From an optimization exercise on the open Yosys and OpenROAD flow, aimed at small area, a short achievable clock period and few clock cycles per item; shortcuts taken in it are not production practice. At most, simulation tests tie the RTL to the original design; equivalence was not proved. Not every run is shown, and edits may drop behaviour that the tests do not exercise. The RTL of runs 9 to 12 was laid out without a check of its function.

Run 1, metal 2:
(3 px per µm)
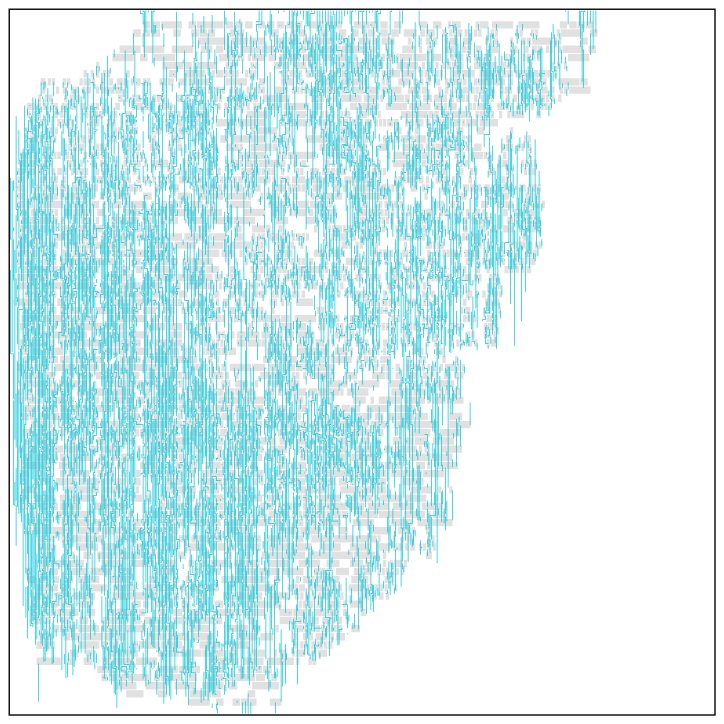
Run 1, I/O nets highlighted:
(2 px per µm)
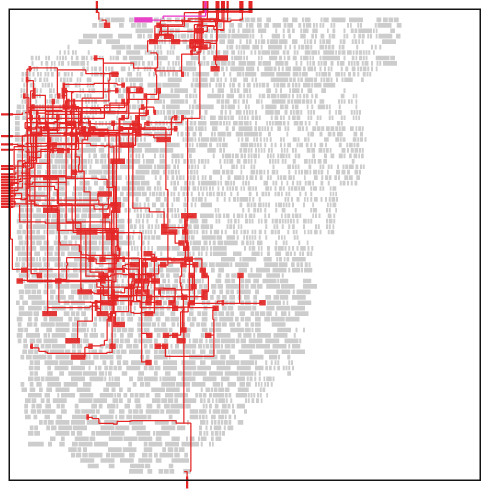
Run 1, local utilization:
(1.5 px per µm) 23 x 23 tiles, from white (low) to dark blue (high), 0 to 100% covered.
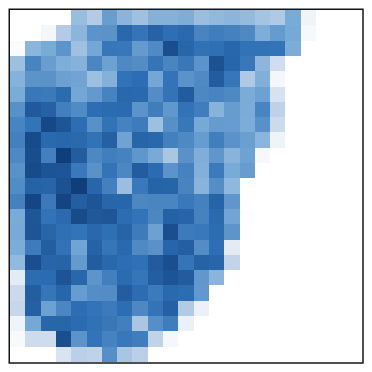
==> flow/design.v, too long to show whole: its modules and the start of the top module <==
// module f32_mult: 152 lines
// module f32_mult_mul24: 1242 lines
// module f32_mult_fa: 7 lines
module f32_mult (
  input logic clk, rst_n,
  input logic [31:0] a, b,
  input logic start,
  output logic done,
  output logic [31:0] p
);
  // ...
==> flow/flow/run.sh <==
#!/bin/bash
# The standard layout, with the input/output port buffers made from plain
# buf cells (buffer_ports otherwise picks a slow delay cell for them).
set -euo pipefail
bash standard.sh "BUFFER_PORTS_ARGS=-buffer_cell sky130_fd_sc_hd__buf_4" finish > standard_flow.log 2>&1
==> flow/standard.sh <==
#!/bin/bash
# synth_recipe.tcl (not shown) runs the flow's synth.tcl, then flattens the netlist and writes it again
# the make line also repeats each setting of config.mk as NAME=value (left out here)
make -C /OpenROAD-flow-scripts/flow DESIGN_CONFIG=/design/flow/config.mk WORK_HOME=/design/flow/orfs CLKGATE_MAP_FILE= SYNTH_SCRIPT=/design/flow/synth_recipe.tcl "${@:-finish}"
==> flow/config.mk <==
export PLATFORM = sky130hd
export DESIGN_NAME = f32_mult
export DESIGN_NICKNAME = f32_mult
export VERILOG_FILES = /design/flow/design.v
export SDC_FILE = /design/flow/constraint.sdc
export NUM_CORES = 4
export LEC_CHECK = 0
export ABC_AREA = 1
export CAP_MARGIN = 20
export CORE_MARGIN = 2
export CORE_UTILIZATION = 40
export PLACE_DENSITY = 0.75
export SETUP_SLACK_MARGIN = 1.5
export SLEW_MARGIN = 20
export SYNTH_HIERARCHICAL = 1
export SYNTH_MINIMUM_KEEP_SIZE = 0
==> flow/constraint.sdc <==
create_clock -name core_clock -period 12.0 [get_ports {clk}]
set_input_delay 2.4000 -clock core_clock [delete_from_list [all_inputs] [get_ports {clk}]]
set_output_delay 2.4000 -clock core_clock [all_outputs]
set_load 0.01 [all_outputs]
==> impl_metrics.yaml, run 1 <==
detailed_routing:
  firstDrtPassIters: 7
  ant_nets: 0
  avgViaCountPerCell: 5.96
  drt_iter0_drc: 3214
sta:
  layout_min_cycle_time_ns: 10.24
  relSlewSlack_pct: 24.7
  holdWs_ns: 1.87
  setup_tns_ns: 0
  finalSetupViolCount: 0
  hold_violations: 0
layout:
  fin_area_mm2: 0.0237
  layout.nonclk_buf_share_pct: 7.76
  multi_input_area_share_pct: 78.9
  syn_to_final_growth_pct: 11.4
  instances_no_fill: 3841
  clkCellAreaFrac_pct: 0.722
  multi_input_area_mm2: 0.0187
  nets: 3608
  largest_cell_class: "multi-input combinational cells"
  fill_cells: 5230
  seq-cell-share_pct: 2.80
  multi_input_cells: 2516
  diodes: 0
worst_setup_path:
  cpLargestDelayFamily: "adder cells"
  worstPathArrival_ns: 10.42
  crit_path_top_delay_cell: "fa_1"
  crit_type: "in2reg"
  path_depth: 43
  required_ns: 12.18
  start_kind: "input pin"
  cp_max_fo: 15
floorplanning:
  die_h_um: 235
  die_w_um: 235
  num_rows: 84
  tap_cells: 688
clocking:
  hold_buffers: 0
  cts_buffers: 5
  clock-sinks: 33
  ctsResizeCount: 22
  cts_tree: "built"
  clk_pin_slew_ns: 0.06
  cts_root_buf: "clkbuf_16"
synth:
  ys.flop_type: "dfxtp_1"
  syn_nets: 3563
  synth-seq-area-share_pct: 3.12
  avgSynthCellArea_um2: 6.86
  syn_inst: 3107
  synth_seq_cells: 33
place:
  placed_cells: 3781
  dp_hpwl_um: 60900
  place_area_mm2: 0.0226
global_route:
  grt_util_met2_pct: 40.1
  antenna_found_initial: 0
  grt_pass1_wl_um: 120000
  grtUsageMet1_pct: 37.2
  busiest_layer: "met2"
  grt_pass1_vias: 21000
  grt_usage_pct: 27.4
job:
  drv_cap: 0
status:
  outcome: "finished clean"
Testbench counts for the RTL of run 1, summed over its fixed seeds: cycles 12,000, ops 12,000.
-- 'metal 2' (at the start) --
share of all routed wire = 41%
longest straight run = 104 µm
nets with wire on the layer = 2,889
main direction = vertical
wire length on this layer = 32.8 mm
Vias: 22.9k
final WL: 80,400 µm

-- 'I/O nets highlighted' (at the start) --
red -> `b`  # bits 32, direction input, edge 19 left, 12 top, 1 bottom, end cells 206, buffers 33, wire 6,250 µm
magenta -> `done`  # bits 1, direction output, edge top, end cells 1, buffers 1, wire 29.8 µm
IO buf count: 99
I/O pin total: 100

-- 'local utilization' (at the start) --
tiles over 75% full = 20%
nearly empty tiles = 33%
emptiest ninth of the die = lower right
Final Util: 45.1%
Initial Util: 40.5%
core area: 0.0527 mm²

[run 1: logic make-up (layout without fill, tap and decap cells)]
kind of cell             Yosys count  after routing  share of synthesized area (%)
adder cells (fa/ha/maj)          389            389                           32.2
buffers and inverters            561            604                           10.8
AND/OR/NAND/NOR                 1281           1283                           26.2
flip-flops                        33             33                           3.12
XOR/XNOR                         316            316                           13.0
AO/OA/AOI/OAI                    527            528                           14.6
[run 1: cells in the final DEF, fill, tap and decap left out, types with 8 or more instances in the layout]
cell type and count:
xnor2_1 23, nor2_2 30, a21oi_1 111, nor2_4 20
xor2_1 288, or2_2 8, nor3_1 13, nand3_1 149
inv_2 26, ha_1 120, fa_1 264, o21ai_1 19
o21ai_0 59, nand2_1 745, nor2_1 170, nand2_2 31
nand4_1 78, a21oi_4 9, dfxtp_1 32, buf_12 14
nor4_1 9, buf_4 197, o22ai_1 276, inv_1 331
clkinvlp_4 12
[run 1: through the flow]
stage	setup slack, ns	util (%)
after floorplan	2.25	-
after global placement	0.874	42.9
after detailed placement	0.709	42.9
after CTS	1.50	43.7
after global routing	1.39	45.1
final	1.76	45.1
[run 1: cell usage after synthesis (3+ instances only)]
master,count,area [µm²]
a211oi_1,4,30.0
a21o_1,6,45.0
a21oi_1,123,616
a22oi_1,3,22.5
a31oi_1,6,37.5
buf_1,28,105
buf_2,27,135
buf_4,13,97.6
buf_6,12,135
clkbuf_1,104,390
clkinv_1,7,26.3
dfxtp_1,32,641
fa_1,266,5330
ha_1,123,1540
inv_1,348,1310
inv_2,20,75.1
nand2_1,752,2820
nand2_2,24,150
nand2_4,3,33.8
nand3_1,151,756
nand3_2,3,30.0
nand3b_1,4,30.0
nand4_1,78,488
nor2_1,190,713
nor2_2,20,125
nor2_4,9,101
nor3_1,14,70.1
nor3_2,3,30.0
nor4_1,9,56.3
o21a_1,3,22.5
o21ai_0,63,315
o21ai_1,17,85.1
o21ai_2,6,52.6
o21bai_1,6,45.0
o22ai_1,278,1740
o31ai_1,4,30.0
or2_0,3,18.8
or2_2,8,50.1
xnor2_1,23,201
xor2_1,292,2560
[run 1: per-layer routing]
metal | up-vias | wire, µm | part of all wire [%]
met5 | - | 0 | 0
met4 | 0 | 5520 | 6.9
met3 | 351 | 10900 | 14
met2 | 1775 | 32800 | 41
met1 | 10500 | 31200 | 39
li1 | 10200 | - | -
==> run 2, diff against run 1 <==
--- a/flow/config.mk
+++ b/flow/config.mk
@@ -7,10 +7,10 @@
 export LEC_CHECK = 0
 export ABC_AREA = 1
-export CAP_MARGIN = 20
+export CAP_MARGIN = 8
 export CORE_MARGIN = 2
 export CORE_UTILIZATION = 40
 export PLACE_DENSITY = 0.75
 export SETUP_SLACK_MARGIN = 1.5
-export SLEW_MARGIN = 20
+export SLEW_MARGIN = 8
 export SYNTH_HIERARCHICAL = 1
 export SYNTH_MINIMUM_KEEP_SIZE = 0
Run 2, the routed nets:
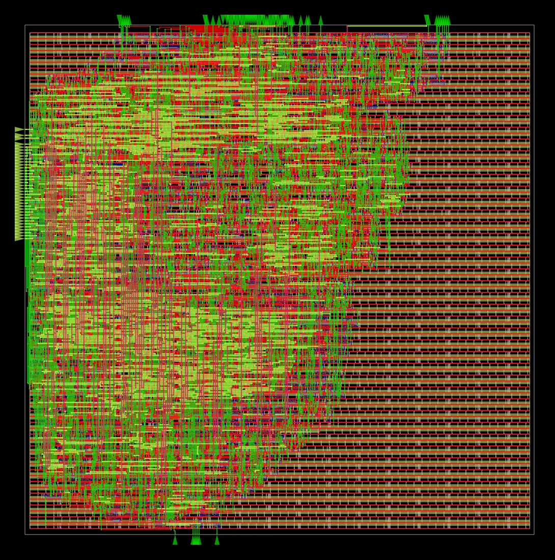
metal2 WL: 33,100 µm
max layer used: met4

Run 2, metal 2:
(3 px per µm)
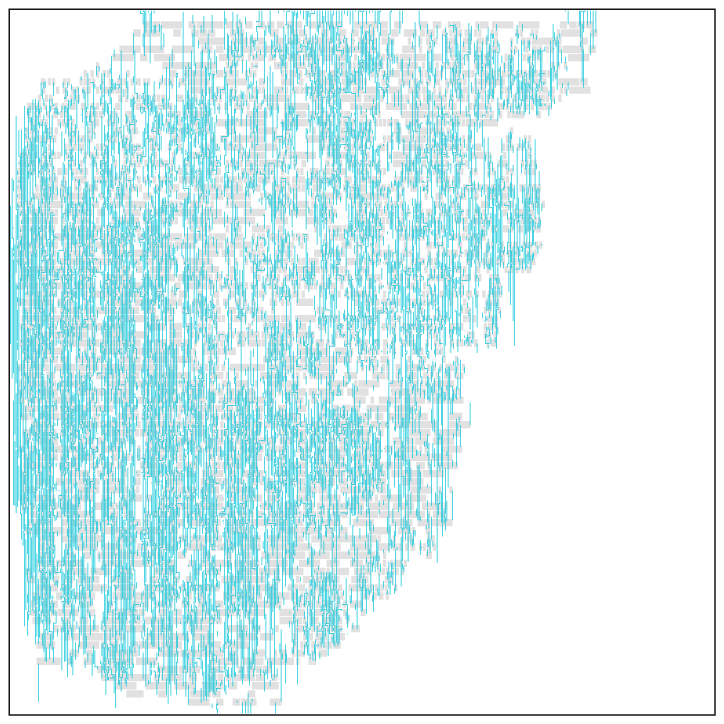
share of all routed wire = 41%
nets with wire on the layer = 2,904
main direction = vertical
met2 usage: 40.1%
Vias: 22.9k

Run 2, a small window of the routed layout:
Window x 46 to 71, y 164 to 189 µm. Cells in gray, sequential cells in the stronger gray; small squares are vias.
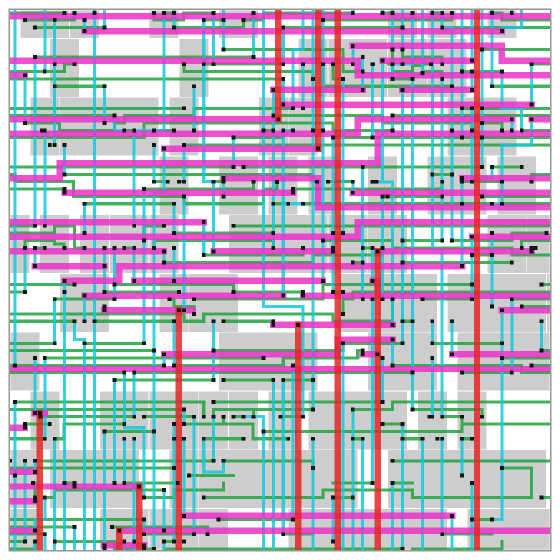
magenta -> M3
red -> M4
cyan -> M2
green -> M1
most frequent = inv_1 (12), nand2_1 (9)
sequential cells in the window = 0
cells with their middle in the window = 58

==> run 2 against run 1 <==
- still clean on timing, DRC and antenna
- first-iteration DRC count is 7.2% lower
- die area stayed put
- via count hardly changed
- cell area hardly changed
- cell count hardly changed
- hold slack hardly changed
- maximum frequency is 0.38% lower
- critical endpoint unchanged
- largest cell class unchanged
==> impl_metrics.yaml, run 2 <==
worst_setup_path:
  crit_path_top_delay_cell: "fa_1"
  end_kind: "flip-flop"
  required_ns: 12.18
  critPathMaxStageDelay_ns: 0.53
  cp_common_cell: "nand2_2"
  cp_max_fo: 23
  start_kind: "input pin"
  crit_type: "in2reg"
  worstPathArrival_ns: 10.45
synth:
  synth.top_cells.by_count: "nand2_1 (752), inv_1 (348), xor2_1 (292)"
  synth_area_leaders: "fa_1 (25%), nand2_1 (13%), xor2_1 (12%), o22ai_1 (8.2%), ha_1 (7.2%)"
  syn_inst: 3107
  syn_nets: 3563
  synthDistinctLibCells: 59
  synth.top_cell.area_share_pct: 25.0
  synthesis.area_mm2: 0.0213
  yosysMostFrequentCell: "nand2_1"
  ys.flop_type: "dfxtp_1"
  async_reset_ff_share_pct: 3.03
  synth_seq_cells: 33
  yosysWarnings: 8
  synth-seq-area-share_pct: 3.12
  avgSynthCellArea_um2: 6.86
  yosysTopAreaCell: "fa_1"
min_path:
  hp-class: "in2async"
sta:
  slew_viol_final: 0
  fmax_mhz: 97.3
  hold_violations: 0
  holdWs_ns: 1.87
  max_slew.worst_pin.slew_ns: 1.20
  setup_tns_ns: 0
  finalSetupViolCount: 0
  relSlewSlack_pct: 20.1
  layout_min_cycle_time_ns: 10.28
  rsz0062_at_grt: "no"
  period_share_pct: 85.6
layout:
  drive_gt1_share_pct: 13.2
  mostFrequentLayoutCells: "nand2_1 (744), inv_1 (331), xor2_1 (288)"
  fill_cells: 5237
  final_common_cell: "nand2_1"
  syn_to_final_growth_pct: 11.5
  diodes: 0
  fin_area_mm2: 0.0238
  instances_no_fill: 3844
  nets: 3611
place:
  placed_cells: 3781
  gp_congestion: 1.01
  place_area_mm2: 0.0226
  dp_hpwl_um: 60900
  io_buffers: 99
detailed_routing:
  route.detailed.drc: 0
  wl_per_cell_um: 21.0
  ant_nets: 0
  avgViaCountPerCell: 5.95
  wl_um: 80600
  drt_iter0_drc: 2981
  firstDrtPassIters: 8
global_route:
  overflow: 0
  antenna_found_initial: 0
  grt_pass1_wl_um: 120000
  grt_usage_pct: 27.4
  grt_max_degree: 45
  grt_pass1_vias: 21000
clocking:
  cts_buffer_depth: 2
  cts_buffers: 5
  clock-sinks: 33
  cts_root_buf: "clkbuf_16"
  htreeDepth: 2
  clk_pin_slew_ns: 0.06
  hold_buffers: 0
  cts_tree: "built"
floorplanning:
  die_h_um: 235
  dieArea_mm2: 0.0551
  start_util_pct: 40.5
  ios: 100
  num_rows: 84
  die_w_um: 235
  core_mm2: 0.0527
job:
  drv_cap: 0
status:
  outcome: "finished clean"
## run 2: changes by cell type in the layout (fill, tap and decap cells not counted), sizes merged
cell,previous run,this run
buf,218,221
## run 2: worst max-delay path: cells and delay by family
family                     cells  cell delay (ns)
adders and majority gates      7             3.30
AOI/OAI and AO/OA              4             0.51
and+or+nand+nor               25             3.18
xor gates and xnor gates       1             0.20
buffers and inverters          6             0.84
## run 2: repair_timing
action | 4_1_cts | 5_1_grt
setup endpoints to repair | 31 | 31
buffers inserted | 13 | 37
cloned | 1 | 4
gates resized for setup | 22 | 96
pin swaps | 4 | 31
## run 2: layout make-up
class                           count  area, µm²  area share (%)
Clock buffer                        5        125           0.527
Clock inverter                      3       46.3           0.195
Inverter                          376       1460            6.16
Multi-Input combinational cell   2516      18700            78.9
Sequential cell                    33        666            2.80
Tap cell                          688        861            3.62
Timing Repair Buffer              221       1850            7.79
Timing Repair inverter              2       10.0          0.0421
## run 2: layer usage
layer / share of wire, % / GRT usage [%] / wire length (µm)
met3: 14 / 6.91 / 11000
met5: 0 / 0 / 0
met4: 6.9 / 14.1 / 5530
met2: 41 / 40.1 / 33100
met1: 38 / 37.2 / 31000
## run 2: kinds of logic after synthesis
| kind of cell | after synthesis | synth area share (%) |
|---|---|---|
| adder cells (fa/ha/maj) | 389 | 32.2 |
| XOR/XNOR | 316 | 13.0 |
| AO/OA/AOI/OAI | 527 | 14.6 |
| flip-flops | 33 | 3.12 |
| buffers and inverters | 561 | 10.8 |
| AND/OR/NAND/NOR | 1281 | 26.2 |
## run 2: stage by stage
| step | worst slack, ns | utilization [%] |
|---|---|---|
| 5_1_grt | 1.36 | 45.1 |
| 2_1_floorplan | 2.25 | - |
| 3_5_place_dp | 0.709 | 42.9 |
| 6_report | 1.72 | 45.1 |
| 3_3_place_gp | 0.874 | 42.9 |
| 4_1_cts | 1.50 | 43.7 |
==> run 3: too many edits to list; what changed since run 2 <==
flow/design.v: 1401 -> 1446 lines; modules unchanged: 2
  f32_mult_mul24: edited, 1242 -> 1287 lines
--- a/flow/config.mk
+++ b/flow/config.mk
@@ -7,10 +7,10 @@
 export LEC_CHECK = 0
 export ABC_AREA = 1
-export CAP_MARGIN = 8
+export CAP_MARGIN = 20
 export CORE_MARGIN = 2
 export CORE_UTILIZATION = 40
 export PLACE_DENSITY = 0.75
-export SETUP_SLACK_MARGIN = 1.5
-export SLEW_MARGIN = 8
+export SETUP_SLACK_MARGIN = 1.8
+export SLEW_MARGIN = 20
 export SYNTH_HIERARCHICAL = 1
 export SYNTH_MINIMUM_KEEP_SIZE = 0
Run 3, I/O nets highlighted:
(2 px per µm)
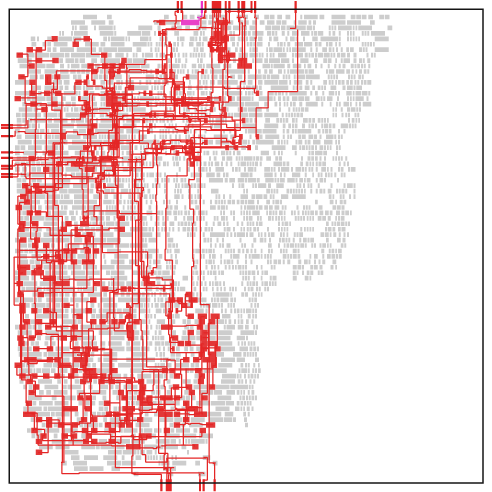
red -> `b`  # bits 32, direction input, edge 16 top, 9 left, 7 bottom, end cells 400, buffers 42, wire 9,420 µm
magenta -> `done`  # bits 1, direction output, edge top, end cells 1, buffers 1, wire 6.40 µm

Run 3, metal 2:
(3 px per µm)
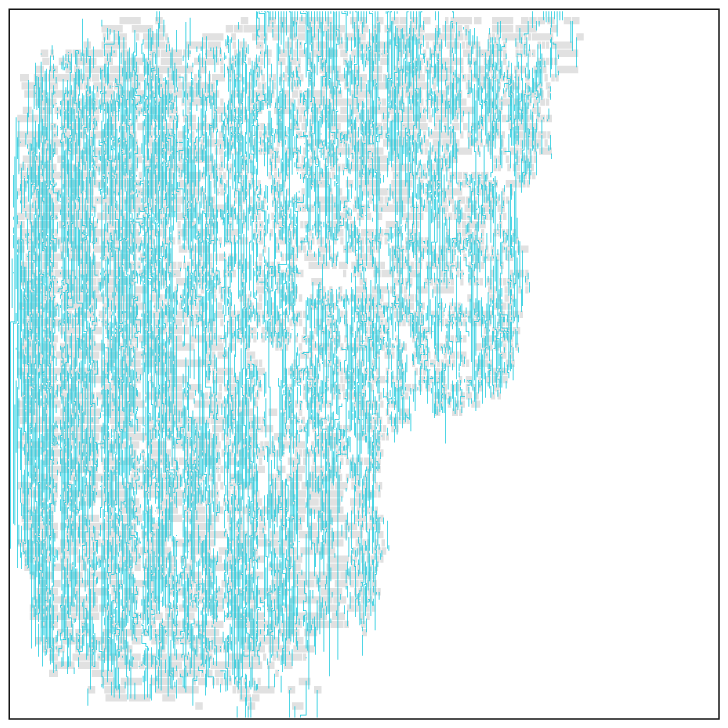
share of all routed wire = 45%
main direction = vertical
nets with wire on the layer = 2,938
longest straight run = 79.0 µm
wire length on this layer = 35.6 mm
met2 usage: 43.2%
final WL: 79,300 µm

Run 3, the routed nets:
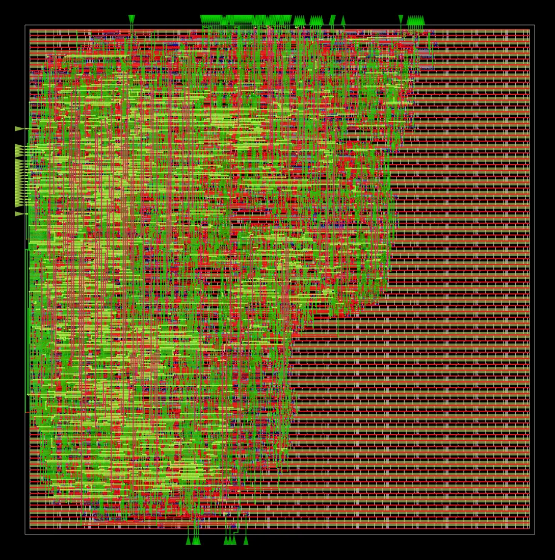
Vias: 23.0k
WL per Instance: 20.6 µm
metal2 WL: 35,600 µm
GRT Total Usage: 26.7%
M1 WL: 29,200 µm

==> run 3 against run 2 <==
- cell area increased by 0.89%
- synthesized cell count about the same
- die area increased by 1.1%
==> impl_metrics.yaml, run 3 <==
layout:
  fill_cells: 5250
  mostFrequentLayoutCells: "nand2_1 (777), inv_1 (308), xor2_1 (287)"
  syn_to_final_growth_pct: 11.2
  drive_gt1_share_pct: 13.9
  nets: 3617
  largest_reg_flops: 32
  final_common_cell: "nand2_1"
  diodes: 0
clocking:
  clk_pin_slew_ns: 0.06
  htreeDepth: 2
  cts_tree: "built"
  cts_buffers: 5
  cts_root_buf: "clkbuf_16"
  hold_buffers: 0
  cts_buffer_depth: 2
  clock-sinks: 33
synth:
  yosysTopAreaCell: "fa_1"
  synthesis.area_mm2: 0.0215
  synth.top_cells.by_count: "nand2_1 (785), inv_1 (329), xor2_1 (290)"
  yosysWarnings: 8
  yosysMostFrequentCell: "nand2_1"
  synth_edf_count: 0
  syn_inst: 3106
  syn_nets: 3561
  synth_area_leaders: "fa_1 (25%), nand2_1 (14%), xor2_1 (12%), o22ai_1 (7.4%), ha_1 (7.1%)"
  synth-seq-area-share_pct: 3.09
  ys.flop_type: "dfxtp_1"
  synthDistinctLibCells: 58
  synth_seq_cells: 33
  avgSynthCellArea_um2: 6.94
  synth.top_cell.area_share_pct: 24.7
  async_reset_ff_share_pct: 3.03
floorplanning:
  dieArea_mm2: 0.0557
  ios: 100
  die_w_um: 236
  core_mm2: 0.0535
  die_h_um: 236
  num_rows: 85
  start_util_pct: 40.3
place:
  post-place-ws_ns: 1.07
  io_buffers: 99
  gp_congestion: 1.00
  dp_hpwl_um: 60200
sta:
  max_slew.worst_pin.slew_ns: 1.01
  finalWorstSetupSlack_ns: 2.07
  relSlewSlack_pct: 32.5
  slew_viol_final: 0
  hold_violations: 0
  finalSetupViolCount: 0
  period_share_pct: 82.7
  holdWs_ns: 1.87
  fmax_mhz: 101
  layout_min_cycle_time_ns: 9.93
  setup_tns_ns: 0
  rsz0062_at_grt: "no"
min_path:
  hp-class: "in2async"
global_route:
  grt_max_degree: 46
  antenna_found_initial: 0
  grt_pass1_wl_um: 118000
  overflow: 0
  grt_pass1_vias: 21600
detailed_routing:
  ant_nets: 0
  avgViaCountPerCell: 5.95
  firstDrtPassIters: 6
  route.detailed.drc: 0
  drt_iter0_drc: 2689
status:
  outcome: "finished clean"
worst_setup_path:
  cp_max_fo: 15
  critPathMaxStageDelay_ns: 0.56
  start_kind: "input pin"
  crit_type: "in2reg"
  required_ns: 12.20
  cp_common_cell: "nand2_1"
  end_kind: "flip-flop"
  worstPathArrival_ns: 10.12
  crit_path_top_delay_cell: "fa_2"
job:
  drv_cap: 0
Testbench counts for the RTL of run 3, summed over its fixed seeds: cycles 12,000, ops 12,000.
## run 3: cell types whose count changed after synthesis, moves of 12 or more
cell,delta
o22ai_1,-24
clkbuf_1,-43
o22ai_2,+23
a21oi_2,+12
a21oi_1,-36
inv_1,-19
o21ai_0,+26
nand2_1,+33
buf_2,+26
## run 3: routing by layer
metal / wire length, µm / GRT usage (%) / vias to the layer above
met3: 8990 / 5.65 / 344
met1: 29200 / 32.9 / 10800
li1: - / - / 10300
met2: 35600 / 43.2 / 1537
met4: 5530 / 15.8 / 0
met5: 0 / 0 / -
## run 3: worst max-delay path, delay by kind of cell
family / cells / cell delay (ns)
AO/OA/AOI/OAI: 4 / 0.79
XOR/XNOR: 1 / 0.12
adder cells (fa/ha/maj): 6 / 2.76
buffers and inverters: 8 / 1.31
AND/OR/NAND/NOR: 23 / 2.69
## run 3: final cells by class
type                       count  area (µm²)  share of cell area (%)
sequential                    33         666                    2.78
timing repair buffer         236        1990                    8.32
clock buffer                   5         125                   0.522
multi-input combinational   2539       18900                    78.8
timing repair inverter         2        12.5                  0.0522
inverter                     345        1370                    5.72
tap                          696         871                    3.63
clock inverter                 3        46.3                   0.193
## run 3: cells by family after synthesis
family,Yosys count,share of synthesized area (%)
buf+inv,536,10.8
xor+xnor,308,12.6
compound gates,519,15.2
simple gates,1322,26.6
flops,33,3.09
fa+ha+maj,388,31.8
## run 3: stage by stage
stage,cell area [µm²],std cells,utilization (%)
2_1_floorplan,21500,3106,-
3_3_place_gp,22800,3792,42.6
3_5_place_dp,22800,3792,42.6
4_1_cts,23000,3800,42.9
5_1_grt,24000,3859,44.8
6_report,24000,3859,44.8
## run 3: repair_timing
item / in CTS / in global routing
pin swaps: 0 / 14
buffers inserted: 0 / 53
gates resized for setup: 6 / 110
endpoints found under the setup margin: 31 / 31
cloned: 0 / 5
==> run 4, diff against run 3 <==
--- a/flow/config.mk
+++ b/flow/config.mk
@@ -11,5 +11,5 @@
 export CORE_UTILIZATION = 40
 export PLACE_DENSITY = 0.75
-export SETUP_SLACK_MARGIN = 1.8
+export SETUP_SLACK_MARGIN = 0.8
 export SLEW_MARGIN = 20
 export SYNTH_HIERARCHICAL = 1
Run 4, metal 2:
(3 px per µm)
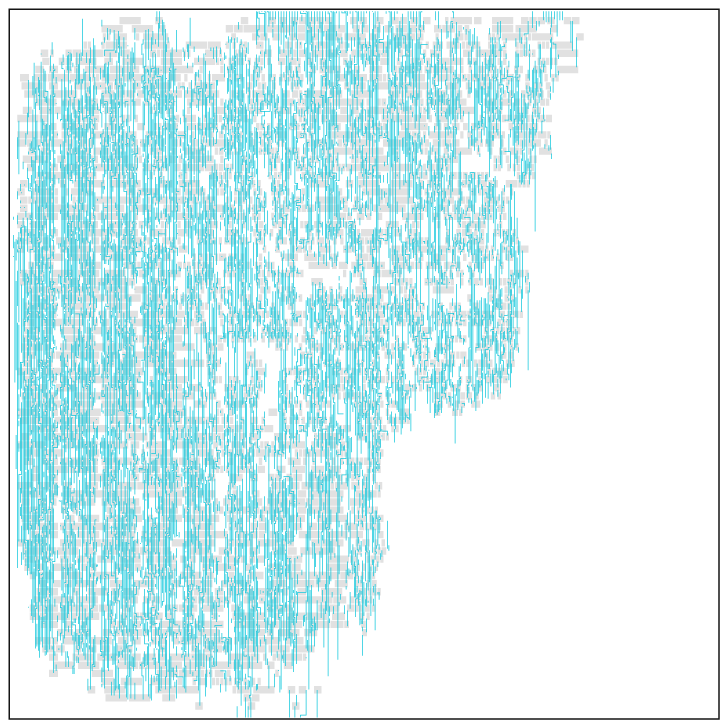
nets with wire on the layer = 2,855
share of all routed wire = 45%
longest straight run = 81.6 µm
main direction = vertical
wire length on this layer = 34.0 mm
Vias: 22.4k
met2 usage: 43.2%

Run 4, the routed nets:
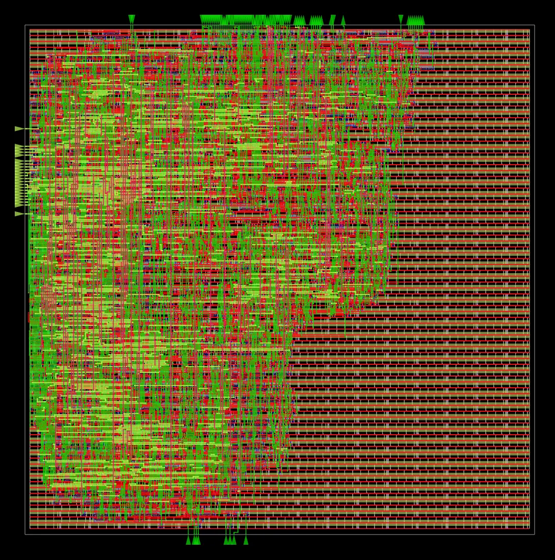
metal2 WL: 34,000 µm
final WL: 76,400 µm
GRT Total Usage: 26.7%
WL per Instance: 20.1 µm

Run 4, local utilization:
(1.5 px per µm) 24 x 24 tiles, from white (low) to dark blue (high), 0 to 100% covered.
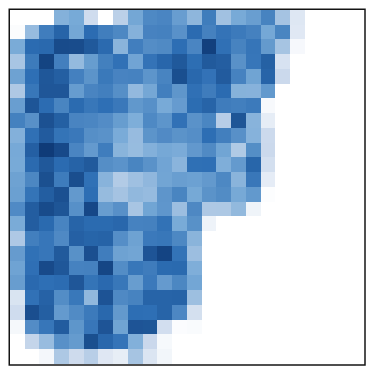
emptiest ninth of the die = lower right
nearly empty tiles = 35%
mean over tiles = 40%
tiles over 75% full = 16%
Final Util: 42.9%
Initial Util: 40.3%
core area: 0.0535 mm²

==> run 4 against run 3 <==
- setup slack worse by 0.49 ns
- highest routed layer unchanged
- critical endpoint is now p[28]
- global-route usage hardly changed
- flip-flop and latch count stayed put
- critical path type unchanged
- critical path depth is 4 higher
- still clean on timing, DRC and antenna
- utilization is 1.9 points lower
- count of clock-buffer cells in the layout stayed put
==> impl_metrics.yaml, run 4 <==
sta:
  hold_violations: 0
  fmax_mhz: 96.0
  period_share_pct: 86.8
  slew_viol_final: 0
  layout_min_cycle_time_ns: 10.42
  rsz0062_at_grt: "no"
  relSlewSlack_pct: 27.1
  max_slew.worst_pin.slew_ns: 1.09
  finalWorstSetupSlack_ns: 1.58
  finalSetupViolCount: 0
  setup_tns_ns: 0
synth:
  synth.top_cells.by_count: "nand2_1 (785), inv_1 (329), xor2_1 (290)"
  async_reset_ff_share_pct: 3.03
  synth.top_cell.area_share_pct: 24.7
  yosysWarnings: 8
  synthDistinctLibCells: 58
  yosysMostFrequentCell: "nand2_1"
  yosysTopAreaCell: "fa_1"
  syn_nets: 3561
  synth-seq-area-share_pct: 3.09
  synthesis.area_mm2: 0.0215
  ys.flop_type: "dfxtp_1"
  synth_area_leaders: "fa_1 (25%), nand2_1 (14%), xor2_1 (12%), o22ai_1 (7.4%), ha_1 (7.1%)"
  avgSynthCellArea_um2: 6.94
  syn_inst: 3106
  synth_edf_count: 0
  synth_seq_cells: 33
job:
  drv_cap: 0
worst_setup_path:
  required_ns: 12.18
  cp_common_cell: "nand2_1"
  crit_path_top_delay_cell: "fa_1"
  crit_type: "in2reg"
  end_kind: "flip-flop"
  cp_max_fo: 25
  critPathMaxStageDelay_ns: 0.56
  worstPathArrival_ns: 10.60
  start_kind: "input pin"
place:
  dp_hpwl_um: 60200
  post-place-ws_ns: 1.07
  gp_congestion: 1.00
  io_buffers: 99
layout:
  drive_gt1_share_pct: 10.2
  final_common_cell: "nand2_1"
  largest_reg_flops: 32
  nets: 3559
  mostFrequentLayoutCells: "nand2_1 (784), inv_1 (329), xor2_1 (290)"
  syn_to_final_growth_pct: 6.60
  diodes: 0
floorplanning:
  dieArea_mm2: 0.0557
  num_rows: 85
  die_w_um: 236
  die_h_um: 236
  ios: 100
clocking:
  cts_root_buf: "clkbuf_16"
  clk_pin_slew_ns: 0.06
  cts_tree: "built"
  htreeDepth: 2
  hold_buffers: 0
  cts_buffers: 5
  post_cts_buffers: 0
  clock-sinks: 33
  cts_buffer_depth: 2
global_route:
  overflow: 0
  met3_usage_pct: 5.70
  grtUsageMet1_pct: 32.9
  grt_max_degree: 46
  grt_pass1_wl_um: 118000
  antenna_found_initial: 0
  grt_pass1_vias: 21600
  busiest_layer: "met2"
detailed_routing:
  avgViaCountPerCell: 5.89
  ant_nets: 0
  drt_iter0_drc: 2470
  firstDrtPassIters: 9
  route.detailed.drc: 0
status:
  outcome: "finished clean"
min_path:
  hp-class: "in2async"
[run 4: worst max-delay path, delay by kind of cell]
kind	cells	cell delay, ns
xor gates and xnor gates	1	0.20
adders and majority gates	6	2.86
buffers and inverters	8	1.58
and+or+nand+nor	30	3.37
AOI/OAI and AO/OA	1	0.09
[run 4: timing repair]
item                                    in CTS  in global routing
endpoints found under the setup margin       0                 23
gates resized for setup                      0                  2
hold endpoints to repair                     0                  0
[run 4: final cells by class]
class,count,area [µm²]
Clock buffer,5,125
Clock inverter,3,46.3
Fill cell,5378,30500
Inverter,345,1290
Multi-Input combinational cell,2537,18600
Sequential cell,33,666
Tap cell,696,871
Timing Repair Buffer,182,1400
[run 4: cell families after synthesis]
group	Yosys count	synth area share, %
simple gates	1322	26.6
buf+inv	536	10.8
compound gates	519	15.2
fa+ha+maj	388	31.8
xor+xnor	308	12.6
flops	33	3.09
[run 4: metrics by stage]
stage / std cells / hold WS, ns / util, % / instance area (µm²)
2_1_floorplan: 3106 / 2.10 / - / 21500
3_3_place_gp: 3792 / 2.17 / 42.6 / 22800
3_5_place_dp: 3792 / 2.18 / 42.6 / 22800
4_1_cts: 3800 / 1.87 / 42.9 / 22900
5_1_grt: 3801 / 1.87 / 42.9 / 23000
6_report: 3801 / 1.87 / 42.9 / 23000
[run 4: metal layers]
layer / share of wire [%] / wire (µm)
met1: 38 / 29000
met2: 44 / 34000
met3: 11 / 8210
met4: 6.9 / 5250
met5: 0 / 0
==> run 5, diff against run 4 <==
--- a/flow/config.mk
+++ b/flow/config.mk
@@ -11,5 +11,5 @@
 export CORE_UTILIZATION = 40
 export PLACE_DENSITY = 0.75
-export SETUP_SLACK_MARGIN = 0.8
+export SETUP_SLACK_MARGIN = 1.5
 export SLEW_MARGIN = 20
 export SYNTH_HIERARCHICAL = 1
Run 5, a small window of the routed layout:
Window x 47 to 72, y 165 to 190 µm. Cells in gray, sequential cells in the stronger gray; small squares are vias.
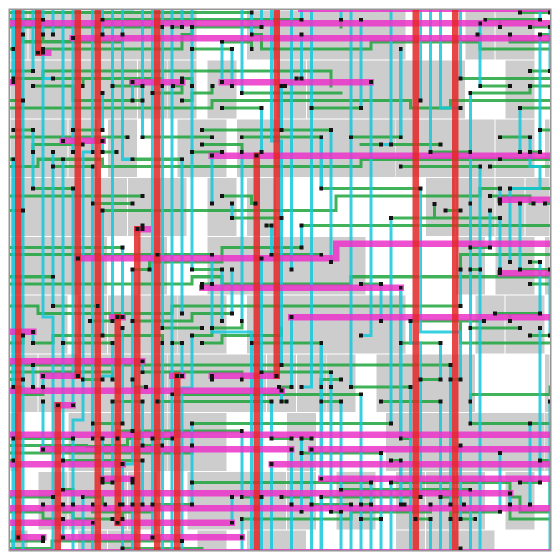
cyan -> M2
green -> M1
red -> M4
magenta -> M3
sequential cells in the window = 0
most frequent = nand2_1 (15), inv_1 (13)
cells with their middle in the window = 63

Run 5, local utilization:
(1.5 px per µm) 24 x 24 tiles, from white (low) to dark blue (high), 0 to 100% covered.
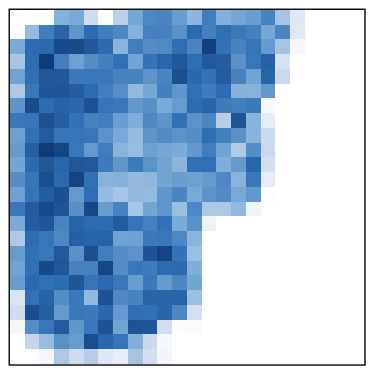
emptiest ninth of the die = lower right
mean over tiles = 40%
nearly empty tiles = 35%
tiles over 75% full = 17%
fullest tile = 95%
Final Util: 43.5%

Run 5, the routed nets:
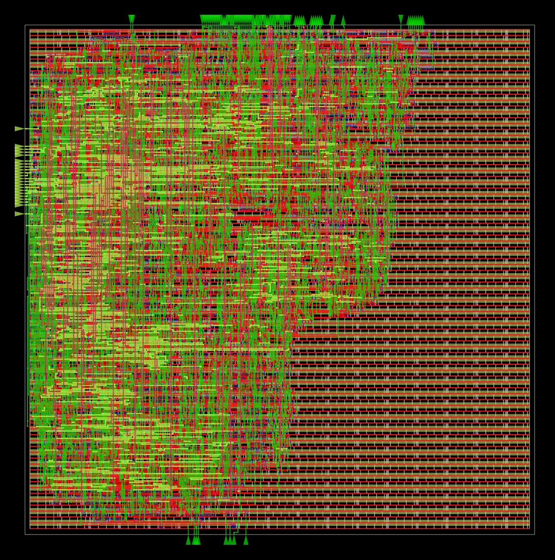
WL met3: 8200 µm
M1 WL: 29,000 µm
WL per Instance: 20.1 µm
metal2 WL: 34,400 µm

==> run 5 against run 4 <==
- still clean on timing, DRC and antenna
- global-route usage is the same
- routed wire length grew 0.79%
- sequential share of layout area is essentially flat
- via count grew 0.58%
- count of clock-buffer cells in the layout is the same
- cell count grew 0.58%
==> impl_metrics.yaml, run 5 <==
synth:
  synthMuxAreaShare_pct: 0
  ys.flop_type: "dfxtp_1"
  synth-adder-area-share_pct: 31.8
  synth-seq-area-share_pct: 3.09
  synthDistinctLibCells: 58
  synth_top_family_by_area: "adder cells"
  avgSynthCellArea_um2: 6.94
  synth.top_cell.area_share_pct: 24.7
  yosysTopAreaCell: "fa_1"
  synthesis.area_mm2: 0.0215
  yosysWarnings: 8
  async_reset_ff_share_pct: 3.03
  synth_compound_area_share_pct: 15.2
  syn_nets: 3561
  synthSimpleGateAreaFrac_pct: 26.6
  synth_area_leaders: "fa_1 (25%), nand2_1 (14%), xor2_1 (12%), o22ai_1 (7.4%), ha_1 (7.1%)"
  synth.top_cells.by_count: "nand2_1 (785), inv_1 (329), xor2_1 (290)"
  syn_inst: 3106
  synth_edf_count: 0
  synth_seq_cells: 33
  yosysMostFrequentCell: "nand2_1"
  synthXorXnorAreaFrac_pct: 12.6
global_route:
  overflow: 0
  grt_max_degree: 46
  antenna_found_initial: 0
  grt_pass1_vias: 21600
  grt_pass1_wl_um: 118000
  grt_usage_pct: 26.7
layout:
  fill_cells: 5344
  nets: 3581
  fin_area_mm2: 0.0233
  diodes: 0
  drive_gt1_share_pct: 11.4
  seqCellArea_um2: 666
  multi_input_area_mm2: 0.0186
  final_common_cell: "nand2_1"
  mostFrequentLayoutCells: "nand2_1 (782), inv_1 (317), xor2_1 (290)"
  largest_reg_flops: 32
  syn_to_final_growth_pct: 8.12
detailed_routing:
  route.detailed.drc: 0
  ant_nets: 0
  drt_iter0_drc: 2517
  routed-via-count: 22500
  avgViaCountPerCell: 5.89
  wl_um: 77000
  firstDrtPassIters: 6
clocking:
  cts_root_buf: "clkbuf_16"
  cts_buffers: 5
  clk_pin_slew_ns: 0.06
  htreeDepth: 2
  clock-sinks: 33
  hold_buffers: 0
  cts_buffer_depth: 2
  cts_tree: "built"
worst_setup_path:
  cp_max_fo: 18
  cp_common_cell: "nand2_1"
  required_ns: 12.18
  start_kind: "input pin"
  crit_path_top_delay_cell: "fa_1"
  worstPathArrival_ns: 10.17
  critPathMaxStageDelay_ns: 0.53
  crit_type: "in2reg"
  end_kind: "flip-flop"
floorplanning:
  start_util_pct: 40.3
  die_w_um: 236
  dieArea_mm2: 0.0557
  die_h_um: 236
  ios: 100
  core_mm2: 0.0535
  num_rows: 85
sta:
  fmax_mhz: 100
  max_slew.worst_pin.slew_ns: 0.993
  slew_viol_final: 0
  period_share_pct: 83.2
  hold_violations: 0
  relSlewSlack_pct: 33.7
  setup_tns_ns: 0
  finalSetupViolCount: 0
  rsz0062_at_grt: "no"
  layout_min_cycle_time_ns: 9.99
status:
  outcome: "finished clean"
place:
  io_buffers: 99
  gp_congestion: 1.00
  dp_hpwl_um: 60200
  place_area_mm2: 0.0228
min_path:
  hp-class: "in2async"
job:
  drv_cap: 0
run 5: cell counts after synthesis:
Identical to the previous run, type by type.
run 5: kinds of logic after synthesis:
group	Yosys count
buffers and inverters	536
and+or+nand+nor	1322
adders and majority gates	388
xor gates and xnor gates	308
DFF	33
AOI/OAI and AO/OA	519
run 5: worst max-delay path, delay by kind of cell:
family                   cells  cell delay [ns]
XOR/XNOR                     1             0.25
buffers and inverters        7             1.11
AND/OR/NAND/NOR             29             3.13
adder cells (fa/ha/maj)      6             2.70
AO/OA/AOI/OAI                2             0.53
run 5: cell type report:
type,count,share of cell area [%]
Clock buffer,5,0.537
Timing Repair Buffer,203,6.94
Sequential cell,33,2.86
Tap cell,696,3.74
Inverter,345,5.73
Clock inverter,3,0.199
Multi-Input combinational cell,2538,80.0
run 5: per-stage QoR:
stage / hold slack, ns / std cells / setup WS [ns]
global route: 1.87 / 3823 / 1.48
detailed placement: 2.18 / 3792 / 1.07
floorplan: 2.10 / 3106 / 2.95
CTS: 1.87 / 3800 / 1.52
global placement: 2.17 / 3792 / 1.17
finish: 1.87 / 3823 / 2.01
run 5: what timing repair did:
| item | 4_1_cts | 5_1_grt |
|---|---|---|
| resized for setup | 1 | 38 |
| pin swaps | 0 | 3 |
| gates cloned | 0 | 1 |
| setup endpoints to repair | 23 | 31 |
| buffers inserted | 0 | 21 |
run 5: metal layers:
layer	part of all wire, %	global-route usage (%)
met1	38	32.9
met2	45	43.2
met3	11	5.70
met4	7.0	15.8
met5	0	0
==> run 6, diff against run 5 <==
--- a/flow/config.mk
+++ b/flow/config.mk
@@ -9,5 +9,5 @@
 export CAP_MARGIN = 20
 export CORE_MARGIN = 2
-export CORE_UTILIZATION = 40
+export CORE_UTILIZATION = 50
 export PLACE_DENSITY = 0.75
 export SETUP_SLACK_MARGIN = 1.5
Run 6, the routed nets:
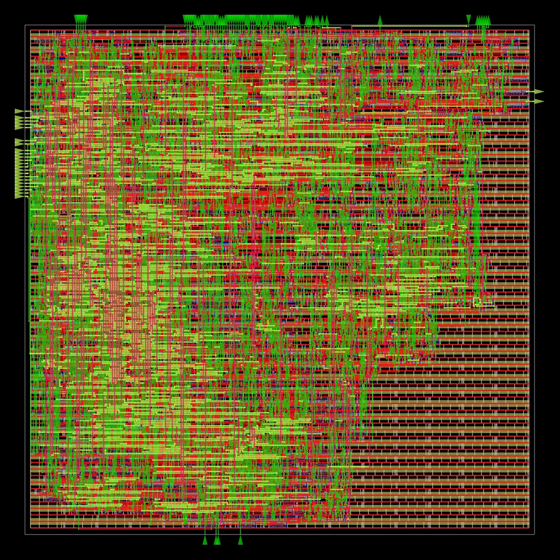
WL met3: 10,700 µm
WL per Instance: 22.7 µm

Run 6, metal 2:
(3 px per µm)
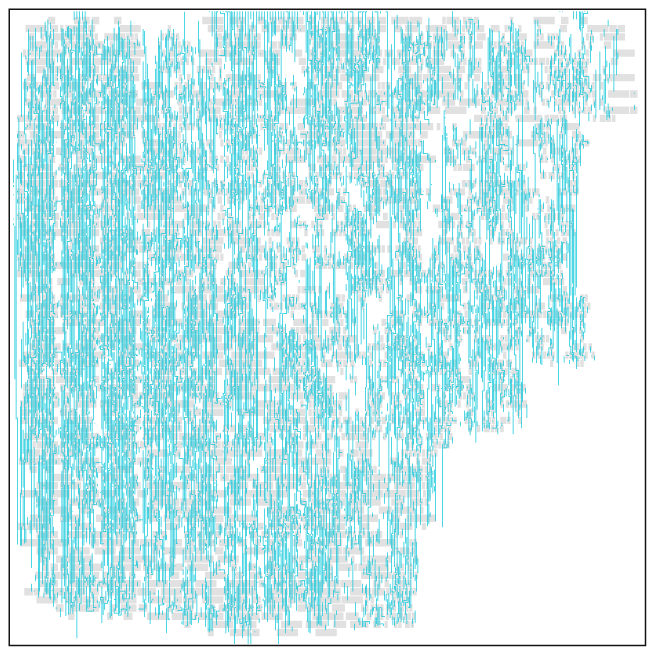
main direction = vertical
nets with wire on the layer = 2,959
Vias: 23.1k
met2 usage: 55.5%
final WL: 82,900 µm

Run 6, local utilization:
(2 px per µm) 21 x 21 tiles, from white (low) to dark blue (high), 0 to 100% covered.
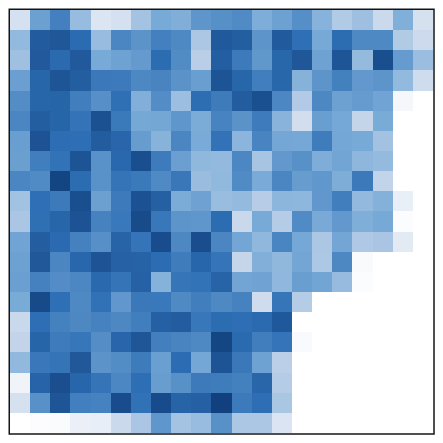
tiles over 75% full = 20%
fullest tile = 93%
mean over tiles = 50%
densest ninth of the die = middle left
nearly empty tiles = 15%
Initial Util: 50.4%
Final Util: 54.2%

==> run 6 against run 5 <==
- largest cell class unchanged
- hold slack improved by 0.0034 ns
- utilization rose by 11 points
- still clean
- setup slack worse by 0.18 ns
- critical path depth shrank 8
- via count increased by 2.7%
- synthesized cell count did not move
- count of clock-buffer cells in the layout did not move
- die area shrank 20%
- first-iteration DRC count increased by 25%
==> impl_metrics.yaml, run 6 <==
sta:
  finalSetupViolCount: 0
  fmax_mhz: 98.3
  max_slew.worst_pin.slew_ns: 1.04
  setup_tns_ns: 0
  hold_violations: 0
  rsz0062_at_grt: "yes"
  finalWorstSetupSlack_ns: 1.83
  relSlewSlack_pct: 30.6
  slew_viol_final: 0
  layout_min_cycle_time_ns: 10.17
  period_share_pct: 84.8
global_route:
  grt_max_degree: 46
  overflow: 0
  grt_pass1_wl_um: 125000
  grt_pass1_vias: 22000
  grt_usage_pct: 36.1
  antenna_found_initial: 1
synth:
  synth-seq-area-share_pct: 3.09
  yosysMostFrequentCell: "nand2_1"
  yosysWarnings: 8
  syn_nets: 3561
  synth_seq_cells: 33
  ys.flop_type: "dfxtp_1"
  yosysTopAreaCell: "fa_1"
  synth.top_cell.area_share_pct: 24.7
  synth_area_leaders: "fa_1 (25%), nand2_1 (14%), xor2_1 (12%), o22ai_1 (7.4%), ha_1 (7.1%)"
  synth.top_cells.by_count: "nand2_1 (785), inv_1 (329), xor2_1 (290)"
  synth_edf_count: 0
  syn_inst: 3106
  async_reset_ff_share_pct: 3.03
  synthesis.area_mm2: 0.0215
  avgSynthCellArea_um2: 6.94
  synthDistinctLibCells: 58
floorplanning:
  die_h_um: 212
  num_rows: 76
  ios: 100
  core_mm2: 0.0428
  die_w_um: 212
  dieArea_mm2: 0.0448
worst_setup_path:
  end_kind: "flip-flop"
  worstPathArrival_ns: 10.38
  critPathMaxStageDelay_ns: 0.52
  required_ns: 12.21
  crit_type: "in2reg"
  cp_max_fo: 38
  cp_common_cell: "nand2_1"
  start_kind: "input pin"
  crit_path_top_delay_cell: "fa_1"
layout:
  fill_cells: 4123
  syn_to_final_growth_pct: 7.74
  mostFrequentLayoutCells: "nand2_1 (780), inv_1 (317), xor2_1 (288)"
  largest_reg_flops: 32
  diodes: 0
  nets: 3568
  final_common_cell: "nand2_1"
  instances_no_fill: 3660
  drive_gt1_share_pct: 11.7
place:
  dp_hpwl_um: 63000
  placed_cells: 3625
  io_buffers: 99
  post-place-ws_ns: 0.873
  gp_congestion: 1.05
status:
  outcome: "finished clean"
clocking:
  cts_root_buf: "clkbuf_16"
  cts_tree: "built"
  hold_buffers: 0
  clock-sinks: 33
  cts_buffers: 5
  htreeDepth: 2
  cts_buffer_depth: 2
  clk_pin_slew_ns: 0.06
detailed_routing:
  avgViaCountPerCell: 6.31
  firstDrtPassIters: 7
  ant_nets: 0
  route.detailed.drc: 0
  drt_iter0_drc: 3155
job:
  drv_cap: 0
min_path:
  hp-class: "in2async"
-- run 6: what timing repair did --
item	in CTS	in global routing
endpoints found under the setup margin	31	31
pin swaps	0	8
buffers inserted	5	19
gates resized for setup	12	74
cloned	0	3
-- run 6: kinds of logic (layout without fill, tap and decap cells) --
kind of cell | Yosys count | in the layout | synth area share [%]
compound gates | 519 | 519 | 15.2
xor+xnor | 308 | 308 | 12.6
fa+ha+maj | 388 | 388 | 31.8
buf+inv | 536 | 544 | 10.8
flops | 33 | 33 | 3.09
simple gates | 1322 | 1322 | 26.6
-- run 6: per-stage QoR --
stage	hold slack (ns)	instance area (µm²)
5_1_grt	1.86	23200
4_1_cts	1.87	22700
3_3_place_gp	2.18	22400
2_1_floorplan	2.10	21500
3_5_place_dp	2.18	22400
6_report	1.88	23200
-- run 6: final cells by class --
type	instances	area [µm²]	area share (%)
Inverter	345	1330	5.75
Tap cell	546	683	2.94
Timing Repair inverter	2	10.0	0.0431
Sequential cell	33	666	2.87
Multi-Input combinational cell	2537	18700	80.8
Clock inverter	3	46.3	0.199
Timing Repair Buffer	189	1600	6.91
Clock buffer	5	125	0.539
-- run 6: per-layer routing --
metal	global-route usage (%)	routed length (µm)	part of all wire, %	vias up
met4	18.5	5220	6.3	0
met1	47.3	31400	38	10800
met2	55.5	35700	43	1742
li1	-	-	-	10200
met3	8.57	10700	13	381
met5	0	0	0	-
-- run 6: worst max-delay path, delay by kind of cell --
kind	cells	cell delay [ns]
AOI/OAI and AO/OA	4	0.99
xor gates and xnor gates	1	0.20
adders and majority gates	6	2.83
buffers and inverters	4	0.84
and+or+nand+nor	22	3.01
==> run 7, diff against run 6 <==
==> flow/flow/run.sh (replaced) <==
#!/bin/bash
# The standard layout, with the input/output port buffers made from plain
# buf cells (buffer_ports otherwise picks a slow delay cell for them).
set -euo pipefail
bash standard.sh "BUFFER_PORTS_ARGS=-buffer_cell sky130_fd_sc_hd__buf_2" finish > standard_flow.log 2>&1
--- a/flow/config.mk
+++ b/flow/config.mk
@@ -9,5 +9,5 @@
 export CAP_MARGIN = 20
 export CORE_MARGIN = 2
-export CORE_UTILIZATION = 50
+export CORE_UTILIZATION = 40
 export PLACE_DENSITY = 0.75
 export SETUP_SLACK_MARGIN = 1.5
Run 7, metal 2:
(3 px per µm)
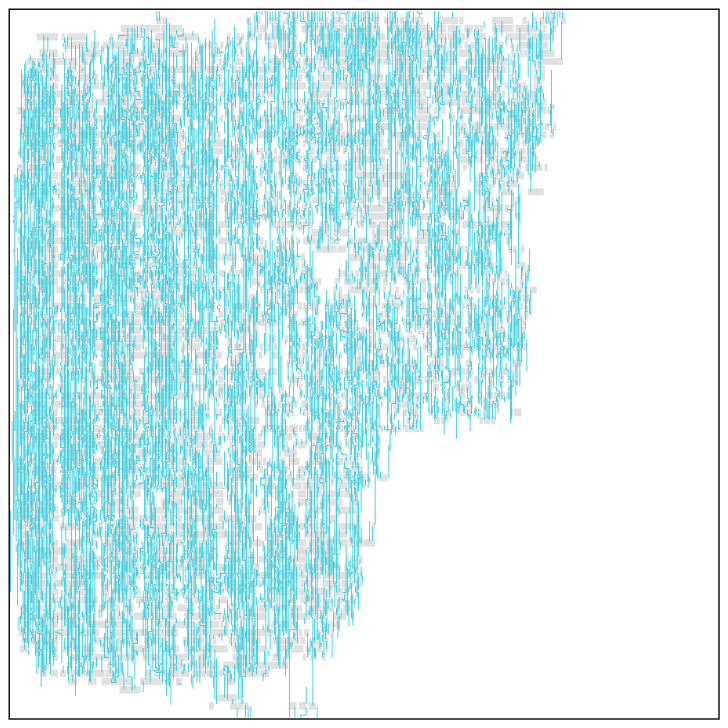
longest straight run = 76.8 µm
nets with wire on the layer = 2,902
share of all routed wire = 45%
wire length on this layer = 36.1 mm
main direction = vertical
met2 usage: 44.8%
final WL: 80,500 µm
Vias: 22.9k

Run 7, I/O nets highlighted:
(2 px per µm)
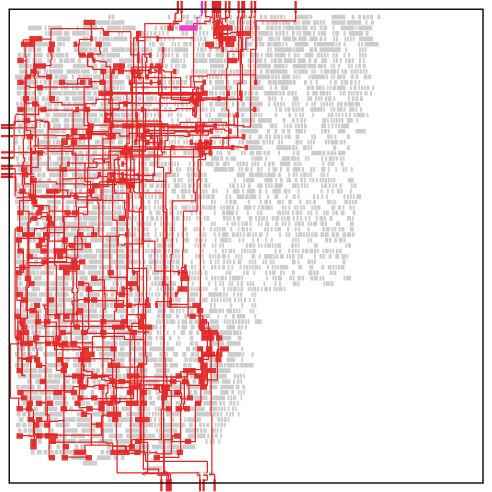
red -> `b`  # bits 32, direction input, edge 16 top, 9 left, 7 bottom, end cells 400, buffers 46, wire 9,900 µm
magenta -> `done`  # bits 1, direction output, edge top, end cells 1, buffers 1, wire 8.00 µm

Run 7, local utilization:
(1.5 px per µm) 24 x 24 tiles, from white (low) to dark blue (high), 0 to 100% covered.
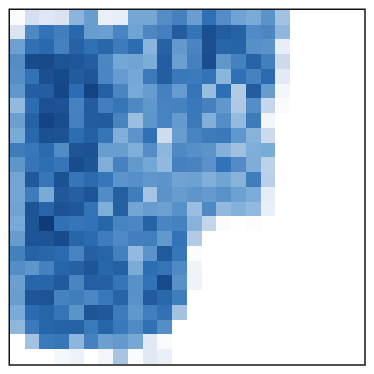
mean over tiles = 41%
emptiest ninth of the die = lower right
tiles over 75% full = 18%
fullest tile = 95%
Final Util: 43.9%
Initial Util: 40.3%

==> run 7 against run 6 <==
- still clean
- synthesized area is the same
- routed wire length shrank 3.0%
- setup slack lost 0.092 ns
- global-route usage shrank 8.7 points
- cell count grew 5.4%
- highest routed layer unchanged
==> impl_metrics.yaml, run 7 <==
worst_setup_path:
  crit_path_top_delay_cell: "a21oi_4"
  critPathMaxStageDelay_ns: 0.53
  crit_type: "in2reg"
  cp_common_cell: "nand2_1"
  worstPathArrival_ns: 10.45
  cp_max_fo: 13
  required_ns: 12.18
  start_kind: "input pin"
  end_kind: "flip-flop"
synth:
  yosysMostFrequentCell: "nand2_1"
  synth_seq_cells: 33
  async_reset_ff_share_pct: 3.03
  synth-adder-area-share_pct: 31.8
  synthesis.area_mm2: 0.0215
  synthDistinctLibCells: 58
  yosysTopAreaCell: "fa_1"
  synth.top_cell.area_share_pct: 24.7
  synthMuxAreaShare_pct: 0
  synthSimpleGateAreaFrac_pct: 26.6
  yosysWarnings: 8
  avgSynthCellArea_um2: 6.94
  syn_inst: 3106
  synth.top_cells.by_count: "nand2_1 (785), inv_1 (329), xor2_1 (290)"
  syn_nets: 3561
  synthXorXnorAreaFrac_pct: 12.6
  synth_compound_area_share_pct: 15.2
  synth_area_leaders: "fa_1 (25%), nand2_1 (14%), xor2_1 (12%), o22ai_1 (7.4%), ha_1 (7.1%)"
  synth-seq-area-share_pct: 3.09
  synth_edf_count: 0
  synth_top_family_by_area: "adder cells"
  ys.flop_type: "dfxtp_1"
sta:
  setup_tns_ns: 0
  hold_violations: 0
  period_share_pct: 85.5
  relSlewSlack_pct: 31.9
  max_slew.worst_pin.slew_ns: 1.02
  rsz0062_at_grt: "no"
  finalWorstSetupSlack_ns: 1.74
  fmax_mhz: 97.4
  finalSetupViolCount: 0
  layout_min_cycle_time_ns: 10.26
  holdWs_ns: 1.87
  slew_viol_final: 0
floorplanning:
  ios: 100
  dieArea_mm2: 0.0557
  num_rows: 85
  die_h_um: 236
  core_mm2: 0.0535
  die_w_um: 236
global_route:
  antenna_found_initial: 1
  grt_pass1_wl_um: 121000
  grt_usage_pct: 27.4
  grt_max_degree: 46
  grt_pass1_vias: 21500
  overflow: 0
detailed_routing:
  wl_per_cell_um: 20.9
  firstDrtPassIters: 7
  avgViaCountPerCell: 5.94
  route.detailed.drc: 0
  ant_nets: 0
  drt_iter0_drc: 2910
job:
  drv_cap: 0
layout:
  fin_area_mm2: 0.0235
  final_common_cell: "nand2_1"
  largest_reg_flops: 32
  syn_to_final_growth_pct: 9.05
  drive_gt1_share_pct: 13.0
  mostFrequentLayoutCells: "nand2_1 (777), inv_1 (318), xor2_1 (289)"
  nets: 3615
place:
  post-place-ws_ns: 0.939
  place_area_mm2: 0.0226
  dp_hpwl_um: 61400
  gp_congestion: 1.02
  io_buffers: 99
clocking:
  clk_pin_slew_ns: 0.06
  clock-sinks: 33
  cts_buffer_depth: 2
  htreeDepth: 2
  cts_root_buf: "clkbuf_16"
  cts_buffers: 5
  cts_tree: "built"
status:
  outcome: "finished clean"
min_path:
  hp-class: "in2async"
## run 7: cell types whose count changed in the layout (fill, tap and decap cells not counted), sizes merged
cell	before	now
buf	186	230
clkbuf	8	11
clkinvlp	12	14
diode	0	1
inv	335	332
o21a	2	3
## run 7: repair_timing
action                                  4_1_cts  5_1_grt
endpoints found under the setup margin       31       31
hold buffers                                  0        0
pin swaps                                     0       14
endpoints found under the hold margin         0        0
cloned                                        0        4
gates resized for setup                       7       88
buffers inserted                              0       46
## run 7: stage by stage
step                std cells
detailed placement       3799
finish                   3858
CTS                      3807
global route             3858
global placement         3799
floorplan                3106
## run 7: worst max-delay path: cells and delay by family
kind / cells / cell delay [ns]
buffers and inverters: 7 / 1.16
AO/OA/AOI/OAI: 3 / 0.89
adder cells (fa/ha/maj): 6 / 2.71
AND/OR/NAND/NOR: 23 / 2.95
XOR/XNOR: 2 / 0.30
## run 7: layout make-up
class                      instances  area [µm²]
inverter                         345        1340
clock inverter                     2        37.5
timing repair inverter             2        15.0
antenna                            1        2.50
fill                            5424       30000
multi-input combinational       2538       18800
timing repair buffer             235        1650
sequential                        33         666
clock buffer                       6         139
tap                              696         871
## run 7: logic make-up after synthesis
group / count (synthesis)
adders and majority gates: 388
DFF: 33
and+or+nand+nor: 1322
AOI/OAI and AO/OA: 519
buffers and inverters: 536
xor gates and xnor gates: 308
## run 7: per-layer routing
| metal | global-route usage [%] | share of wire (%) | vias to the layer above |
|---|---|---|---|
| met2 | 44.8 | 45 | 1670 |
| met1 | 34.1 | 36 | 10600 |
| met3 | 5.14 | 12 | 355 |
| li1 | - | - | 10300 |
| met5 | 0 | 0 | - |
| met4 | 15.3 | 7.2 | 0 |
## Run 8: large edit since run 7, in outline
flow/design.v: 1446 -> 1446 lines; modules unchanged: 2
  f32_mult_mul24: edited, 1287 -> 1287 lines
==> flow/flow/run.sh (replaced) <==
#!/bin/bash
# The standard layout, with the input/output port buffers made from plain
# buf cells (buffer_ports otherwise picks a slow delay cell for them).
set -euo pipefail
bash standard.sh "BUFFER_PORTS_ARGS=-buffer_cell sky130_fd_sc_hd__buf_4" finish > standard_flow.log 2>&1
Run 8, metal 2:
(3 px per µm)
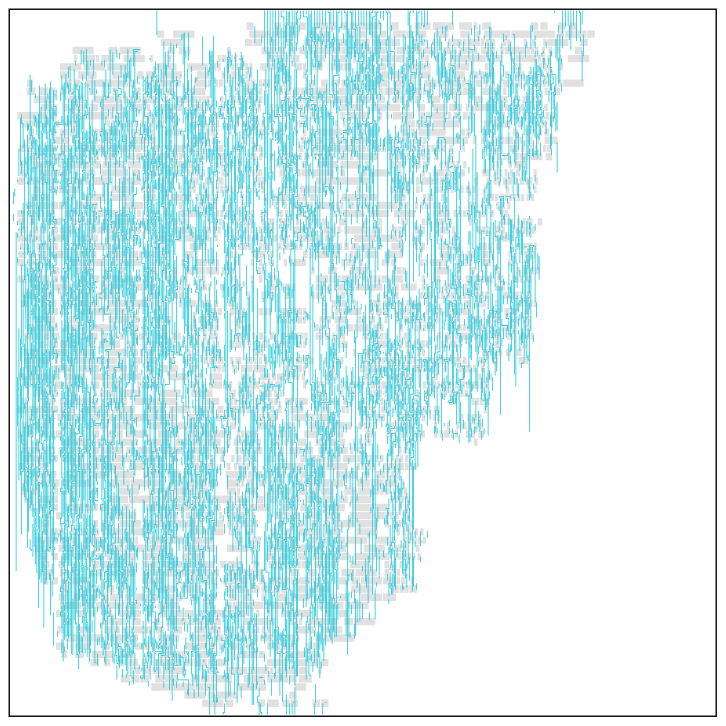
nets with wire on the layer = 2,810
longest straight run = 113 µm
main direction = vertical
Vias: 22.3k
final WL: 76,800 µm

Run 8, local utilization:
(1.5 px per µm) 24 x 24 tiles, from white (low) to dark blue (high), 0 to 100% covered.
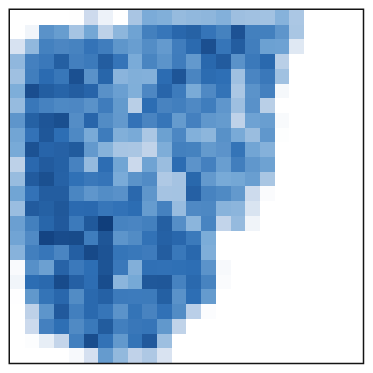
nearly empty tiles = 34%
fullest tile = 94%
densest ninth of the die = middle left
emptiest ninth of the die = lower right
tiles over 75% full = 16%
Initial Util: 40.6%
Final Util: 43.5%
core area: 0.0527 mm²

Run 8, the routed nets:
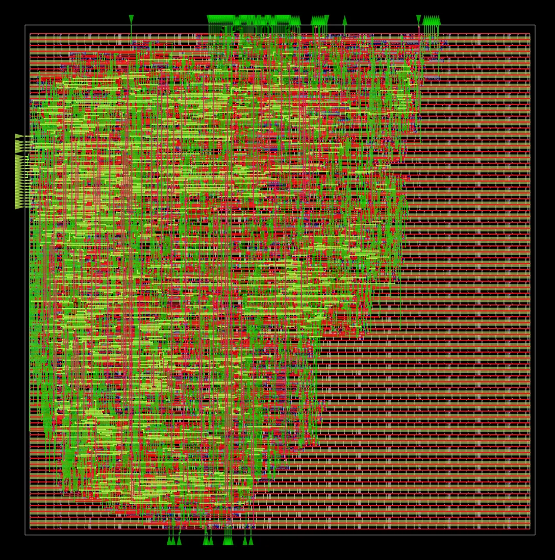
WL met3: 8480 µm
M1 WL: 29,300 µm

==> run 8 against run 7 <==
- still clean on timing, DRC and antenna
- sequential share of layout area increased by 0.073 points
- critical path depth decreased by 1
- hold slack got worse by 0.0026 ns
- synthesized cell count decreased by 0.39%
- global-route usage decreased by 0.54 points
- utilization decreased by 0.42 points
- highest routed layer unchanged
==> impl_metrics.yaml, run 8 <==
synth:
  avgSynthCellArea_um2: 6.91
  yosysTopAreaCell: "fa_1"
  synth_seq_cells: 33
  synth.top_cells.by_count: "nand2_1 (768), inv_1 (309), xor2_1 (291)"
  synthesis.area_mm2: 0.0214
  synth_area_leaders: "fa_1 (25%), nand2_1 (13%), xor2_1 (12%), o22ai_1 (8.1%), ha_1 (7.1%)"
  syn_nets: 3549
  synth_edf_count: 0
  async_reset_ff_share_pct: 3.03
  synthDistinctLibCells: 56
  syn_inst: 3094
  synth-seq-area-share_pct: 3.11
  yosysWarnings: 8
sta:
  finalWorstSetupSlack_ns: 1.99
  rsz0062_at_grt: "no"
  relSlewSlack_pct: 25.7
  period_share_pct: 83.4
  layout_min_cycle_time_ns: 10.01
  fmax_mhz: 99.9
  setup_tns_ns: 0
  finalSetupViolCount: 0
  max_slew.worst_pin.slew_ns: 1.11
  slew_viol_final: 0
clocking:
  cts_root_buf: "clkbuf_16"
  hold_buffers: 0
  cts_buffers: 5
  cts_tree: "built"
  clock-sinks: 33
  htreeDepth: 2
  cts_buffer_depth: 2
  clk_pin_slew_ns: 0.06
layout:
  drive_gt1_share_pct: 10.6
  final_common_cell: "nand2_1"
  syn_to_final_growth_pct: 7.14
  largest_reg_flops: 32
  fill_cells: 5320
  diodes: 0
  mostFrequentLayoutCells: "nand2_1 (766), inv_1 (305), xor2_1 (291)"
  nets: 3534
global_route:
  grt_pass1_vias: 21300
  grt_max_degree: 46
  grt_usage_pct: 26.9
  grt_pass1_wl_um: 119000
  overflow: 0
  antenna_found_initial: 0
status:
  outcome: "finished clean"
worst_setup_path:
  crit_path_top_delay_cell: "fa_1"
  critPathMaxStageDelay_ns: 0.53
  required_ns: 12.21
  crit_type: "in2reg"
  worstPathArrival_ns: 10.22
  start_kind: "input pin"
  cp_common_cell: "nand2_1"
  end_kind: "flip-flop"
  cp_max_fo: 29
floorplanning:
  dieArea_mm2: 0.0553
  ios: 100
  die_w_um: 235
  die_h_um: 235
  num_rows: 84
place:
  dp_hpwl_um: 60500
  io_buffers: 99
  gp_congestion: 0.996
  post-place-ws_ns: 1.07
detailed_routing:
  wl_per_cell_um: 20.4
  route.detailed.drc: 0
  drt_iter0_drc: 2450
  firstDrtPassIters: 7
  ant_nets: 0
  avgViaCountPerCell: 5.92
min_path:
  hp-class: "in2async"
job:
  drv_cap: 0
Testbench counts for the RTL of run 8, summed over its fixed seeds: cycles 12,000, ops 12,000.
-- run 8: changes by cell type in the layout (fill, tap and decap cells not counted), sizes merged, moves of 2 or more --
cell,previous run,this run
buf,230,169
clkbuf,11,5
clkinv,2,4
clkinvlp,14,6
inv,332,328
nand2,803,800
-- run 8: metrics by stage --
stage	cell area, µm²	utilization, %	std cells	hold slack (ns)
after floorplan	21400	-	3094	2.10
after global placement	22400	42.6	3748	2.18
after detailed placement	22400	42.6	3748	2.18
after CTS	22600	43.0	3756	1.87
after global routing	22900	43.5	3768	1.87
final	22900	43.5	3768	1.87
-- run 8: area by class of cell --
class	count	area, µm²	share of cell area (%)
Sequential cell	33	666	2.91
Tap cell	688	861	3.76
Inverter	336	1290	5.65
Clock buffer	5	125	0.546
Multi-Input combinational cell	2534	18600	81.0
Clock inverter	3	46.3	0.202
Timing Repair Buffer	169	1360	5.92
-- run 8: layer usage --
metal  vias to the layer above  global-route usage [%]  share of wire (%)
met3                       286                    5.45                 11
met1                     10400                    34.1                 38
met5                         -                       0                  0
met4                         0                    17.1                6.6
met2                      1509                    41.7                 44
li1                      10100                       -                  -
-- run 8: timing repair --
item | CTS | global route
endpoints found under the setup margin | 30 | 31
gates resized for setup | 2 | 49
buffers inserted | 0 | 12
pin swaps | 0 | 3
-- run 8: logic make-up after synthesis --
family	Yosys count	synth area share, %
AOI/OAI and AO/OA	519	14.6
xor gates and xnor gates	309	12.7
adders and majority gates	388	32.1
buffers and inverters	527	10.4
DFF	33	3.11
and+or+nand+nor	1318	27.1
-- run 8: critical path: cells and delay by family --
family,cells,cell delay (ns)
adders and majority gates,6,2.78
and+or+nand+nor,20,2.42
buffers and inverters,8,1.50
xor gates and xnor gates,1,0.21
AOI/OAI and AO/OA,5,0.85
--- run 9: outline of the changes from run 8 ---
flow/design.v: 1446 -> 1464 lines; modules unchanged: 1
  f32_mult: edited, 152 -> 1457 lines
  removed: f32_mult_mul24
--- a/flow/config.mk
+++ b/flow/config.mk
@@ -11,5 +11,5 @@
 export CORE_UTILIZATION = 40
 export PLACE_DENSITY = 0.75
-export SETUP_SLACK_MARGIN = 1.5
+export SETUP_SLACK_MARGIN = 4.0
 export SLEW_MARGIN = 20
 export SYNTH_HIERARCHICAL = 1
Run 9, sequential cells grouped by signal name:
(1.5 px per µm) Other sequential cells in the stronger gray, the rest of the logic in the fainter gray.
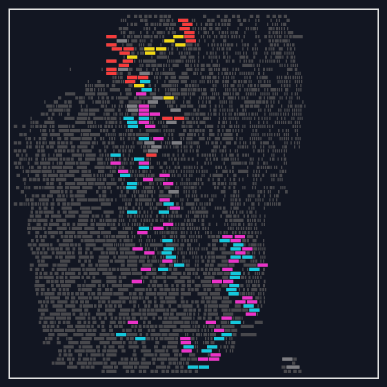
yellow -> `x_sum_q`  # sequential cells 9, where top center
cyan -> `g_q`  # sequential cells 46
magenta -> `p_q`  # sequential cells 48
red -> `sp_pay_q`  # sequential cells 22
fraction of area in registers: 11.2%
sequential cell area: 0.00283 mm²
Final Util: 44.0%

Run 9, the routed nets:
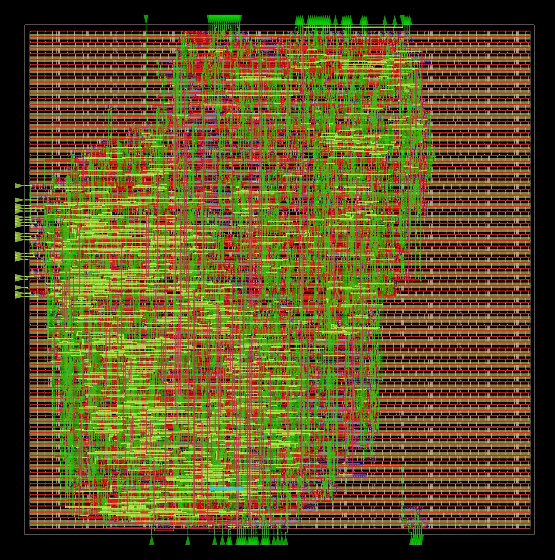
final WL: 82,100 µm
WL met3: 9110 µm
max layer used: met5
GRT Total Usage: 26.7%

Run 9, local utilization:
(1.5 px per µm) 24 x 24 tiles, from white (low) to dark blue (high), 0 to 100% covered.
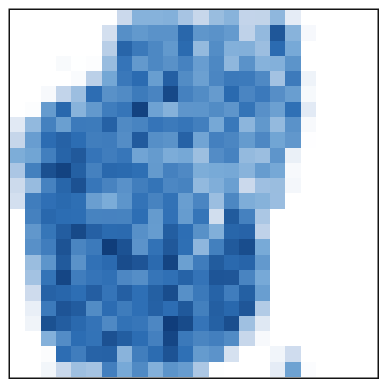
mean over tiles = 41%
fullest tile = 95%
nearly empty tiles = 33%
emptiest ninth of the die = lower right
tiles over 75% full = 17%
Initial Util: 40.3%
core area: 0.0576 mm²

==> run 9 against run 8 <==
- utilization is 0.53 points higher
- cell count is 5.4% higher
- flip-flop and latch count is 108 higher
- non-clock buffer count is 16 lower
- critical path depth is 7 lower
- maximum frequency is 31% higher
- sequential share of layout area is 8.2 points higher
- cell area is 11% higher
- routed wire length is 6.8% higher
- global-route usage is 0.17 points lower
- largest cell class unchanged
==> impl_metrics.yaml, run 9 <==
status:
  outcome: "finished clean"
detailed_routing:
  firstDrtPassIters: 6
  drt_iter0_drc: 3030
  routed-via-count: 23100
  ant_nets: 0
  wl_per_cell_um: 20.7
  avgViaCountPerCell: 5.82
  route.detailed.drc: 0
floorplanning:
  ios: 100
  die_w_um: 245
  num_rows: 88
  die_h_um: 245
  dieArea_mm2: 0.0600
clocking:
  cts_buffers: 17
  htreeDepth: 4
  clk_pin_slew_ns: 0.07
  cts_buffer_depth: 2
  cts_root_buf: "clkbuf_16"
  hold_buffers: 0
  cts_tree: "built"
  clock-sinks: 141
worst_setup_path:
  worstPathArrival_ns: 5.22
  start_kind: "flip-flop"
  required_ns: 9.60
  cp.buffers_inverters: 8
  path_depth: 33
  crit_path_top_delay_cell: "fa_1"
  cp_max_fo: 19
  cp_common_cell: "nand2_1"
  crit_type: "reg2out"
  critPathMaxStageDelay_ns: 0.40
  end_kind: "output pin"
  cpLargestDelayFamily: "simple AND/OR/NAND/NOR gates"
synth:
  synth_edf_count: 0
  yosysMostFrequentCell: "nand2_1"
  ys.flop_type: "dfxtp_1"
  yosysWarnings: 8
  syn_nets: 3658
  synth_area_leaders: "fa_1 (23%), nand2_1 (14%), dfxtp_1 (12%), xor2_1 (11%), o22ai_1 (8.0%)"
  synth.top_cell.area_share_pct: 22.6
  synth_seq_cells: 141
  yosysTopAreaCell: "fa_1"
  syn_inst: 3199
  synthesis.area_mm2: 0.0232
  synth-seq-area-share_pct: 12.2
  avgSynthCellArea_um2: 7.26
  async_reset_ff_share_pct: 0.709
  synthDistinctLibCells: 55
  synth.top_cells.by_count: "nand2_1 (849), o22ai_1 (298), xor2_1 (292)"
layout:
  nets: 3654
  instances_no_fill: 3973
  diodes: 0
  mostFrequentLayoutCells: "nand2_1 (846), o22ai_1 (298), xor2_1 (292)"
  largest_reg_flops: 48
  drive_gt1_share_pct: 9.48
  syn_to_final_growth_pct: 9.19
  final_common_cell: "nand2_1"
place:
  gp_congestion: 0.995
  io_buffers: 99
  post-place-ws_ns: 4.21
  placed_cells: 3910
  dp_hpwl_um: 60400
sta:
  setup_tns_ns: 0
  finalSetupViolCount: 0
  hold_violations: 0
  layout_min_cycle_time_ns: 7.62
  relSlewSlack_pct: 20.2
  fmax_mhz: 131
  max_slew.worst_pin.slew_ns: 1.19
  finalWorstSetupSlack_ns: 4.38
  slew_viol_final: 0
  period_share_pct: 63.5
  rsz0062_at_grt: "no"
global_route:
  grt_max_degree: 54
  antenna_found_initial: 1
  overflow: 0
  grt_pass1_wl_um: 125000
  grt_pass1_vias: 22400
job:
  drv_cap: 0
min_path:
  hp-class: "in2async"
[run 9: cell types whose count changed after synthesis, sizes merged, moves of 29 or more]
| cell | change |
|---|---|
| inv | -75 |
| nand4 | -33 |
| dfxtp | +108 |
| o21ai | -29 |
| buf | -78 |
| nand2 | +76 |
| clkbuf | +73 |
[run 9: area by class of cell]
class                      instances  area [µm²]
clock buffer                      17         425
clock inverter                    15         155
fill                            5747       32200
inverter                         285        1070
multi-input combinational       2597       18700
sequential                       141        2830
tap                              765         957
timing repair buffer             153        1200
[run 9: metrics by stage]
stage	hold WS, ns	area [µm²]
global placement	2.18	24300
detailed placement	2.18	24300
CTS	1.71	25000
finish	1.72	25400
floorplan	2.10	23200
global route	1.70	25400
[run 9: timing repair]
| action | 4_1_cts | 5_1_grt |
|---|---|---|
| cloned | 4 | 6 |
| resized for setup | 5 | 26 |
| pin swaps | 3 | 13 |
| hold endpoints to repair | 0 | 0 |
| setup buffers | 2 | 19 |
| endpoints found under the setup margin | 31 | 31 |
[run 9: routing by layer]
layer  part of all wire [%]  track usage (%)  wire, µm
met2                     45             42.3     36800
met3                     11             5.42      9110
met5                  0.017                0        14
met1                     39             34.2     31700
met4                    5.4             14.5      4460
[run 9: cells by family (layout without fill, tap and decap cells)]
| group | after synthesis | in the layout | synth area share, % |
|---|---|---|---|
| flops | 141 | 141 | 12.2 |
| compound gates | 503 | 503 | 12.9 |
| simple gates | 1386 | 1396 | 25.6 |
| xor+xnor | 306 | 306 | 11.5 |
| fa+ha+maj | 392 | 392 | 29.6 |
| buf+inv | 471 | 470 | 8.17 |
==> run 10, diff against run 9 <==
--- a/flow/config.mk
+++ b/flow/config.mk
@@ -11,5 +11,5 @@
 export CORE_UTILIZATION = 40
 export PLACE_DENSITY = 0.75
-export SETUP_SLACK_MARGIN = 4.0
+export SETUP_SLACK_MARGIN = 1.5
 export SLEW_MARGIN = 20
 export SYNTH_HIERARCHICAL = 1
Run 10, the routed nets:
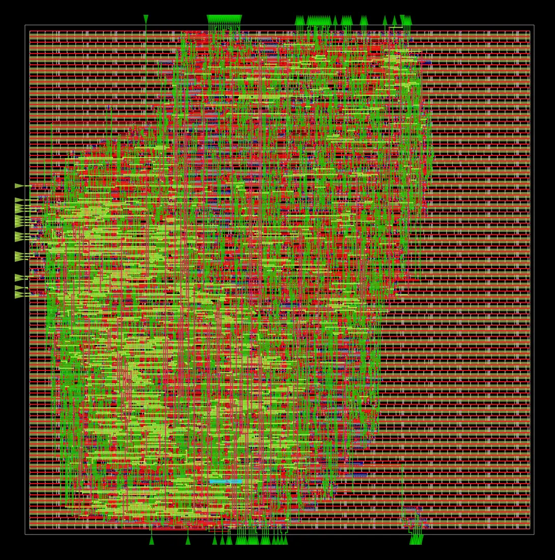
Vias: 22.9k
GRT Total Usage: 26.5%
WL met3: 8620 µm

Run 10, sequential cells grouped by signal name:
(1.5 px per µm) Other sequential cells in the stronger gray, the rest of the logic in the fainter gray.
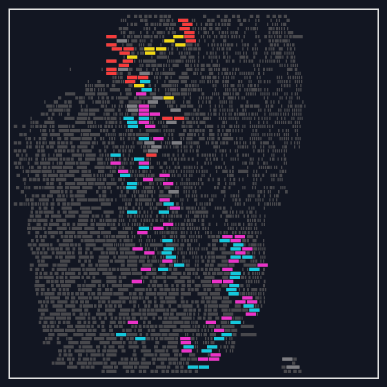
magenta -> `p_q`  # sequential cells 48
cyan -> `g_q`  # sequential cells 46
yellow -> `x_sum_q`  # sequential cells 9, where top center
red -> `sp_pay_q`  # sequential cells 22
fraction of area in registers: 11.3%
Final Util: 43.3%

Run 10, local utilization:
(1.5 px per µm) 24 x 24 tiles, from white (low) to dark blue (high), 0 to 100% covered.
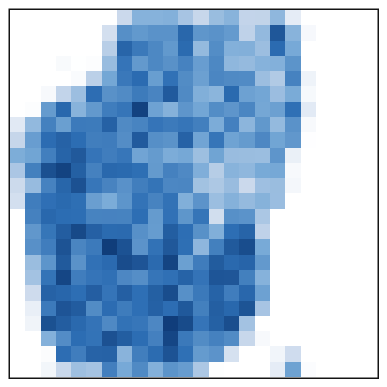
tiles over 75% full = 16%
nearly empty tiles = 33%
emptiest ninth of the die = lower right

==> run 10 against run 9 <==
- maximum frequency down 8.7%
- die area unchanged
- global-route usage decreased by 0.20 points
- non-clock buffer count is 21 lower
- cell count shrank 0.78%
- utilization fell by 0.74 points
- sequential share of layout area is 0.19 points higher
- via count down 1.1%
- critical path depth is 6 lower
- routed wire length shrank 1.8%
- hold slack worse by 0.00096 ns
- critical path type unchanged
- critical endpoint unchanged
==> impl_metrics.yaml, run 10 <==
sta:
  hold_violations: 0
  relSlewSlack_pct: 21.4
  slew_viol_final: 0
  setup_tns_ns: 0
  max_slew.worst_pin.slew_ns: 1.17
  layout_min_cycle_time_ns: 8.35
  period_share_pct: 69.6
  fmax_mhz: 120
  finalSetupViolCount: 0
  rsz0062_at_grt: "no"
  holdWs_ns: 1.72
worst_setup_path:
  cp_max_fo: 42
  end_kind: "output pin"
  cp_common_cell: "nand2_1"
  start_kind: "flip-flop"
  worstPathArrival_ns: 5.95
  required_ns: 9.60
  critPathMaxStageDelay_ns: 0.60
  crit_path_top_delay_cell: "nor2_4"
  crit_type: "reg2out"
floorplanning:
  core_mm2: 0.0576
  start_util_pct: 40.3
  die_h_um: 245
  die_w_um: 245
  num_rows: 88
  dieArea_mm2: 0.0600
  ios: 100
detailed_routing:
  route.detailed.drc: 0
  ant_nets: 0
  avgViaCountPerCell: 5.80
  drt_iter0_drc: 2645
  wl_um: 80500
  wl_per_cell_um: 20.4
  firstDrtPassIters: 6
global_route:
  grt_pass1_wl_um: 124000
  overflow: 0
  antenna_found_initial: 1
  grt_pass1_vias: 22300
  grt_max_degree: 54
clocking:
  hold_buffers: 0
  clock-sinks: 141
  htreeDepth: 4
  post_cts_buffers: 0
  ctsResizeCount: 0
  clk_pin_slew_ns: 0.07
  cts_buffer_depth: 2
  cts_buffers: 17
  cts_root_buf: "clkbuf_16"
  cts_tree: "built"
synth:
  synth.top_cells.by_count: "nand2_1 (849), o22ai_1 (298), xor2_1 (292)"
  synth_area_leaders: "fa_1 (23%), nand2_1 (14%), dfxtp_1 (12%), xor2_1 (11%), o22ai_1 (8.0%)"
  synthesis.area_mm2: 0.0232
  yosysTopAreaCell: "fa_1"
  synth_edf_count: 0
  syn_nets: 3658
  synthDistinctLibCells: 55
  ys.flop_type: "dfxtp_1"
  synth.top_cell.area_share_pct: 22.6
  yosysMostFrequentCell: "nand2_1"
  synth_seq_cells: 141
  avgSynthCellArea_um2: 7.26
  async_reset_ff_share_pct: 0.709
  syn_inst: 3199
  synth-seq-area-share_pct: 12.2
  yosysWarnings: 8
layout:
  largest_reg_flops: 48
  nets: 3623
  final_common_cell: "nand2_1"
  fill_cells: 5775
  instances_no_fill: 3942
  diodes: 0
  drive_gt1_share_pct: 8.12
  mostFrequentLayoutCells: "nand2_1 (849), o22ai_1 (298), xor2_1 (292)"
  syn_to_final_growth_pct: 7.36
place:
  gp_congestion: 0.995
  io_buffers: 99
  placed_cells: 3910
  dp_hpwl_um: 60400
job:
  drv_cap: 0
min_path:
  hp-class: "in2async"
status:
  outcome: "finished clean"
[run 10: cell counts after synthesis]
Identical to the previous run, type by type.
[run 10: logic make-up after synthesis]
group | synth area share [%]
and+or+nand+nor | 25.6
AOI/OAI and AO/OA | 12.9
buffers and inverters | 8.17
adders and majority gates | 29.6
xor gates and xnor gates | 11.5
DFF | 12.2
[run 10: area by class of cell]
type                            count  area, µm²  area share [%]
Clock inverter                     15        155           0.622
Inverter                          285       1070            4.29
Tap cell                          765        957            3.84
Clock buffer                       17        425            1.71
Multi-Input combinational cell   2587      18500            74.2
Timing Repair Buffer              132        991            3.98
Sequential cell                   141       2830            11.3
[run 10: critical path, delay by kind of cell, from the launching register on]
| family | cells | cell delay [ns] |
|---|---|---|
| AND/OR/NAND/NOR | 21 | 3.95 |
| adder cells (fa/ha/maj) | 2 | 0.62 |
| flip-flops | 1 | 0.38 |
| buffers and inverters | 3 | 0.36 |
| AO/OA/AOI/OAI | 1 | 0.17 |
[run 10: through the flow]
step                      setup WS (ns)  area, µm²
after floorplan                    5.38      23200
after global placement             4.30      24300
after detailed placement           4.21      24300
after CTS                          3.70      24900
after global routing               3.06      24900
final                              3.65      24900
[run 10: per-layer routing]
metal	global-route usage [%]	vias up	wire length (µm)
li1	-	10400	-
met1	33.8	10700	31500
met2	42.0	1487	36100
met3	5.52	281	8620
met4	14.4	2	4390
met5	0	-	13
==> run 11, diff against run 10 <==
--- a/flow/config.mk
+++ b/flow/config.mk
@@ -11,5 +11,5 @@
 export CORE_UTILIZATION = 40
 export PLACE_DENSITY = 0.75
-export SETUP_SLACK_MARGIN = 1.5
+export SETUP_SLACK_MARGIN = 5.0
 export SLEW_MARGIN = 20
 export SYNTH_HIERARCHICAL = 1
Run 11, the routed nets:
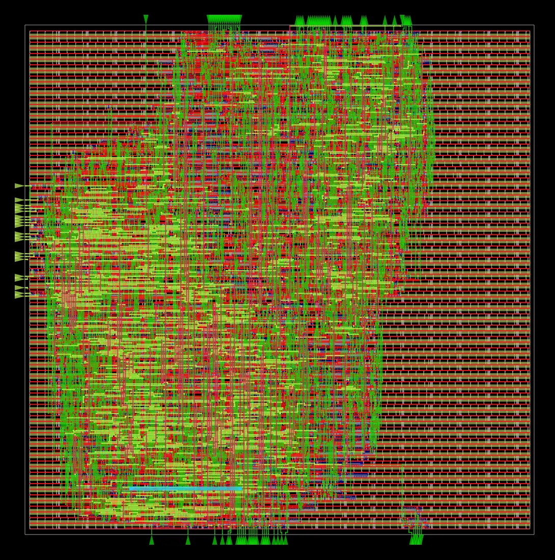
M1 WL: 32,500 µm
metal2 WL: 38,500 µm
Vias: 24.1k

Run 11, a small window of the routed layout:
Window x 49 to 74, y 171 to 196 µm. Cells in gray, sequential cells in the stronger gray; small squares are vias.
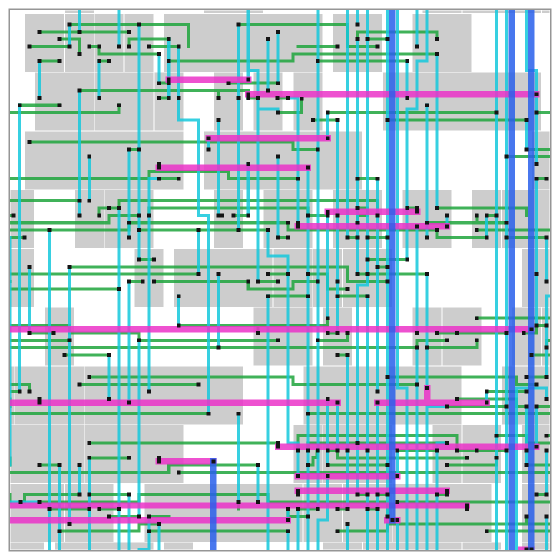
magenta -> M3
blue -> M4
green -> M1
cyan -> M2
sequential cells in the window = 0
cells with their middle in the window = 52
most frequent = nand2_1 (9), o22ai_1 (9)

Run 11, I/O nets highlighted:
(2 px per µm)
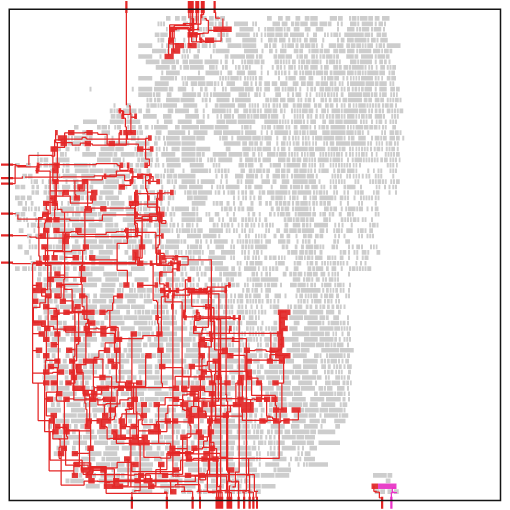
red -> `b`  # bits 32, direction input, edge 17 bottom, 9 top, 6 left, end cells 364, buffers 33, wire 6,950 µm
magenta -> `done`  # bits 1, direction output, edge bottom, end cells 1, buffers 1, wire 10.8 µm

==> run 11 against run 10 <==
- maximum frequency up 14%
- cell area up 9.8%
- die area unchanged
- sequential share of layout area down 0.98 points
- cell count up 3.4%
- via count up 5.3%
- hold slack about the same
- setup slack better by 1.0 ns
- non-clock buffer count up 115
- highest routed layer unchanged
==> impl_metrics.yaml, run 11 <==
status:
  outcome: "finished clean"
layout:
  mostFrequentLayoutCells: "nand2_1 (765), o22ai_1 (298), xor2_1 (286)"
  drive_gt1_share_pct: 17.8
  nets: 3754
  largest_reg_flops: 48
  fill_cells: 5432
  fin_area_mm2: 0.0274
  final_common_cell: "nand2_1"
  final_util_pct: 47.5
  instances_no_fill: 4075
  syn_to_final_growth_pct: 17.9
worst_setup_path:
  crit_type: "reg2out"
  start_kind: "flip-flop"
  crit_path_top_delay_cell: "dfxtp_2"
  end_kind: "output pin"
  worstPathArrival_ns: 4.95
  cp_max_fo: 8
  required_ns: 9.60
  cp_common_cell: "nand2_1"
  critPathMaxStageDelay_ns: 0.34
clocking:
  cts_buffer_depth: 2
  cts_buffers: 17
  htreeDepth: 4
  cts_tree: "built"
  clk_pin_slew_ns: 0.07
  cts_root_buf: "clkbuf_16"
  hold_buffers: 0
  clock-sinks: 141
min_path:
  hp-class: "in2async"
floorplanning:
  core_mm2: 0.0576
  dieArea_mm2: 0.0600
  die_w_um: 245
  ios: 100
  num_rows: 88
  die_h_um: 245
  start_util_pct: 40.3
job:
  drv_cap: 0
sta:
  hold_violations: 0
  layout_min_cycle_time_ns: 7.35
  fmax_mhz: 136
  period_share_pct: 61.2
  holdWs_ns: 1.72
  max_slew.worst_pin.slew_ns: 1.18
  setup_tns_ns: 0
  finalSetupViolCount: 0
  finalWorstSetupSlack_ns: 4.65
  rsz0062_at_grt: "yes"
  slew_viol_final: 0
  relSlewSlack_pct: 20.6
synth:
  ys.flop_type: "dfxtp_1"
  syn_inst: 3199
  synth_area_leaders: "fa_1 (23%), nand2_1 (14%), dfxtp_1 (12%), xor2_1 (11%), o22ai_1 (8.0%)"
  avgSynthCellArea_um2: 7.26
  synth.top_cell.area_share_pct: 22.6
  yosysMostFrequentCell: "nand2_1"
  synth_edf_count: 0
  async_reset_ff_share_pct: 0.709
  synth.top_cells.by_count: "nand2_1 (849), o22ai_1 (298), xor2_1 (292)"
  synthesis.area_mm2: 0.0232
  yosysTopAreaCell: "fa_1"
  synth-seq-area-share_pct: 12.2
  synth_seq_cells: 141
  synthDistinctLibCells: 55
  yosysWarnings: 8
  syn_nets: 3658
global_route:
  grt_max_degree: 54
  overflow: 0
  grt_pass1_vias: 23400
  grt_pass1_wl_um: 131000
  grt_usage_pct: 28.0
  antenna_found_initial: 1
place:
  dp_hpwl_um: 60400
  io_buffers: 99
  placed_cells: 3910
  place_area_mm2: 0.0243
  gp_congestion: 0.995
  post-place-ws_ns: 4.21
detailed_routing:
  wl_um: 86600
  ant_nets: 0
  route.detailed.drc: 0
  avgViaCountPerCell: 5.91
  firstDrtPassIters: 6
  wl_per_cell_um: 21.3
  drt_iter0_drc: 3106
-- run 11: changes by cell type in the layout (fill, tap and decap cells not counted), moves of 22 or more --
| cell | delta |
|---|---|
| buf_6 | +36 |
| nor2_1 | -23 |
| nand3_2 | +28 |
| nand2_4 | +22 |
| nand2_1 | -84 |
| buf_4 | +65 |
| nand2_2 | +59 |
| nand3_1 | -39 |
-- run 11: cells by family (layout without fill, tap and decap cells) --
logic type / Yosys count / after routing / share of synthesized area (%)
and+or+nand+nor: 1386 / 1402 / 25.6
AOI/OAI and AO/OA: 503 / 503 / 12.9
buffers and inverters: 471 / 564 / 8.17
adders and majority gates: 392 / 392 / 29.6
xor gates and xnor gates: 306 / 306 / 11.5
DFF: 141 / 141 / 12.2
other: 0 / 2 / 0
-- run 11: critical path: cells and delay by family (launching register included) --
kind,cells,cell delay (ns)
XOR/XNOR,1,0.17
flip-flops,1,0.34
adder cells (fa/ha/maj),2,0.35
AO/OA/AOI/OAI,3,0.47
AND/OR/NAND/NOR,24,2.41
buffers and inverters,5,0.75
-- run 11: metal layers --
| metal | up-vias | share of wire (%) | wire length (µm) | global-route usage (%) |
|---|---|---|---|---|
| met5 | - | 0.060 | 52 | 0 |
| met1 | 11200 | 37 | 32500 | 35.2 |
| met2 | 1734 | 44 | 38500 | 44.2 |
| met3 | 408 | 11 | 9650 | 5.78 |
| li1 | 10700 | - | - | - |
| met4 | 2 | 6.8 | 5920 | 16.7 |
-- run 11: layout make-up --
class	instances	area (µm²)	share of cell area, %
well taps	765	957	3.50
multi-input cells	2603	19800	72.2
clock inverters	15	155	0.567
repair buffers	247	2130	7.78
inverters	285	1100	4.01
clock buffers	17	425	1.55
diodes	2	5.00	0.0183
flip-flops and latches	141	2840	10.4
-- run 11: what timing repair did --
item / CTS / global route
setup endpoints to repair: 43 / 33
gates resized for setup: 189 / 144
gates cloned: 20 / 2
buffers inserted: 78 / 31
pin swaps: 77 / 89
==> run 12, diff against run 11 <==
--- a/flow/config.mk
+++ b/flow/config.mk
@@ -11,5 +11,5 @@
 export CORE_UTILIZATION = 40
 export PLACE_DENSITY = 0.75
-export SETUP_SLACK_MARGIN = 5.0
+export SETUP_SLACK_MARGIN = 4.6
 export SLEW_MARGIN = 20
 export SYNTH_HIERARCHICAL = 1
Run 12, sequential cells grouped by signal name:
(1.5 px per µm) Other sequential cells in the stronger gray, the rest of the logic in the fainter gray.
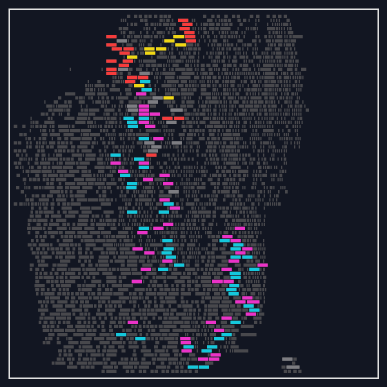
yellow -> `x_sum_q`  # sequential cells 9, where top center
red -> `sp_pay_q`  # sequential cells 22
cyan -> `g_q`  # sequential cells 46
magenta -> `p_q`  # sequential cells 48
not colored = 16
sequential cell area: 0.00284 mm²
fraction of area in registers: 10.5%

Run 12, local utilization:
(1.5 px per µm) 24 x 24 tiles, from white (low) to dark blue (high), 0 to 100% covered.
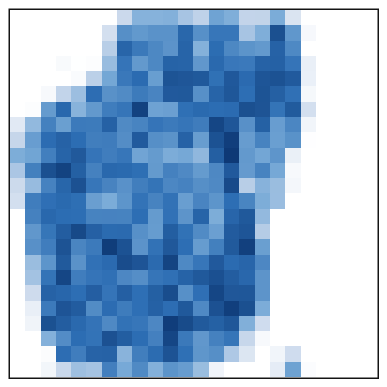
emptiest ninth of the die = lower right
tiles over 75% full = 23%
fullest tile = 96%
nearly empty tiles = 32%
mean over tiles = 43%
Final Util: 46.8%

Run 12, I/O nets highlighted:
(2 px per µm)
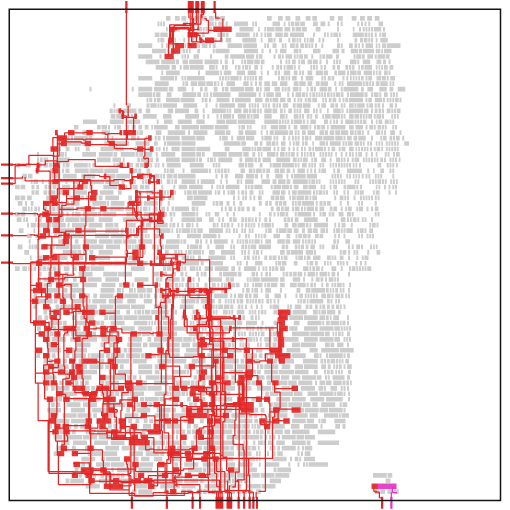
magenta -> `done`  # bits 1, direction output, edge bottom, end cells 1, buffers 1, wire 10.8 µm
red -> `b`  # bits 32, direction input, edge 17 bottom, 9 top, 6 left, end cells 364, buffers 33, wire 6,980 µm

==> run 12 against run 11 <==
- flip-flop and latch count stayed put
- synthesized cell count stayed put
- via count is 0.46% lower
- cell area is 1.5% lower
- synthesized area stayed put
- die area stayed put
- sequential share of layout area is 0.18 points higher
- global-route usage is 0.87 points lower
- count of clock-buffer cells in the layout stayed put
- non-clock buffer count is 9 lower
==> impl_metrics.yaml, run 12 <==
clocking:
  cts_root_buf: "clkbuf_16"
  cts_buffers: 17
  clock-sinks: 141
  hold_buffers: 0
  cts_buffer_depth: 2
  clk_pin_slew_ns: 0.07
  htreeDepth: 4
  cts_tree: "built"
worst_setup_path:
  start_kind: "flip-flop"
  critPathMaxStageDelay_ns: 0.33
  cp_max_fo: 8
  worstPathArrival_ns: 4.93
  crit_path_top_delay_cell: "dfxtp_2"
  end_kind: "output pin"
  cp_common_cell: "nand2_1"
  required_ns: 9.60
  crit_type: "reg2out"
place:
  io_buffers: 99
  dp_hpwl_um: 60400
  post-place-ws_ns: 4.21
  placed_cells: 3910
  gp_congestion: 0.995
sta:
  finalWorstSetupSlack_ns: 4.67
  finalSetupViolCount: 0
  slew_viol_final: 0
  setup_tns_ns: 0
  relSlewSlack_pct: 20.7
  holdWs_ns: 1.73
  fmax_mhz: 136
  hold_violations: 0
  rsz0062_at_grt: "yes"
  layout_min_cycle_time_ns: 7.33
  max_slew.worst_pin.slew_ns: 1.18
  period_share_pct: 61.1
global_route:
  overflow: 0
  grt_pass1_wl_um: 127000
  antenna_found_initial: 1
  grt_max_degree: 54
  grt_pass1_vias: 22700
  grt_usage_pct: 27.1
synth:
  async_reset_ff_share_pct: 0.709
  syn_inst: 3199
  yosysWarnings: 8
  syn_nets: 3658
  synth_edf_count: 0
  synthesis.area_mm2: 0.0232
  avgSynthCellArea_um2: 7.26
  synth-seq-area-share_pct: 12.2
  synth_seq_cells: 141
  yosysTopAreaCell: "fa_1"
  yosysMostFrequentCell: "nand2_1"
  synth_area_leaders: "fa_1 (23%), nand2_1 (14%), dfxtp_1 (12%), xor2_1 (11%), o22ai_1 (8.0%)"
  synth.top_cell.area_share_pct: 22.6
  ys.flop_type: "dfxtp_1"
  synth.top_cells.by_count: "nand2_1 (849), o22ai_1 (298), xor2_1 (292)"
  synthDistinctLibCells: 55
detailed_routing:
  wl_per_cell_um: 21.1
  routed-via-count: 24000
  avgViaCountPerCell: 5.89
  route.detailed.drc: 0
  ant_nets: 0
  firstDrtPassIters: 6
  drt_iter0_drc: 3087
  wl_um: 85700
floorplanning:
  die_h_um: 245
  num_rows: 88
  start_util_pct: 40.3
  dieArea_mm2: 0.0600
  ios: 100
  core_mm2: 0.0576
  die_w_um: 245
layout:
  final_common_cell: "nand2_1"
  instances_no_fill: 4066
  mostFrequentLayoutCells: "nand2_1 (776), o22ai_1 (298), xor2_1 (287)"
  drive_gt1_share_pct: 16.5
  syn_to_final_growth_pct: 16.1
  nets: 3746
  largest_reg_flops: 48
min_path:
  hp-class: "in2async"
status:
  outcome: "finished clean"
job:
  drv_cap: 0
## run 12: cell types whose count changed in the layout (fill, tap and decap cells not counted), sizes merged
cell | before | now
buf | 246 | 236
clkbuf | 18 | 19
clkinvlp | 4 | 5
diode | 2 | 1
## run 12: final cells by class
| type | count | area [µm²] |
|---|---|---|
| Antenna cell | 1 | 2.50 |
| Clock buffer | 17 | 425 |
| Clock inverter | 15 | 155 |
| Fill cell | 5529 | 30600 |
| Inverter | 285 | 1090 |
| Multi-Input combinational cell | 2603 | 19500 |
| Sequential cell | 141 | 2840 |
| Tap cell | 765 | 957 |
| Timing Repair Buffer | 238 | 1970 |
| Timing Repair inverter | 1 | 7.51 |
## run 12: per-layer routing
| metal | vias to the layer above | track usage (%) | share of wire [%] |
|---|---|---|---|
| li1 | 10700 | - | - |
| met1 | 11200 | 34.5 | 38 |
| met2 | 1717 | 42.6 | 44 |
| met3 | 376 | 5.70 | 11 |
| met4 | 2 | 15.5 | 6.5 |
| met5 | - | 0 | 0.022 |
## run 12: cell families after synthesis
logic type,synth area share (%)
xor gates and xnor gates,11.5
adders and majority gates,29.6
buffers and inverters,8.17
DFF,12.2
AOI/OAI and AO/OA,12.9
and+or+nand+nor,25.6
## run 12: per-stage QoR
step	util (%)	cell area (µm²)
after floorplan	-	23200
after global placement	42.3	24300
after detailed placement	42.3	24300
after CTS	44.2	25400
after global routing	46.8	26900
final	46.8	27000
## run 12: repair_timing
action / CTS / global route
pin swaps: 14 / 105
resized for setup: 39 / 223
buffers inserted: 29 / 74
gates cloned: 11 / 9
setup endpoints to repair: 31 / 31
## run 12: critical path, delay by kind of cell (launching register included)
family / cells / cell delay [ns]
fa+ha+maj: 1 / 0.19
flops: 1 / 0.33
simple gates: 23 / 2.81
compound gates: 3 / 0.46
buf+inv: 5 / 0.67
==> run 13, diff against run 12 <==
--- a/flow/design.v
+++ b/flow/design.v
@@ -834,4 +834,23 @@
 assign lz = lzc24(a_ez ? m_a : m_b);
 assign tz = {1'b0, tzc24(m_a)} + {1'b0, tzc24(m_b)};
+logic nr;                       
+logic [9:0] c_sh;               
+logic [5:0] sh;                 
+logic [8:0] e_base;
+assign c_sh = 10'd151 - {1'b0, x_sum};
+assign nr = {1'b0, x_sum} >= 10'd128 + {5'b0, lz};
+assign e_base = x_sum - 9'd128 - {4'b0, lz};
+always_comb begin
+  if (nr)
+    sh = 6'd23 - {1'b0, lz};
+  else if (c_sh[9:6] != 4'd0)
+    sh = 6'd63;
+  else
+    sh = c_sh[5:0];
+end
+logic [3:0] d0, d1, d2;
+assign d0 = 4'b1 << sh[1:0];
+assign d1 = 4'b1 << sh[3:2];
+assign d2 = 4'b1 << sh[5:4];
 logic [47:0] gr, pr;
 assign gr = rx & ry;
@@ -844,7 +863,8 @@
 assign sp_zero = a_zero | b_zero | (a_den & b_den);
 logic [47:0] g_q, p_q;
-logic [8:0] x_sum_q;
-logic [4:0] lz_q;
-logic [5:0] tz_q;
+logic [5:0] sh_q, tz_q;
+logic [3:0] d0_q, d1_q, d2_q;
+logic [8:0] e_base_q;
+logic nr_q;
 logic s_q, sp_nan_q, sp_inf_q, sp_zero_q;
 logic [21:0] sp_pay_q;
@@ -852,6 +872,10 @@
   g_q <= gr;
   p_q <= pr;
-  x_sum_q <= x_sum;
-  lz_q <= lz;
+  sh_q <= sh;
+  d0_q <= d0;
+  d1_q <= d1;
+  d2_q <= d2;
+  e_base_q <= e_base;
+  nr_q <= nr;
   tz_q <= tz;
   s_q <= s_r;
@@ -861,22 +885,7 @@
   sp_pay_q <= sp_pay;
 end
-logic nr;                       
-logic [9:0] c_sh;               
-logic [5:0] sh;                 
-logic [8:0] e_base;
-assign c_sh = 10'd151 - {1'b0, x_sum_q};
-assign nr = {1'b0, x_sum_q} >= 10'd128 + {5'b0, lz_q};
-assign e_base = x_sum_q - 9'd128 - {4'b0, lz_q};
-always_comb begin
-  if (nr)
-    sh = 6'd23 - {1'b0, lz_q};
-  else if (c_sh[9:6] != 4'd0)
-    sh = 6'd63;
-  else
-    sh = c_sh[5:0];
-end
 logic st0, st1;
-assign st1 = {1'b0, tz_q} < {1'b0, sh};
-assign st0 = {1'b0, tz_q} + 7'd1 < {1'b0, sh};
+assign st1 = {1'b0, tz_q} < {1'b0, sh_q};
+assign st0 = {1'b0, tz_q} + 7'd1 < {1'b0, sh_q};
 logic [47:0] prod;
   logic [48:0] sum;
@@ -1379,23 +1388,19 @@
 logic [22:0] ones;
 logic [8:0] e_pre1;
-logic [3:0] d0, d1, d2;
 logic [95:0] v0;
 logic [40:0] v1;
 logic [28:0] v2;
-assign d0 = 4'b1 << sh[1:0];
-assign d1 = 4'b1 << sh[3:2];
-assign d2 = 4'b1 << sh[5:4];
 assign v0 = {47'b0, prod, 1'b0};
 always_comb begin
   for (int i = 0; i < 41; i++)
-    v1[i] = (d2[0] & v0[i]) | (d2[1] & v0[i + 16]) | (d2[2] & v0[i + 32]) | (d2[3] & v0[i + 48]);
+    v1[i] = (d2_q[0] & v0[i]) | (d2_q[1] & v0[i + 16]) | (d2_q[2] & v0[i + 32]) | (d2_q[3] & v0[i + 48]);
   for (int i = 0; i < 29; i++)
-    v2[i] = (d1[0] & v1[i]) | (d1[1] & v1[i + 4]) | (d1[2] & v1[i + 8]) | (d1[3] & v1[i + 12]);
+    v2[i] = (d1_q[0] & v1[i]) | (d1_q[1] & v1[i + 4]) | (d1_q[2] & v1[i + 8]) | (d1_q[3] & v1[i + 12]);
   for (int i = 0; i < 26; i++)
-    win[i] = (d0[0] & v2[i]) | (d0[1] & v2[i + 1]) | (d0[2] & v2[i + 2]) | (d0[3] & v2[i + 3]);
+    win[i] = (d0_q[0] & v2[i]) | (d0_q[1] & v2[i + 1]) | (d0_q[2] & v2[i + 2]) | (d0_q[3] & v2[i + 3]);
 end
 assign top = win[25];
-assign e1 = e_base + 9'd1;
-assign e2 = e_base + 9'd2;
+assign e1 = e_base_q + 9'd1;
+assign e2 = e_base_q + 9'd2;
 always_comb begin
   if (top) begin
@@ -1408,5 +1413,5 @@
     sticky = st0;
   end
-  if (!nr)
+  if (!nr_q)
     e_pre1 = {8'b0, mant[23]} + 9'd1;
   else if (top)
@@ -1414,5 +1419,5 @@
   else
     e_pre1 = e1 + 9'd1;
-  if (!nr)
+  if (!nr_q)
     e_pre = {8'b0, mant[23]};
   else if (top)
@@ -1420,5 +1425,5 @@
   else
     e_pre = e1;
-  ovf = nr & (e_pre >= 9'd255);
+  ovf = nr_q & (e_pre >= 9'd255);
 end
 logic [22:0] po [0:5];
--- a/flow/config.mk
+++ b/flow/config.mk
@@ -11,5 +11,5 @@
 export CORE_UTILIZATION = 40
 export PLACE_DENSITY = 0.75
-export SETUP_SLACK_MARGIN = 4.6
+export SETUP_SLACK_MARGIN = 3.6
 export SLEW_MARGIN = 20
 export SYNTH_HIERARCHICAL = 1
Run 13, the routed nets:
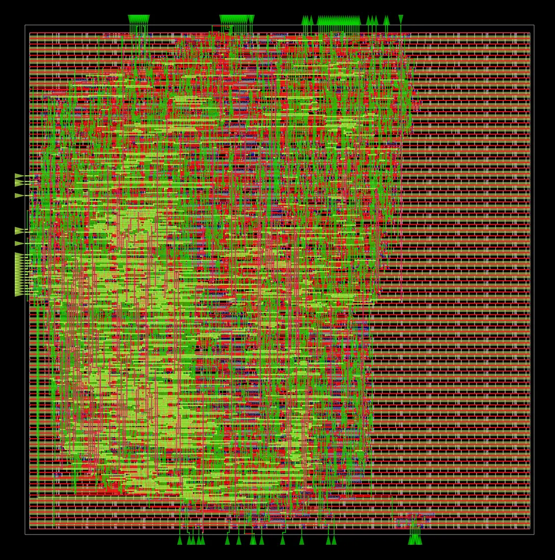
max layer used: met4
final WL: 84,300 µm
metal2 WL: 37,100 µm
Vias: 23.3k
WL per Instance: 21.3 µm

Run 13, local utilization:
(1.5 px per µm) 25 x 25 tiles, from white (low) to dark blue (high), 0 to 100% covered.
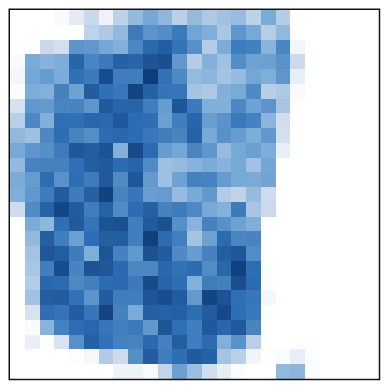
tiles over 75% full = 18%
emptiest ninth of the die = lower right
nearly empty tiles = 33%
mean over tiles = 40%
fullest tile = 95%
Final Util: 43.6%
core area: 0.0578 mm²
Initial Util: 40.5%

Run 13, I/O nets highlighted:
(2 px per µm)
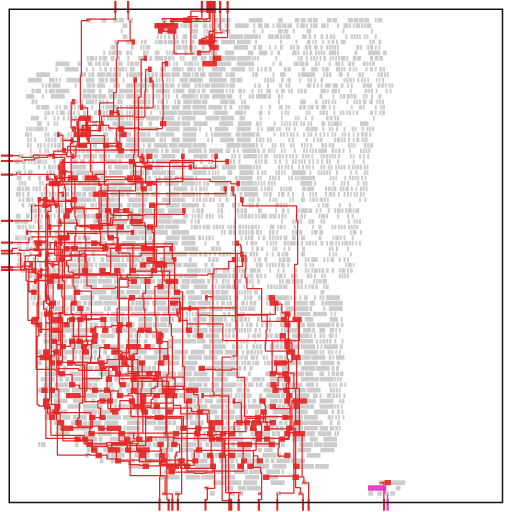
red -> `b`  # bits 32, direction input, edge 13 bottom, 10 top, 9 left, end cells 381, buffers 33, wire 8,880 µm
magenta -> `done`  # bits 1, direction output, edge bottom, end cells 1, buffers 1, wire 5.70 µm

==> run 13 against run 12 <==
- still clean
- die area increased by 0.75%
- synthesized cell count rose by 0.31%
- non-clock buffer count shrank 96
- first-iteration DRC count shrank 15%
- sequential share of layout area rose by 1.8 points
- utilization is 3.2 points lower
- setup slack got worse by 0.60 ns
- synthesized area grew 0.76%
- routed wire length is 1.7% lower
- cell count fell by 2.8%
- critical endpoint is now p[28]
- largest cell class unchanged
==> impl_metrics.yaml, run 13 <==
clocking:
  cts_buffer_depth: 2
  clk_pin_slew_ns: 0.07
  hold_buffers: 0
  cts_tree: "built"
  cts_buffers: 17
  htreeDepth: 4
  cts_root_buf: "clkbuf_16"
  clock-sinks: 155
synth:
  yosysTopAreaCell: "fa_1"
  synthDistinctLibCells: 53
  yosysWarnings: 8
  synth.top_cell.area_share_pct: 22.4
  syn_inst: 3209
  ys.flop_type: "dfxtp_1"
  synth_area_leaders: "fa_1 (22%), dfxtp_1 (13%), nand2_1 (13%), xor2_1 (11%), o22ai_1 (7.5%)"
  avgSynthCellArea_um2: 7.29
  synth_seq_cells: 155
  syn_nets: 3668
  yosysMostFrequentCell: "nand2_1"
  synth-seq-area-share_pct: 13.3
  synth.top_cells.by_count: "nand2_1 (798), xor2_1 (290), o22ai_1 (280)"
  async_reset_ff_share_pct: 0.645
  synthesis.area_mm2: 0.0234
  synth_edf_count: 0
detailed_routing:
  drt_iter0_drc: 2625
  route.detailed.drc: 0
  ant_nets: 0
  avgViaCountPerCell: 5.90
  firstDrtPassIters: 8
layout:
  syn_to_final_growth_pct: 7.76
  largest_reg_flops: 48
  mostFrequentLayoutCells: "nand2_1 (798), xor2_1 (290), o22ai_1 (280)"
  nets: 3636
  drive_gt1_share_pct: 7.65
  final_common_cell: "nand2_1"
  fill_cells: 5788
sta:
  slew_viol_final: 0
  setup_tns_ns: 0
  finalSetupViolCount: 0
  max_slew.worst_pin.slew_ns: 1.17
  holdWs_ns: 1.71
  relSlewSlack_pct: 21.3
  fmax_mhz: 126
  layout_min_cycle_time_ns: 7.94
  period_share_pct: 66.1
  hold_violations: 0
  rsz0062_at_grt: "yes"
worst_setup_path:
  crit_type: "reg2out"
  end_kind: "output pin"
  crit_path_top_delay_cell: "nand4_2"
  worstPathArrival_ns: 5.54
  required_ns: 9.60
  cp_max_fo: 25
  start_kind: "flip-flop"
  critPathMaxStageDelay_ns: 0.45
  cp_common_cell: "nand2_1"
min_path:
  hp-class: "in2async"
global_route:
  overflow: 0
  grt_max_degree: 60
  grt_pass1_wl_um: 129000
  antenna_found_initial: 1
  grt_pass1_vias: 22800
  grt_usage_pct: 27.5
place:
  io_buffers: 99
  dp_hpwl_um: 60400
  gp_congestion: 1.03
floorplanning:
  die_w_um: 246
  dieArea_mm2: 0.0604
  num_rows: 88
  die_h_um: 246
  ios: 100
status:
  outcome: "finished clean"
job:
  drv_cap: 0
Testbench counts for the RTL of run 13, summed over its fixed seeds: cycles 12,000, ops 12,000.
[run 13: cell types whose count changed in the layout (fill, tap and decap cells not counted), sizes merged, moves of 4 or more]
cell    change
nand2      -56
inv         -9
clkinv      -4
o21bai      +8
dfxtp      +14
o22ai      -18
nor2        +7
nor3        -4
buf        -94
nand4       -6
o21ai      +28
a21oi      +17
[run 13: cell type report]
| cell class | count | area, µm² | share of cell area [%] |
|---|---|---|---|
| Timing Repair Buffer | 142 | 1070 | 4.23 |
| Multi-Input combinational cell | 2585 | 18500 | 73.3 |
| Tap cell | 765 | 957 | 3.80 |
| Clock buffer | 19 | 443 | 1.76 |
| Inverter | 276 | 1040 | 4.11 |
| Clock inverter | 11 | 113 | 0.447 |
| Sequential cell | 155 | 3110 | 12.3 |
| Antenna cell | 1 | 2.50 | 0.00993 |
[run 13: logic make-up after synthesis]
group           count (synthesis)  share of synthesized area, %
buf+inv                       472                          7.87
simple gates                 1343                          24.4
compound gates                543                          13.7
fa+ha+maj                     392                          29.4
flops                         155                          13.3
xor+xnor                      304                          11.4
[run 13: metrics by stage]
stage	instance area, µm²	setup WS, ns	cells
2_1_floorplan	23400	5.32	3209
3_3_place_gp	24600	4.27	3917
3_5_place_dp	24600	4.15	3917
4_1_cts	25200	3.68	3947
5_1_grt	25200	3.60	3954
6_report	25200	4.06	3954
[run 13: critical path: cells and delay by family, from the launching register on]
family	cells	cell delay, ns
AND/OR/NAND/NOR	24	3.59
AO/OA/AOI/OAI	4	0.75
flip-flops	1	0.33
buffers and inverters	2	0.21
adder cells (fa/ha/maj)	1	0.18
[run 13: per-layer routing]
layer | track usage [%] | vias up | part of all wire, %
li1 | - | 10500 | -
met1 | 33.5 | 10800 | 38
met2 | 43.4 | 1615 | 44
met3 | 8.75 | 416 | 12
met4 | 14.5 | 0 | 5.9
met5 | 0 | - | 0
[run 13: repair_timing]
action | 4_1_cts | 5_1_grt
gates resized for setup | 0 | 4
endpoints found under the setup margin | 0 | 31
buffers inserted | 0 | 3
==> run 14, diff against run 13 <==
--- a/flow/config.mk
+++ b/flow/config.mk
@@ -11,5 +11,5 @@
 export CORE_UTILIZATION = 40
 export PLACE_DENSITY = 0.75
-export SETUP_SLACK_MARGIN = 3.6
+export SETUP_SLACK_MARGIN = 4.0
 export SLEW_MARGIN = 20
 export SYNTH_HIERARCHICAL = 1
Run 14, sequential cells grouped by signal name:
(1.5 px per µm) Other sequential cells in the stronger gray, the rest of the logic in the fainter gray.
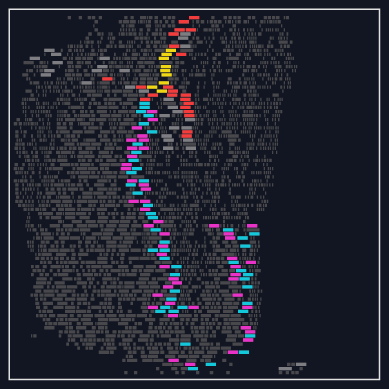
cyan -> `g_q`  # sequential cells 46
red -> `sp_pay_q`  # sequential cells 22, where top center
magenta -> `p_q`  # sequential cells 48
yellow -> `e_base_q`  # sequential cells 9, where top center
Final Util: 43.7%
fraction of area in registers: 12.3%
sequential cell area: 0.00311 mm²

Run 14, a small window of the routed layout:
Window x 49 to 74, y 172 to 197 µm. Cells in gray, sequential cells in the stronger gray; small squares are vias.
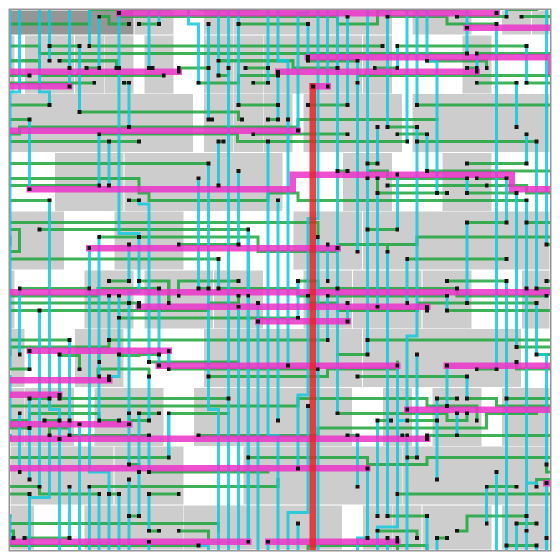
cyan -> M2
magenta -> M3
red -> M4
green -> M1
sequential cells in the window = 0
cells with their middle in the window = 49
most frequent = o22ai_1 (12), inv_1 (9), fa_1 (9)

Run 14, the routed nets:
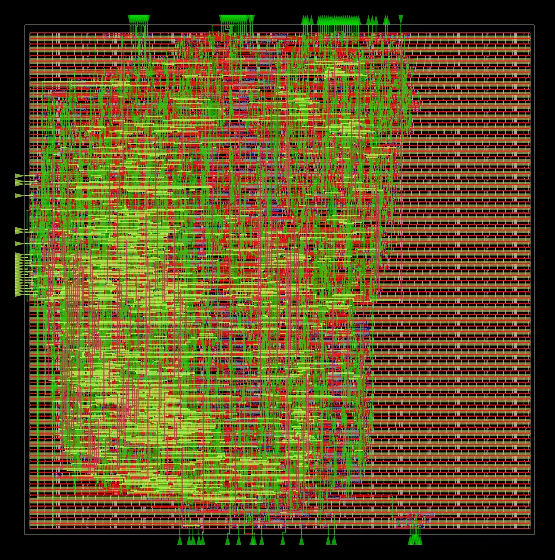
metal2 WL: 37,200 µm
GRT Total Usage: 27.6%
WL met3: 10,300 µm

==> run 14 against run 13 <==
- still clean on timing, DRC and antenna
- non-clock buffer count unchanged
- count of clock-buffer cells in the layout stayed put
- setup slack improved by 0.34 ns
- hold slack improved by 0.0032 ns
- die area unchanged
- cell area rose by 0.27%
- utilization grew 0.12 points
- sequential share of layout area hardly changed
- synthesized area did not move
- via count about the same
- critical path type unchanged
- largest cell class unchanged
- highest routed layer unchanged
==> impl_metrics.yaml, run 14 <==
floorplanning:
  start_util_pct: 40.5
  ios: 100
  die_h_um: 246
  dieArea_mm2: 0.0604
  num_rows: 88
  core_mm2: 0.0578
  die_w_um: 246
synth:
  synth-seq-area-share_pct: 13.3
  async_reset_ff_share_pct: 0.645
  synth.top_cell.area_share_pct: 22.4
  synth.top_cells.by_count: "nand2_1 (798), xor2_1 (290), o22ai_1 (280)"
  synthesis.area_mm2: 0.0234
  synth_area_leaders: "fa_1 (22%), dfxtp_1 (13%), nand2_1 (13%), xor2_1 (11%), o22ai_1 (7.5%)"
  syn_inst: 3209
  synthDistinctLibCells: 53
  avgSynthCellArea_um2: 7.29
  yosysTopAreaCell: "fa_1"
  synth_edf_count: 0
  yosysMostFrequentCell: "nand2_1"
  yosysWarnings: 8
  ys.flop_type: "dfxtp_1"
  syn_nets: 3668
  synth_seq_cells: 155
detailed_routing:
  drt_iter0_drc: 2709
  avgViaCountPerCell: 5.90
  ant_nets: 0
  firstDrtPassIters: 5
  wl_um: 84400
  wl_per_cell_um: 21.3
  routed-via-count: 23400
  route.detailed.drc: 0
global_route:
  antenna_found_initial: 1
  overflow: 0
  grt_max_degree: 60
  grt_pass1_wl_um: 129000
  grt_pass1_vias: 22900
job:
  drv_cap: 0
sta:
  slew_viol_final: 0
  rsz0062_at_grt: "no"
  hold_violations: 0
  relSlewSlack_pct: 20.7
  setup_tns_ns: 0
  layout_min_cycle_time_ns: 7.59
  holdWs_ns: 1.71
  period_share_pct: 63.3
  max_slew.worst_pin.slew_ns: 1.18
  finalSetupViolCount: 0
  fmax_mhz: 132
worst_setup_path:
  crit_path_top_delay_cell: "dfxtp_1"
  worstPathArrival_ns: 5.19
  critPathMaxStageDelay_ns: 0.33
  crit_type: "reg2out"
  path_depth: 30
  cpLargestDelayFamily: "simple AND/OR/NAND/NOR gates"
  cp_common_cell: "nand2_1"
  end_kind: "output pin"
  required_ns: 9.60
  start_kind: "flip-flop"
  cp_max_fo: 14
  cp.buffers_inverters: 1
clocking:
  cts_buffers: 17
  cts_buffer_depth: 2
  cts_root_buf: "clkbuf_16"
  htreeDepth: 4
  cts_tree: "built"
  hold_buffers: 0
  clock-sinks: 155
  clk_pin_slew_ns: 0.07
layout:
  fin_area_mm2: 0.0253
  largest_reg_flops: 48
  nets: 3639
  mostFrequentLayoutCells: "nand2_1 (797), xor2_1 (290), o22ai_1 (280)"
  final_common_cell: "nand2_1"
  drive_gt1_share_pct: 7.80
  syn_to_final_growth_pct: 8.05
status:
  outcome: "finished clean"
place:
  dp_hpwl_um: 60400
  gp_congestion: 1.03
  place_area_mm2: 0.0246
  io_buffers: 99
min_path:
  hp-class: "in2async"
run 14: logic make-up after synthesis:
logic type	after synthesis	share of synthesized area (%)
flip-flops	155	13.3
adder cells (fa/ha/maj)	392	29.4
AND/OR/NAND/NOR	1343	24.4
AO/OA/AOI/OAI	543	13.7
buffers and inverters	472	7.87
XOR/XNOR	304	11.4
run 14: metal layers:
layer  vias to the layer above  GRT usage (%)  share of wire, %
li1                      10500              -                 -
met1                     10900           33.6                38
met2                      1584           43.5                44
met3                       402           8.83                12
met4                         0           14.9               5.8
met5                         -              0                 0
run 14: cell type report:
type / count / area [µm²]
fill: 5783 / 32500
antenna: 1 / 2.50
multi-input combinational: 2588 / 18600
tap: 765 / 957
inverter: 276 / 1040
clock inverter: 11 / 113
timing repair buffer: 142 / 1070
sequential: 155 / 3110
clock buffer: 19 / 443
run 14: timing repair:
action	4_1_cts	5_1_grt
gates resized for setup	2	10
buffers inserted	0	3
setup endpoints to repair	31	31
cloned	2	4
pin swaps	1	4
run 14: through the flow:
stage	std cells	worst slack, ns
5_1_grt	3957	4.00
4_1_cts	3949	4.06
6_report	3957	4.41
3_5_place_dp	3917	4.15
2_1_floorplan	3209	5.32
3_3_place_gp	3917	4.27

## re-timing with driven ports
No port has a modelled driver above. Below, the same layouts with a new extraction and two added sets of constraints. Step 1, drivers: a clkbuf_16 drives clk and a buf_2 each remaining input, both assumed. Step 2, shift: input delay + t, output delay - t, t = (earliest + latest rising clock arrival at the registers) / 2. This alone moves slack from input paths to output paths. a / b / c = no drivers / after step 1 / after step 2; a / b = the first two.
| run | t, ns | setup WS [ns] | worst setup path after step 2 | worst register clock-pin slew, ns |
|---|---|---|---|---|
| run 1 | 0.329 | 1.761 / 1.763 / 1.435 | input to register | 0.07 / 0.07 |
| run 2 | 0.331 | 1.723 / 1.715 / 1.384 | input to register | 0.07 / 0.07 |
| run 3 | 0.323 | 2.073 / 2.066 / 1.744 | input to register | 0.06 / 0.06 |
| run 4 | 0.323 | 1.582 / 1.592 / 1.269 | input to register | 0.06 / 0.06 |
| run 5 | 0.320 | 2.011 / 2.019 / 1.699 | input to register | 0.06 / 0.06 |
| run 6 | 0.318 | 1.830 / 1.788 / 1.470 | input to register | 0.06 / 0.06 |
| run 7 | 0.319 | 1.738 / 1.750 / 1.431 | input to register | 0.06 / 0.06 |
| run 8 | 0.326 | 1.988 / 1.990 / 1.664 | input to register | 0.06 / 0.06 |
| run 9 | 0.490 | 4.378 / 4.322 / 4.258 | input to register | 0.07 / 0.07 |
| run 10 | 0.494 | 3.653 / 3.593 / 4.088 | register to output | 0.07 / 0.07 |
| run 11 | 0.494 | 4.654 / 4.597 / 4.609 | input to register | 0.07 / 0.07 |
| run 12 | 0.489 | 4.669 / 4.611 / 4.283 | input to register | 0.07 / 0.07 |
| run 13 | 0.509 | 4.064 / 4.002 / 4.068 | input to register | 0.07 / 0.07 |
| run 14 | 0.505 | 4.409 / 4.347 / 4.090 | input to register | 0.07 / 0.07 |
After both steps every run listed still meets setup and hold. The setup slack of run 12, which loses most, moves by -0.058 ns with the drivers and by -0.386 ns with both steps.
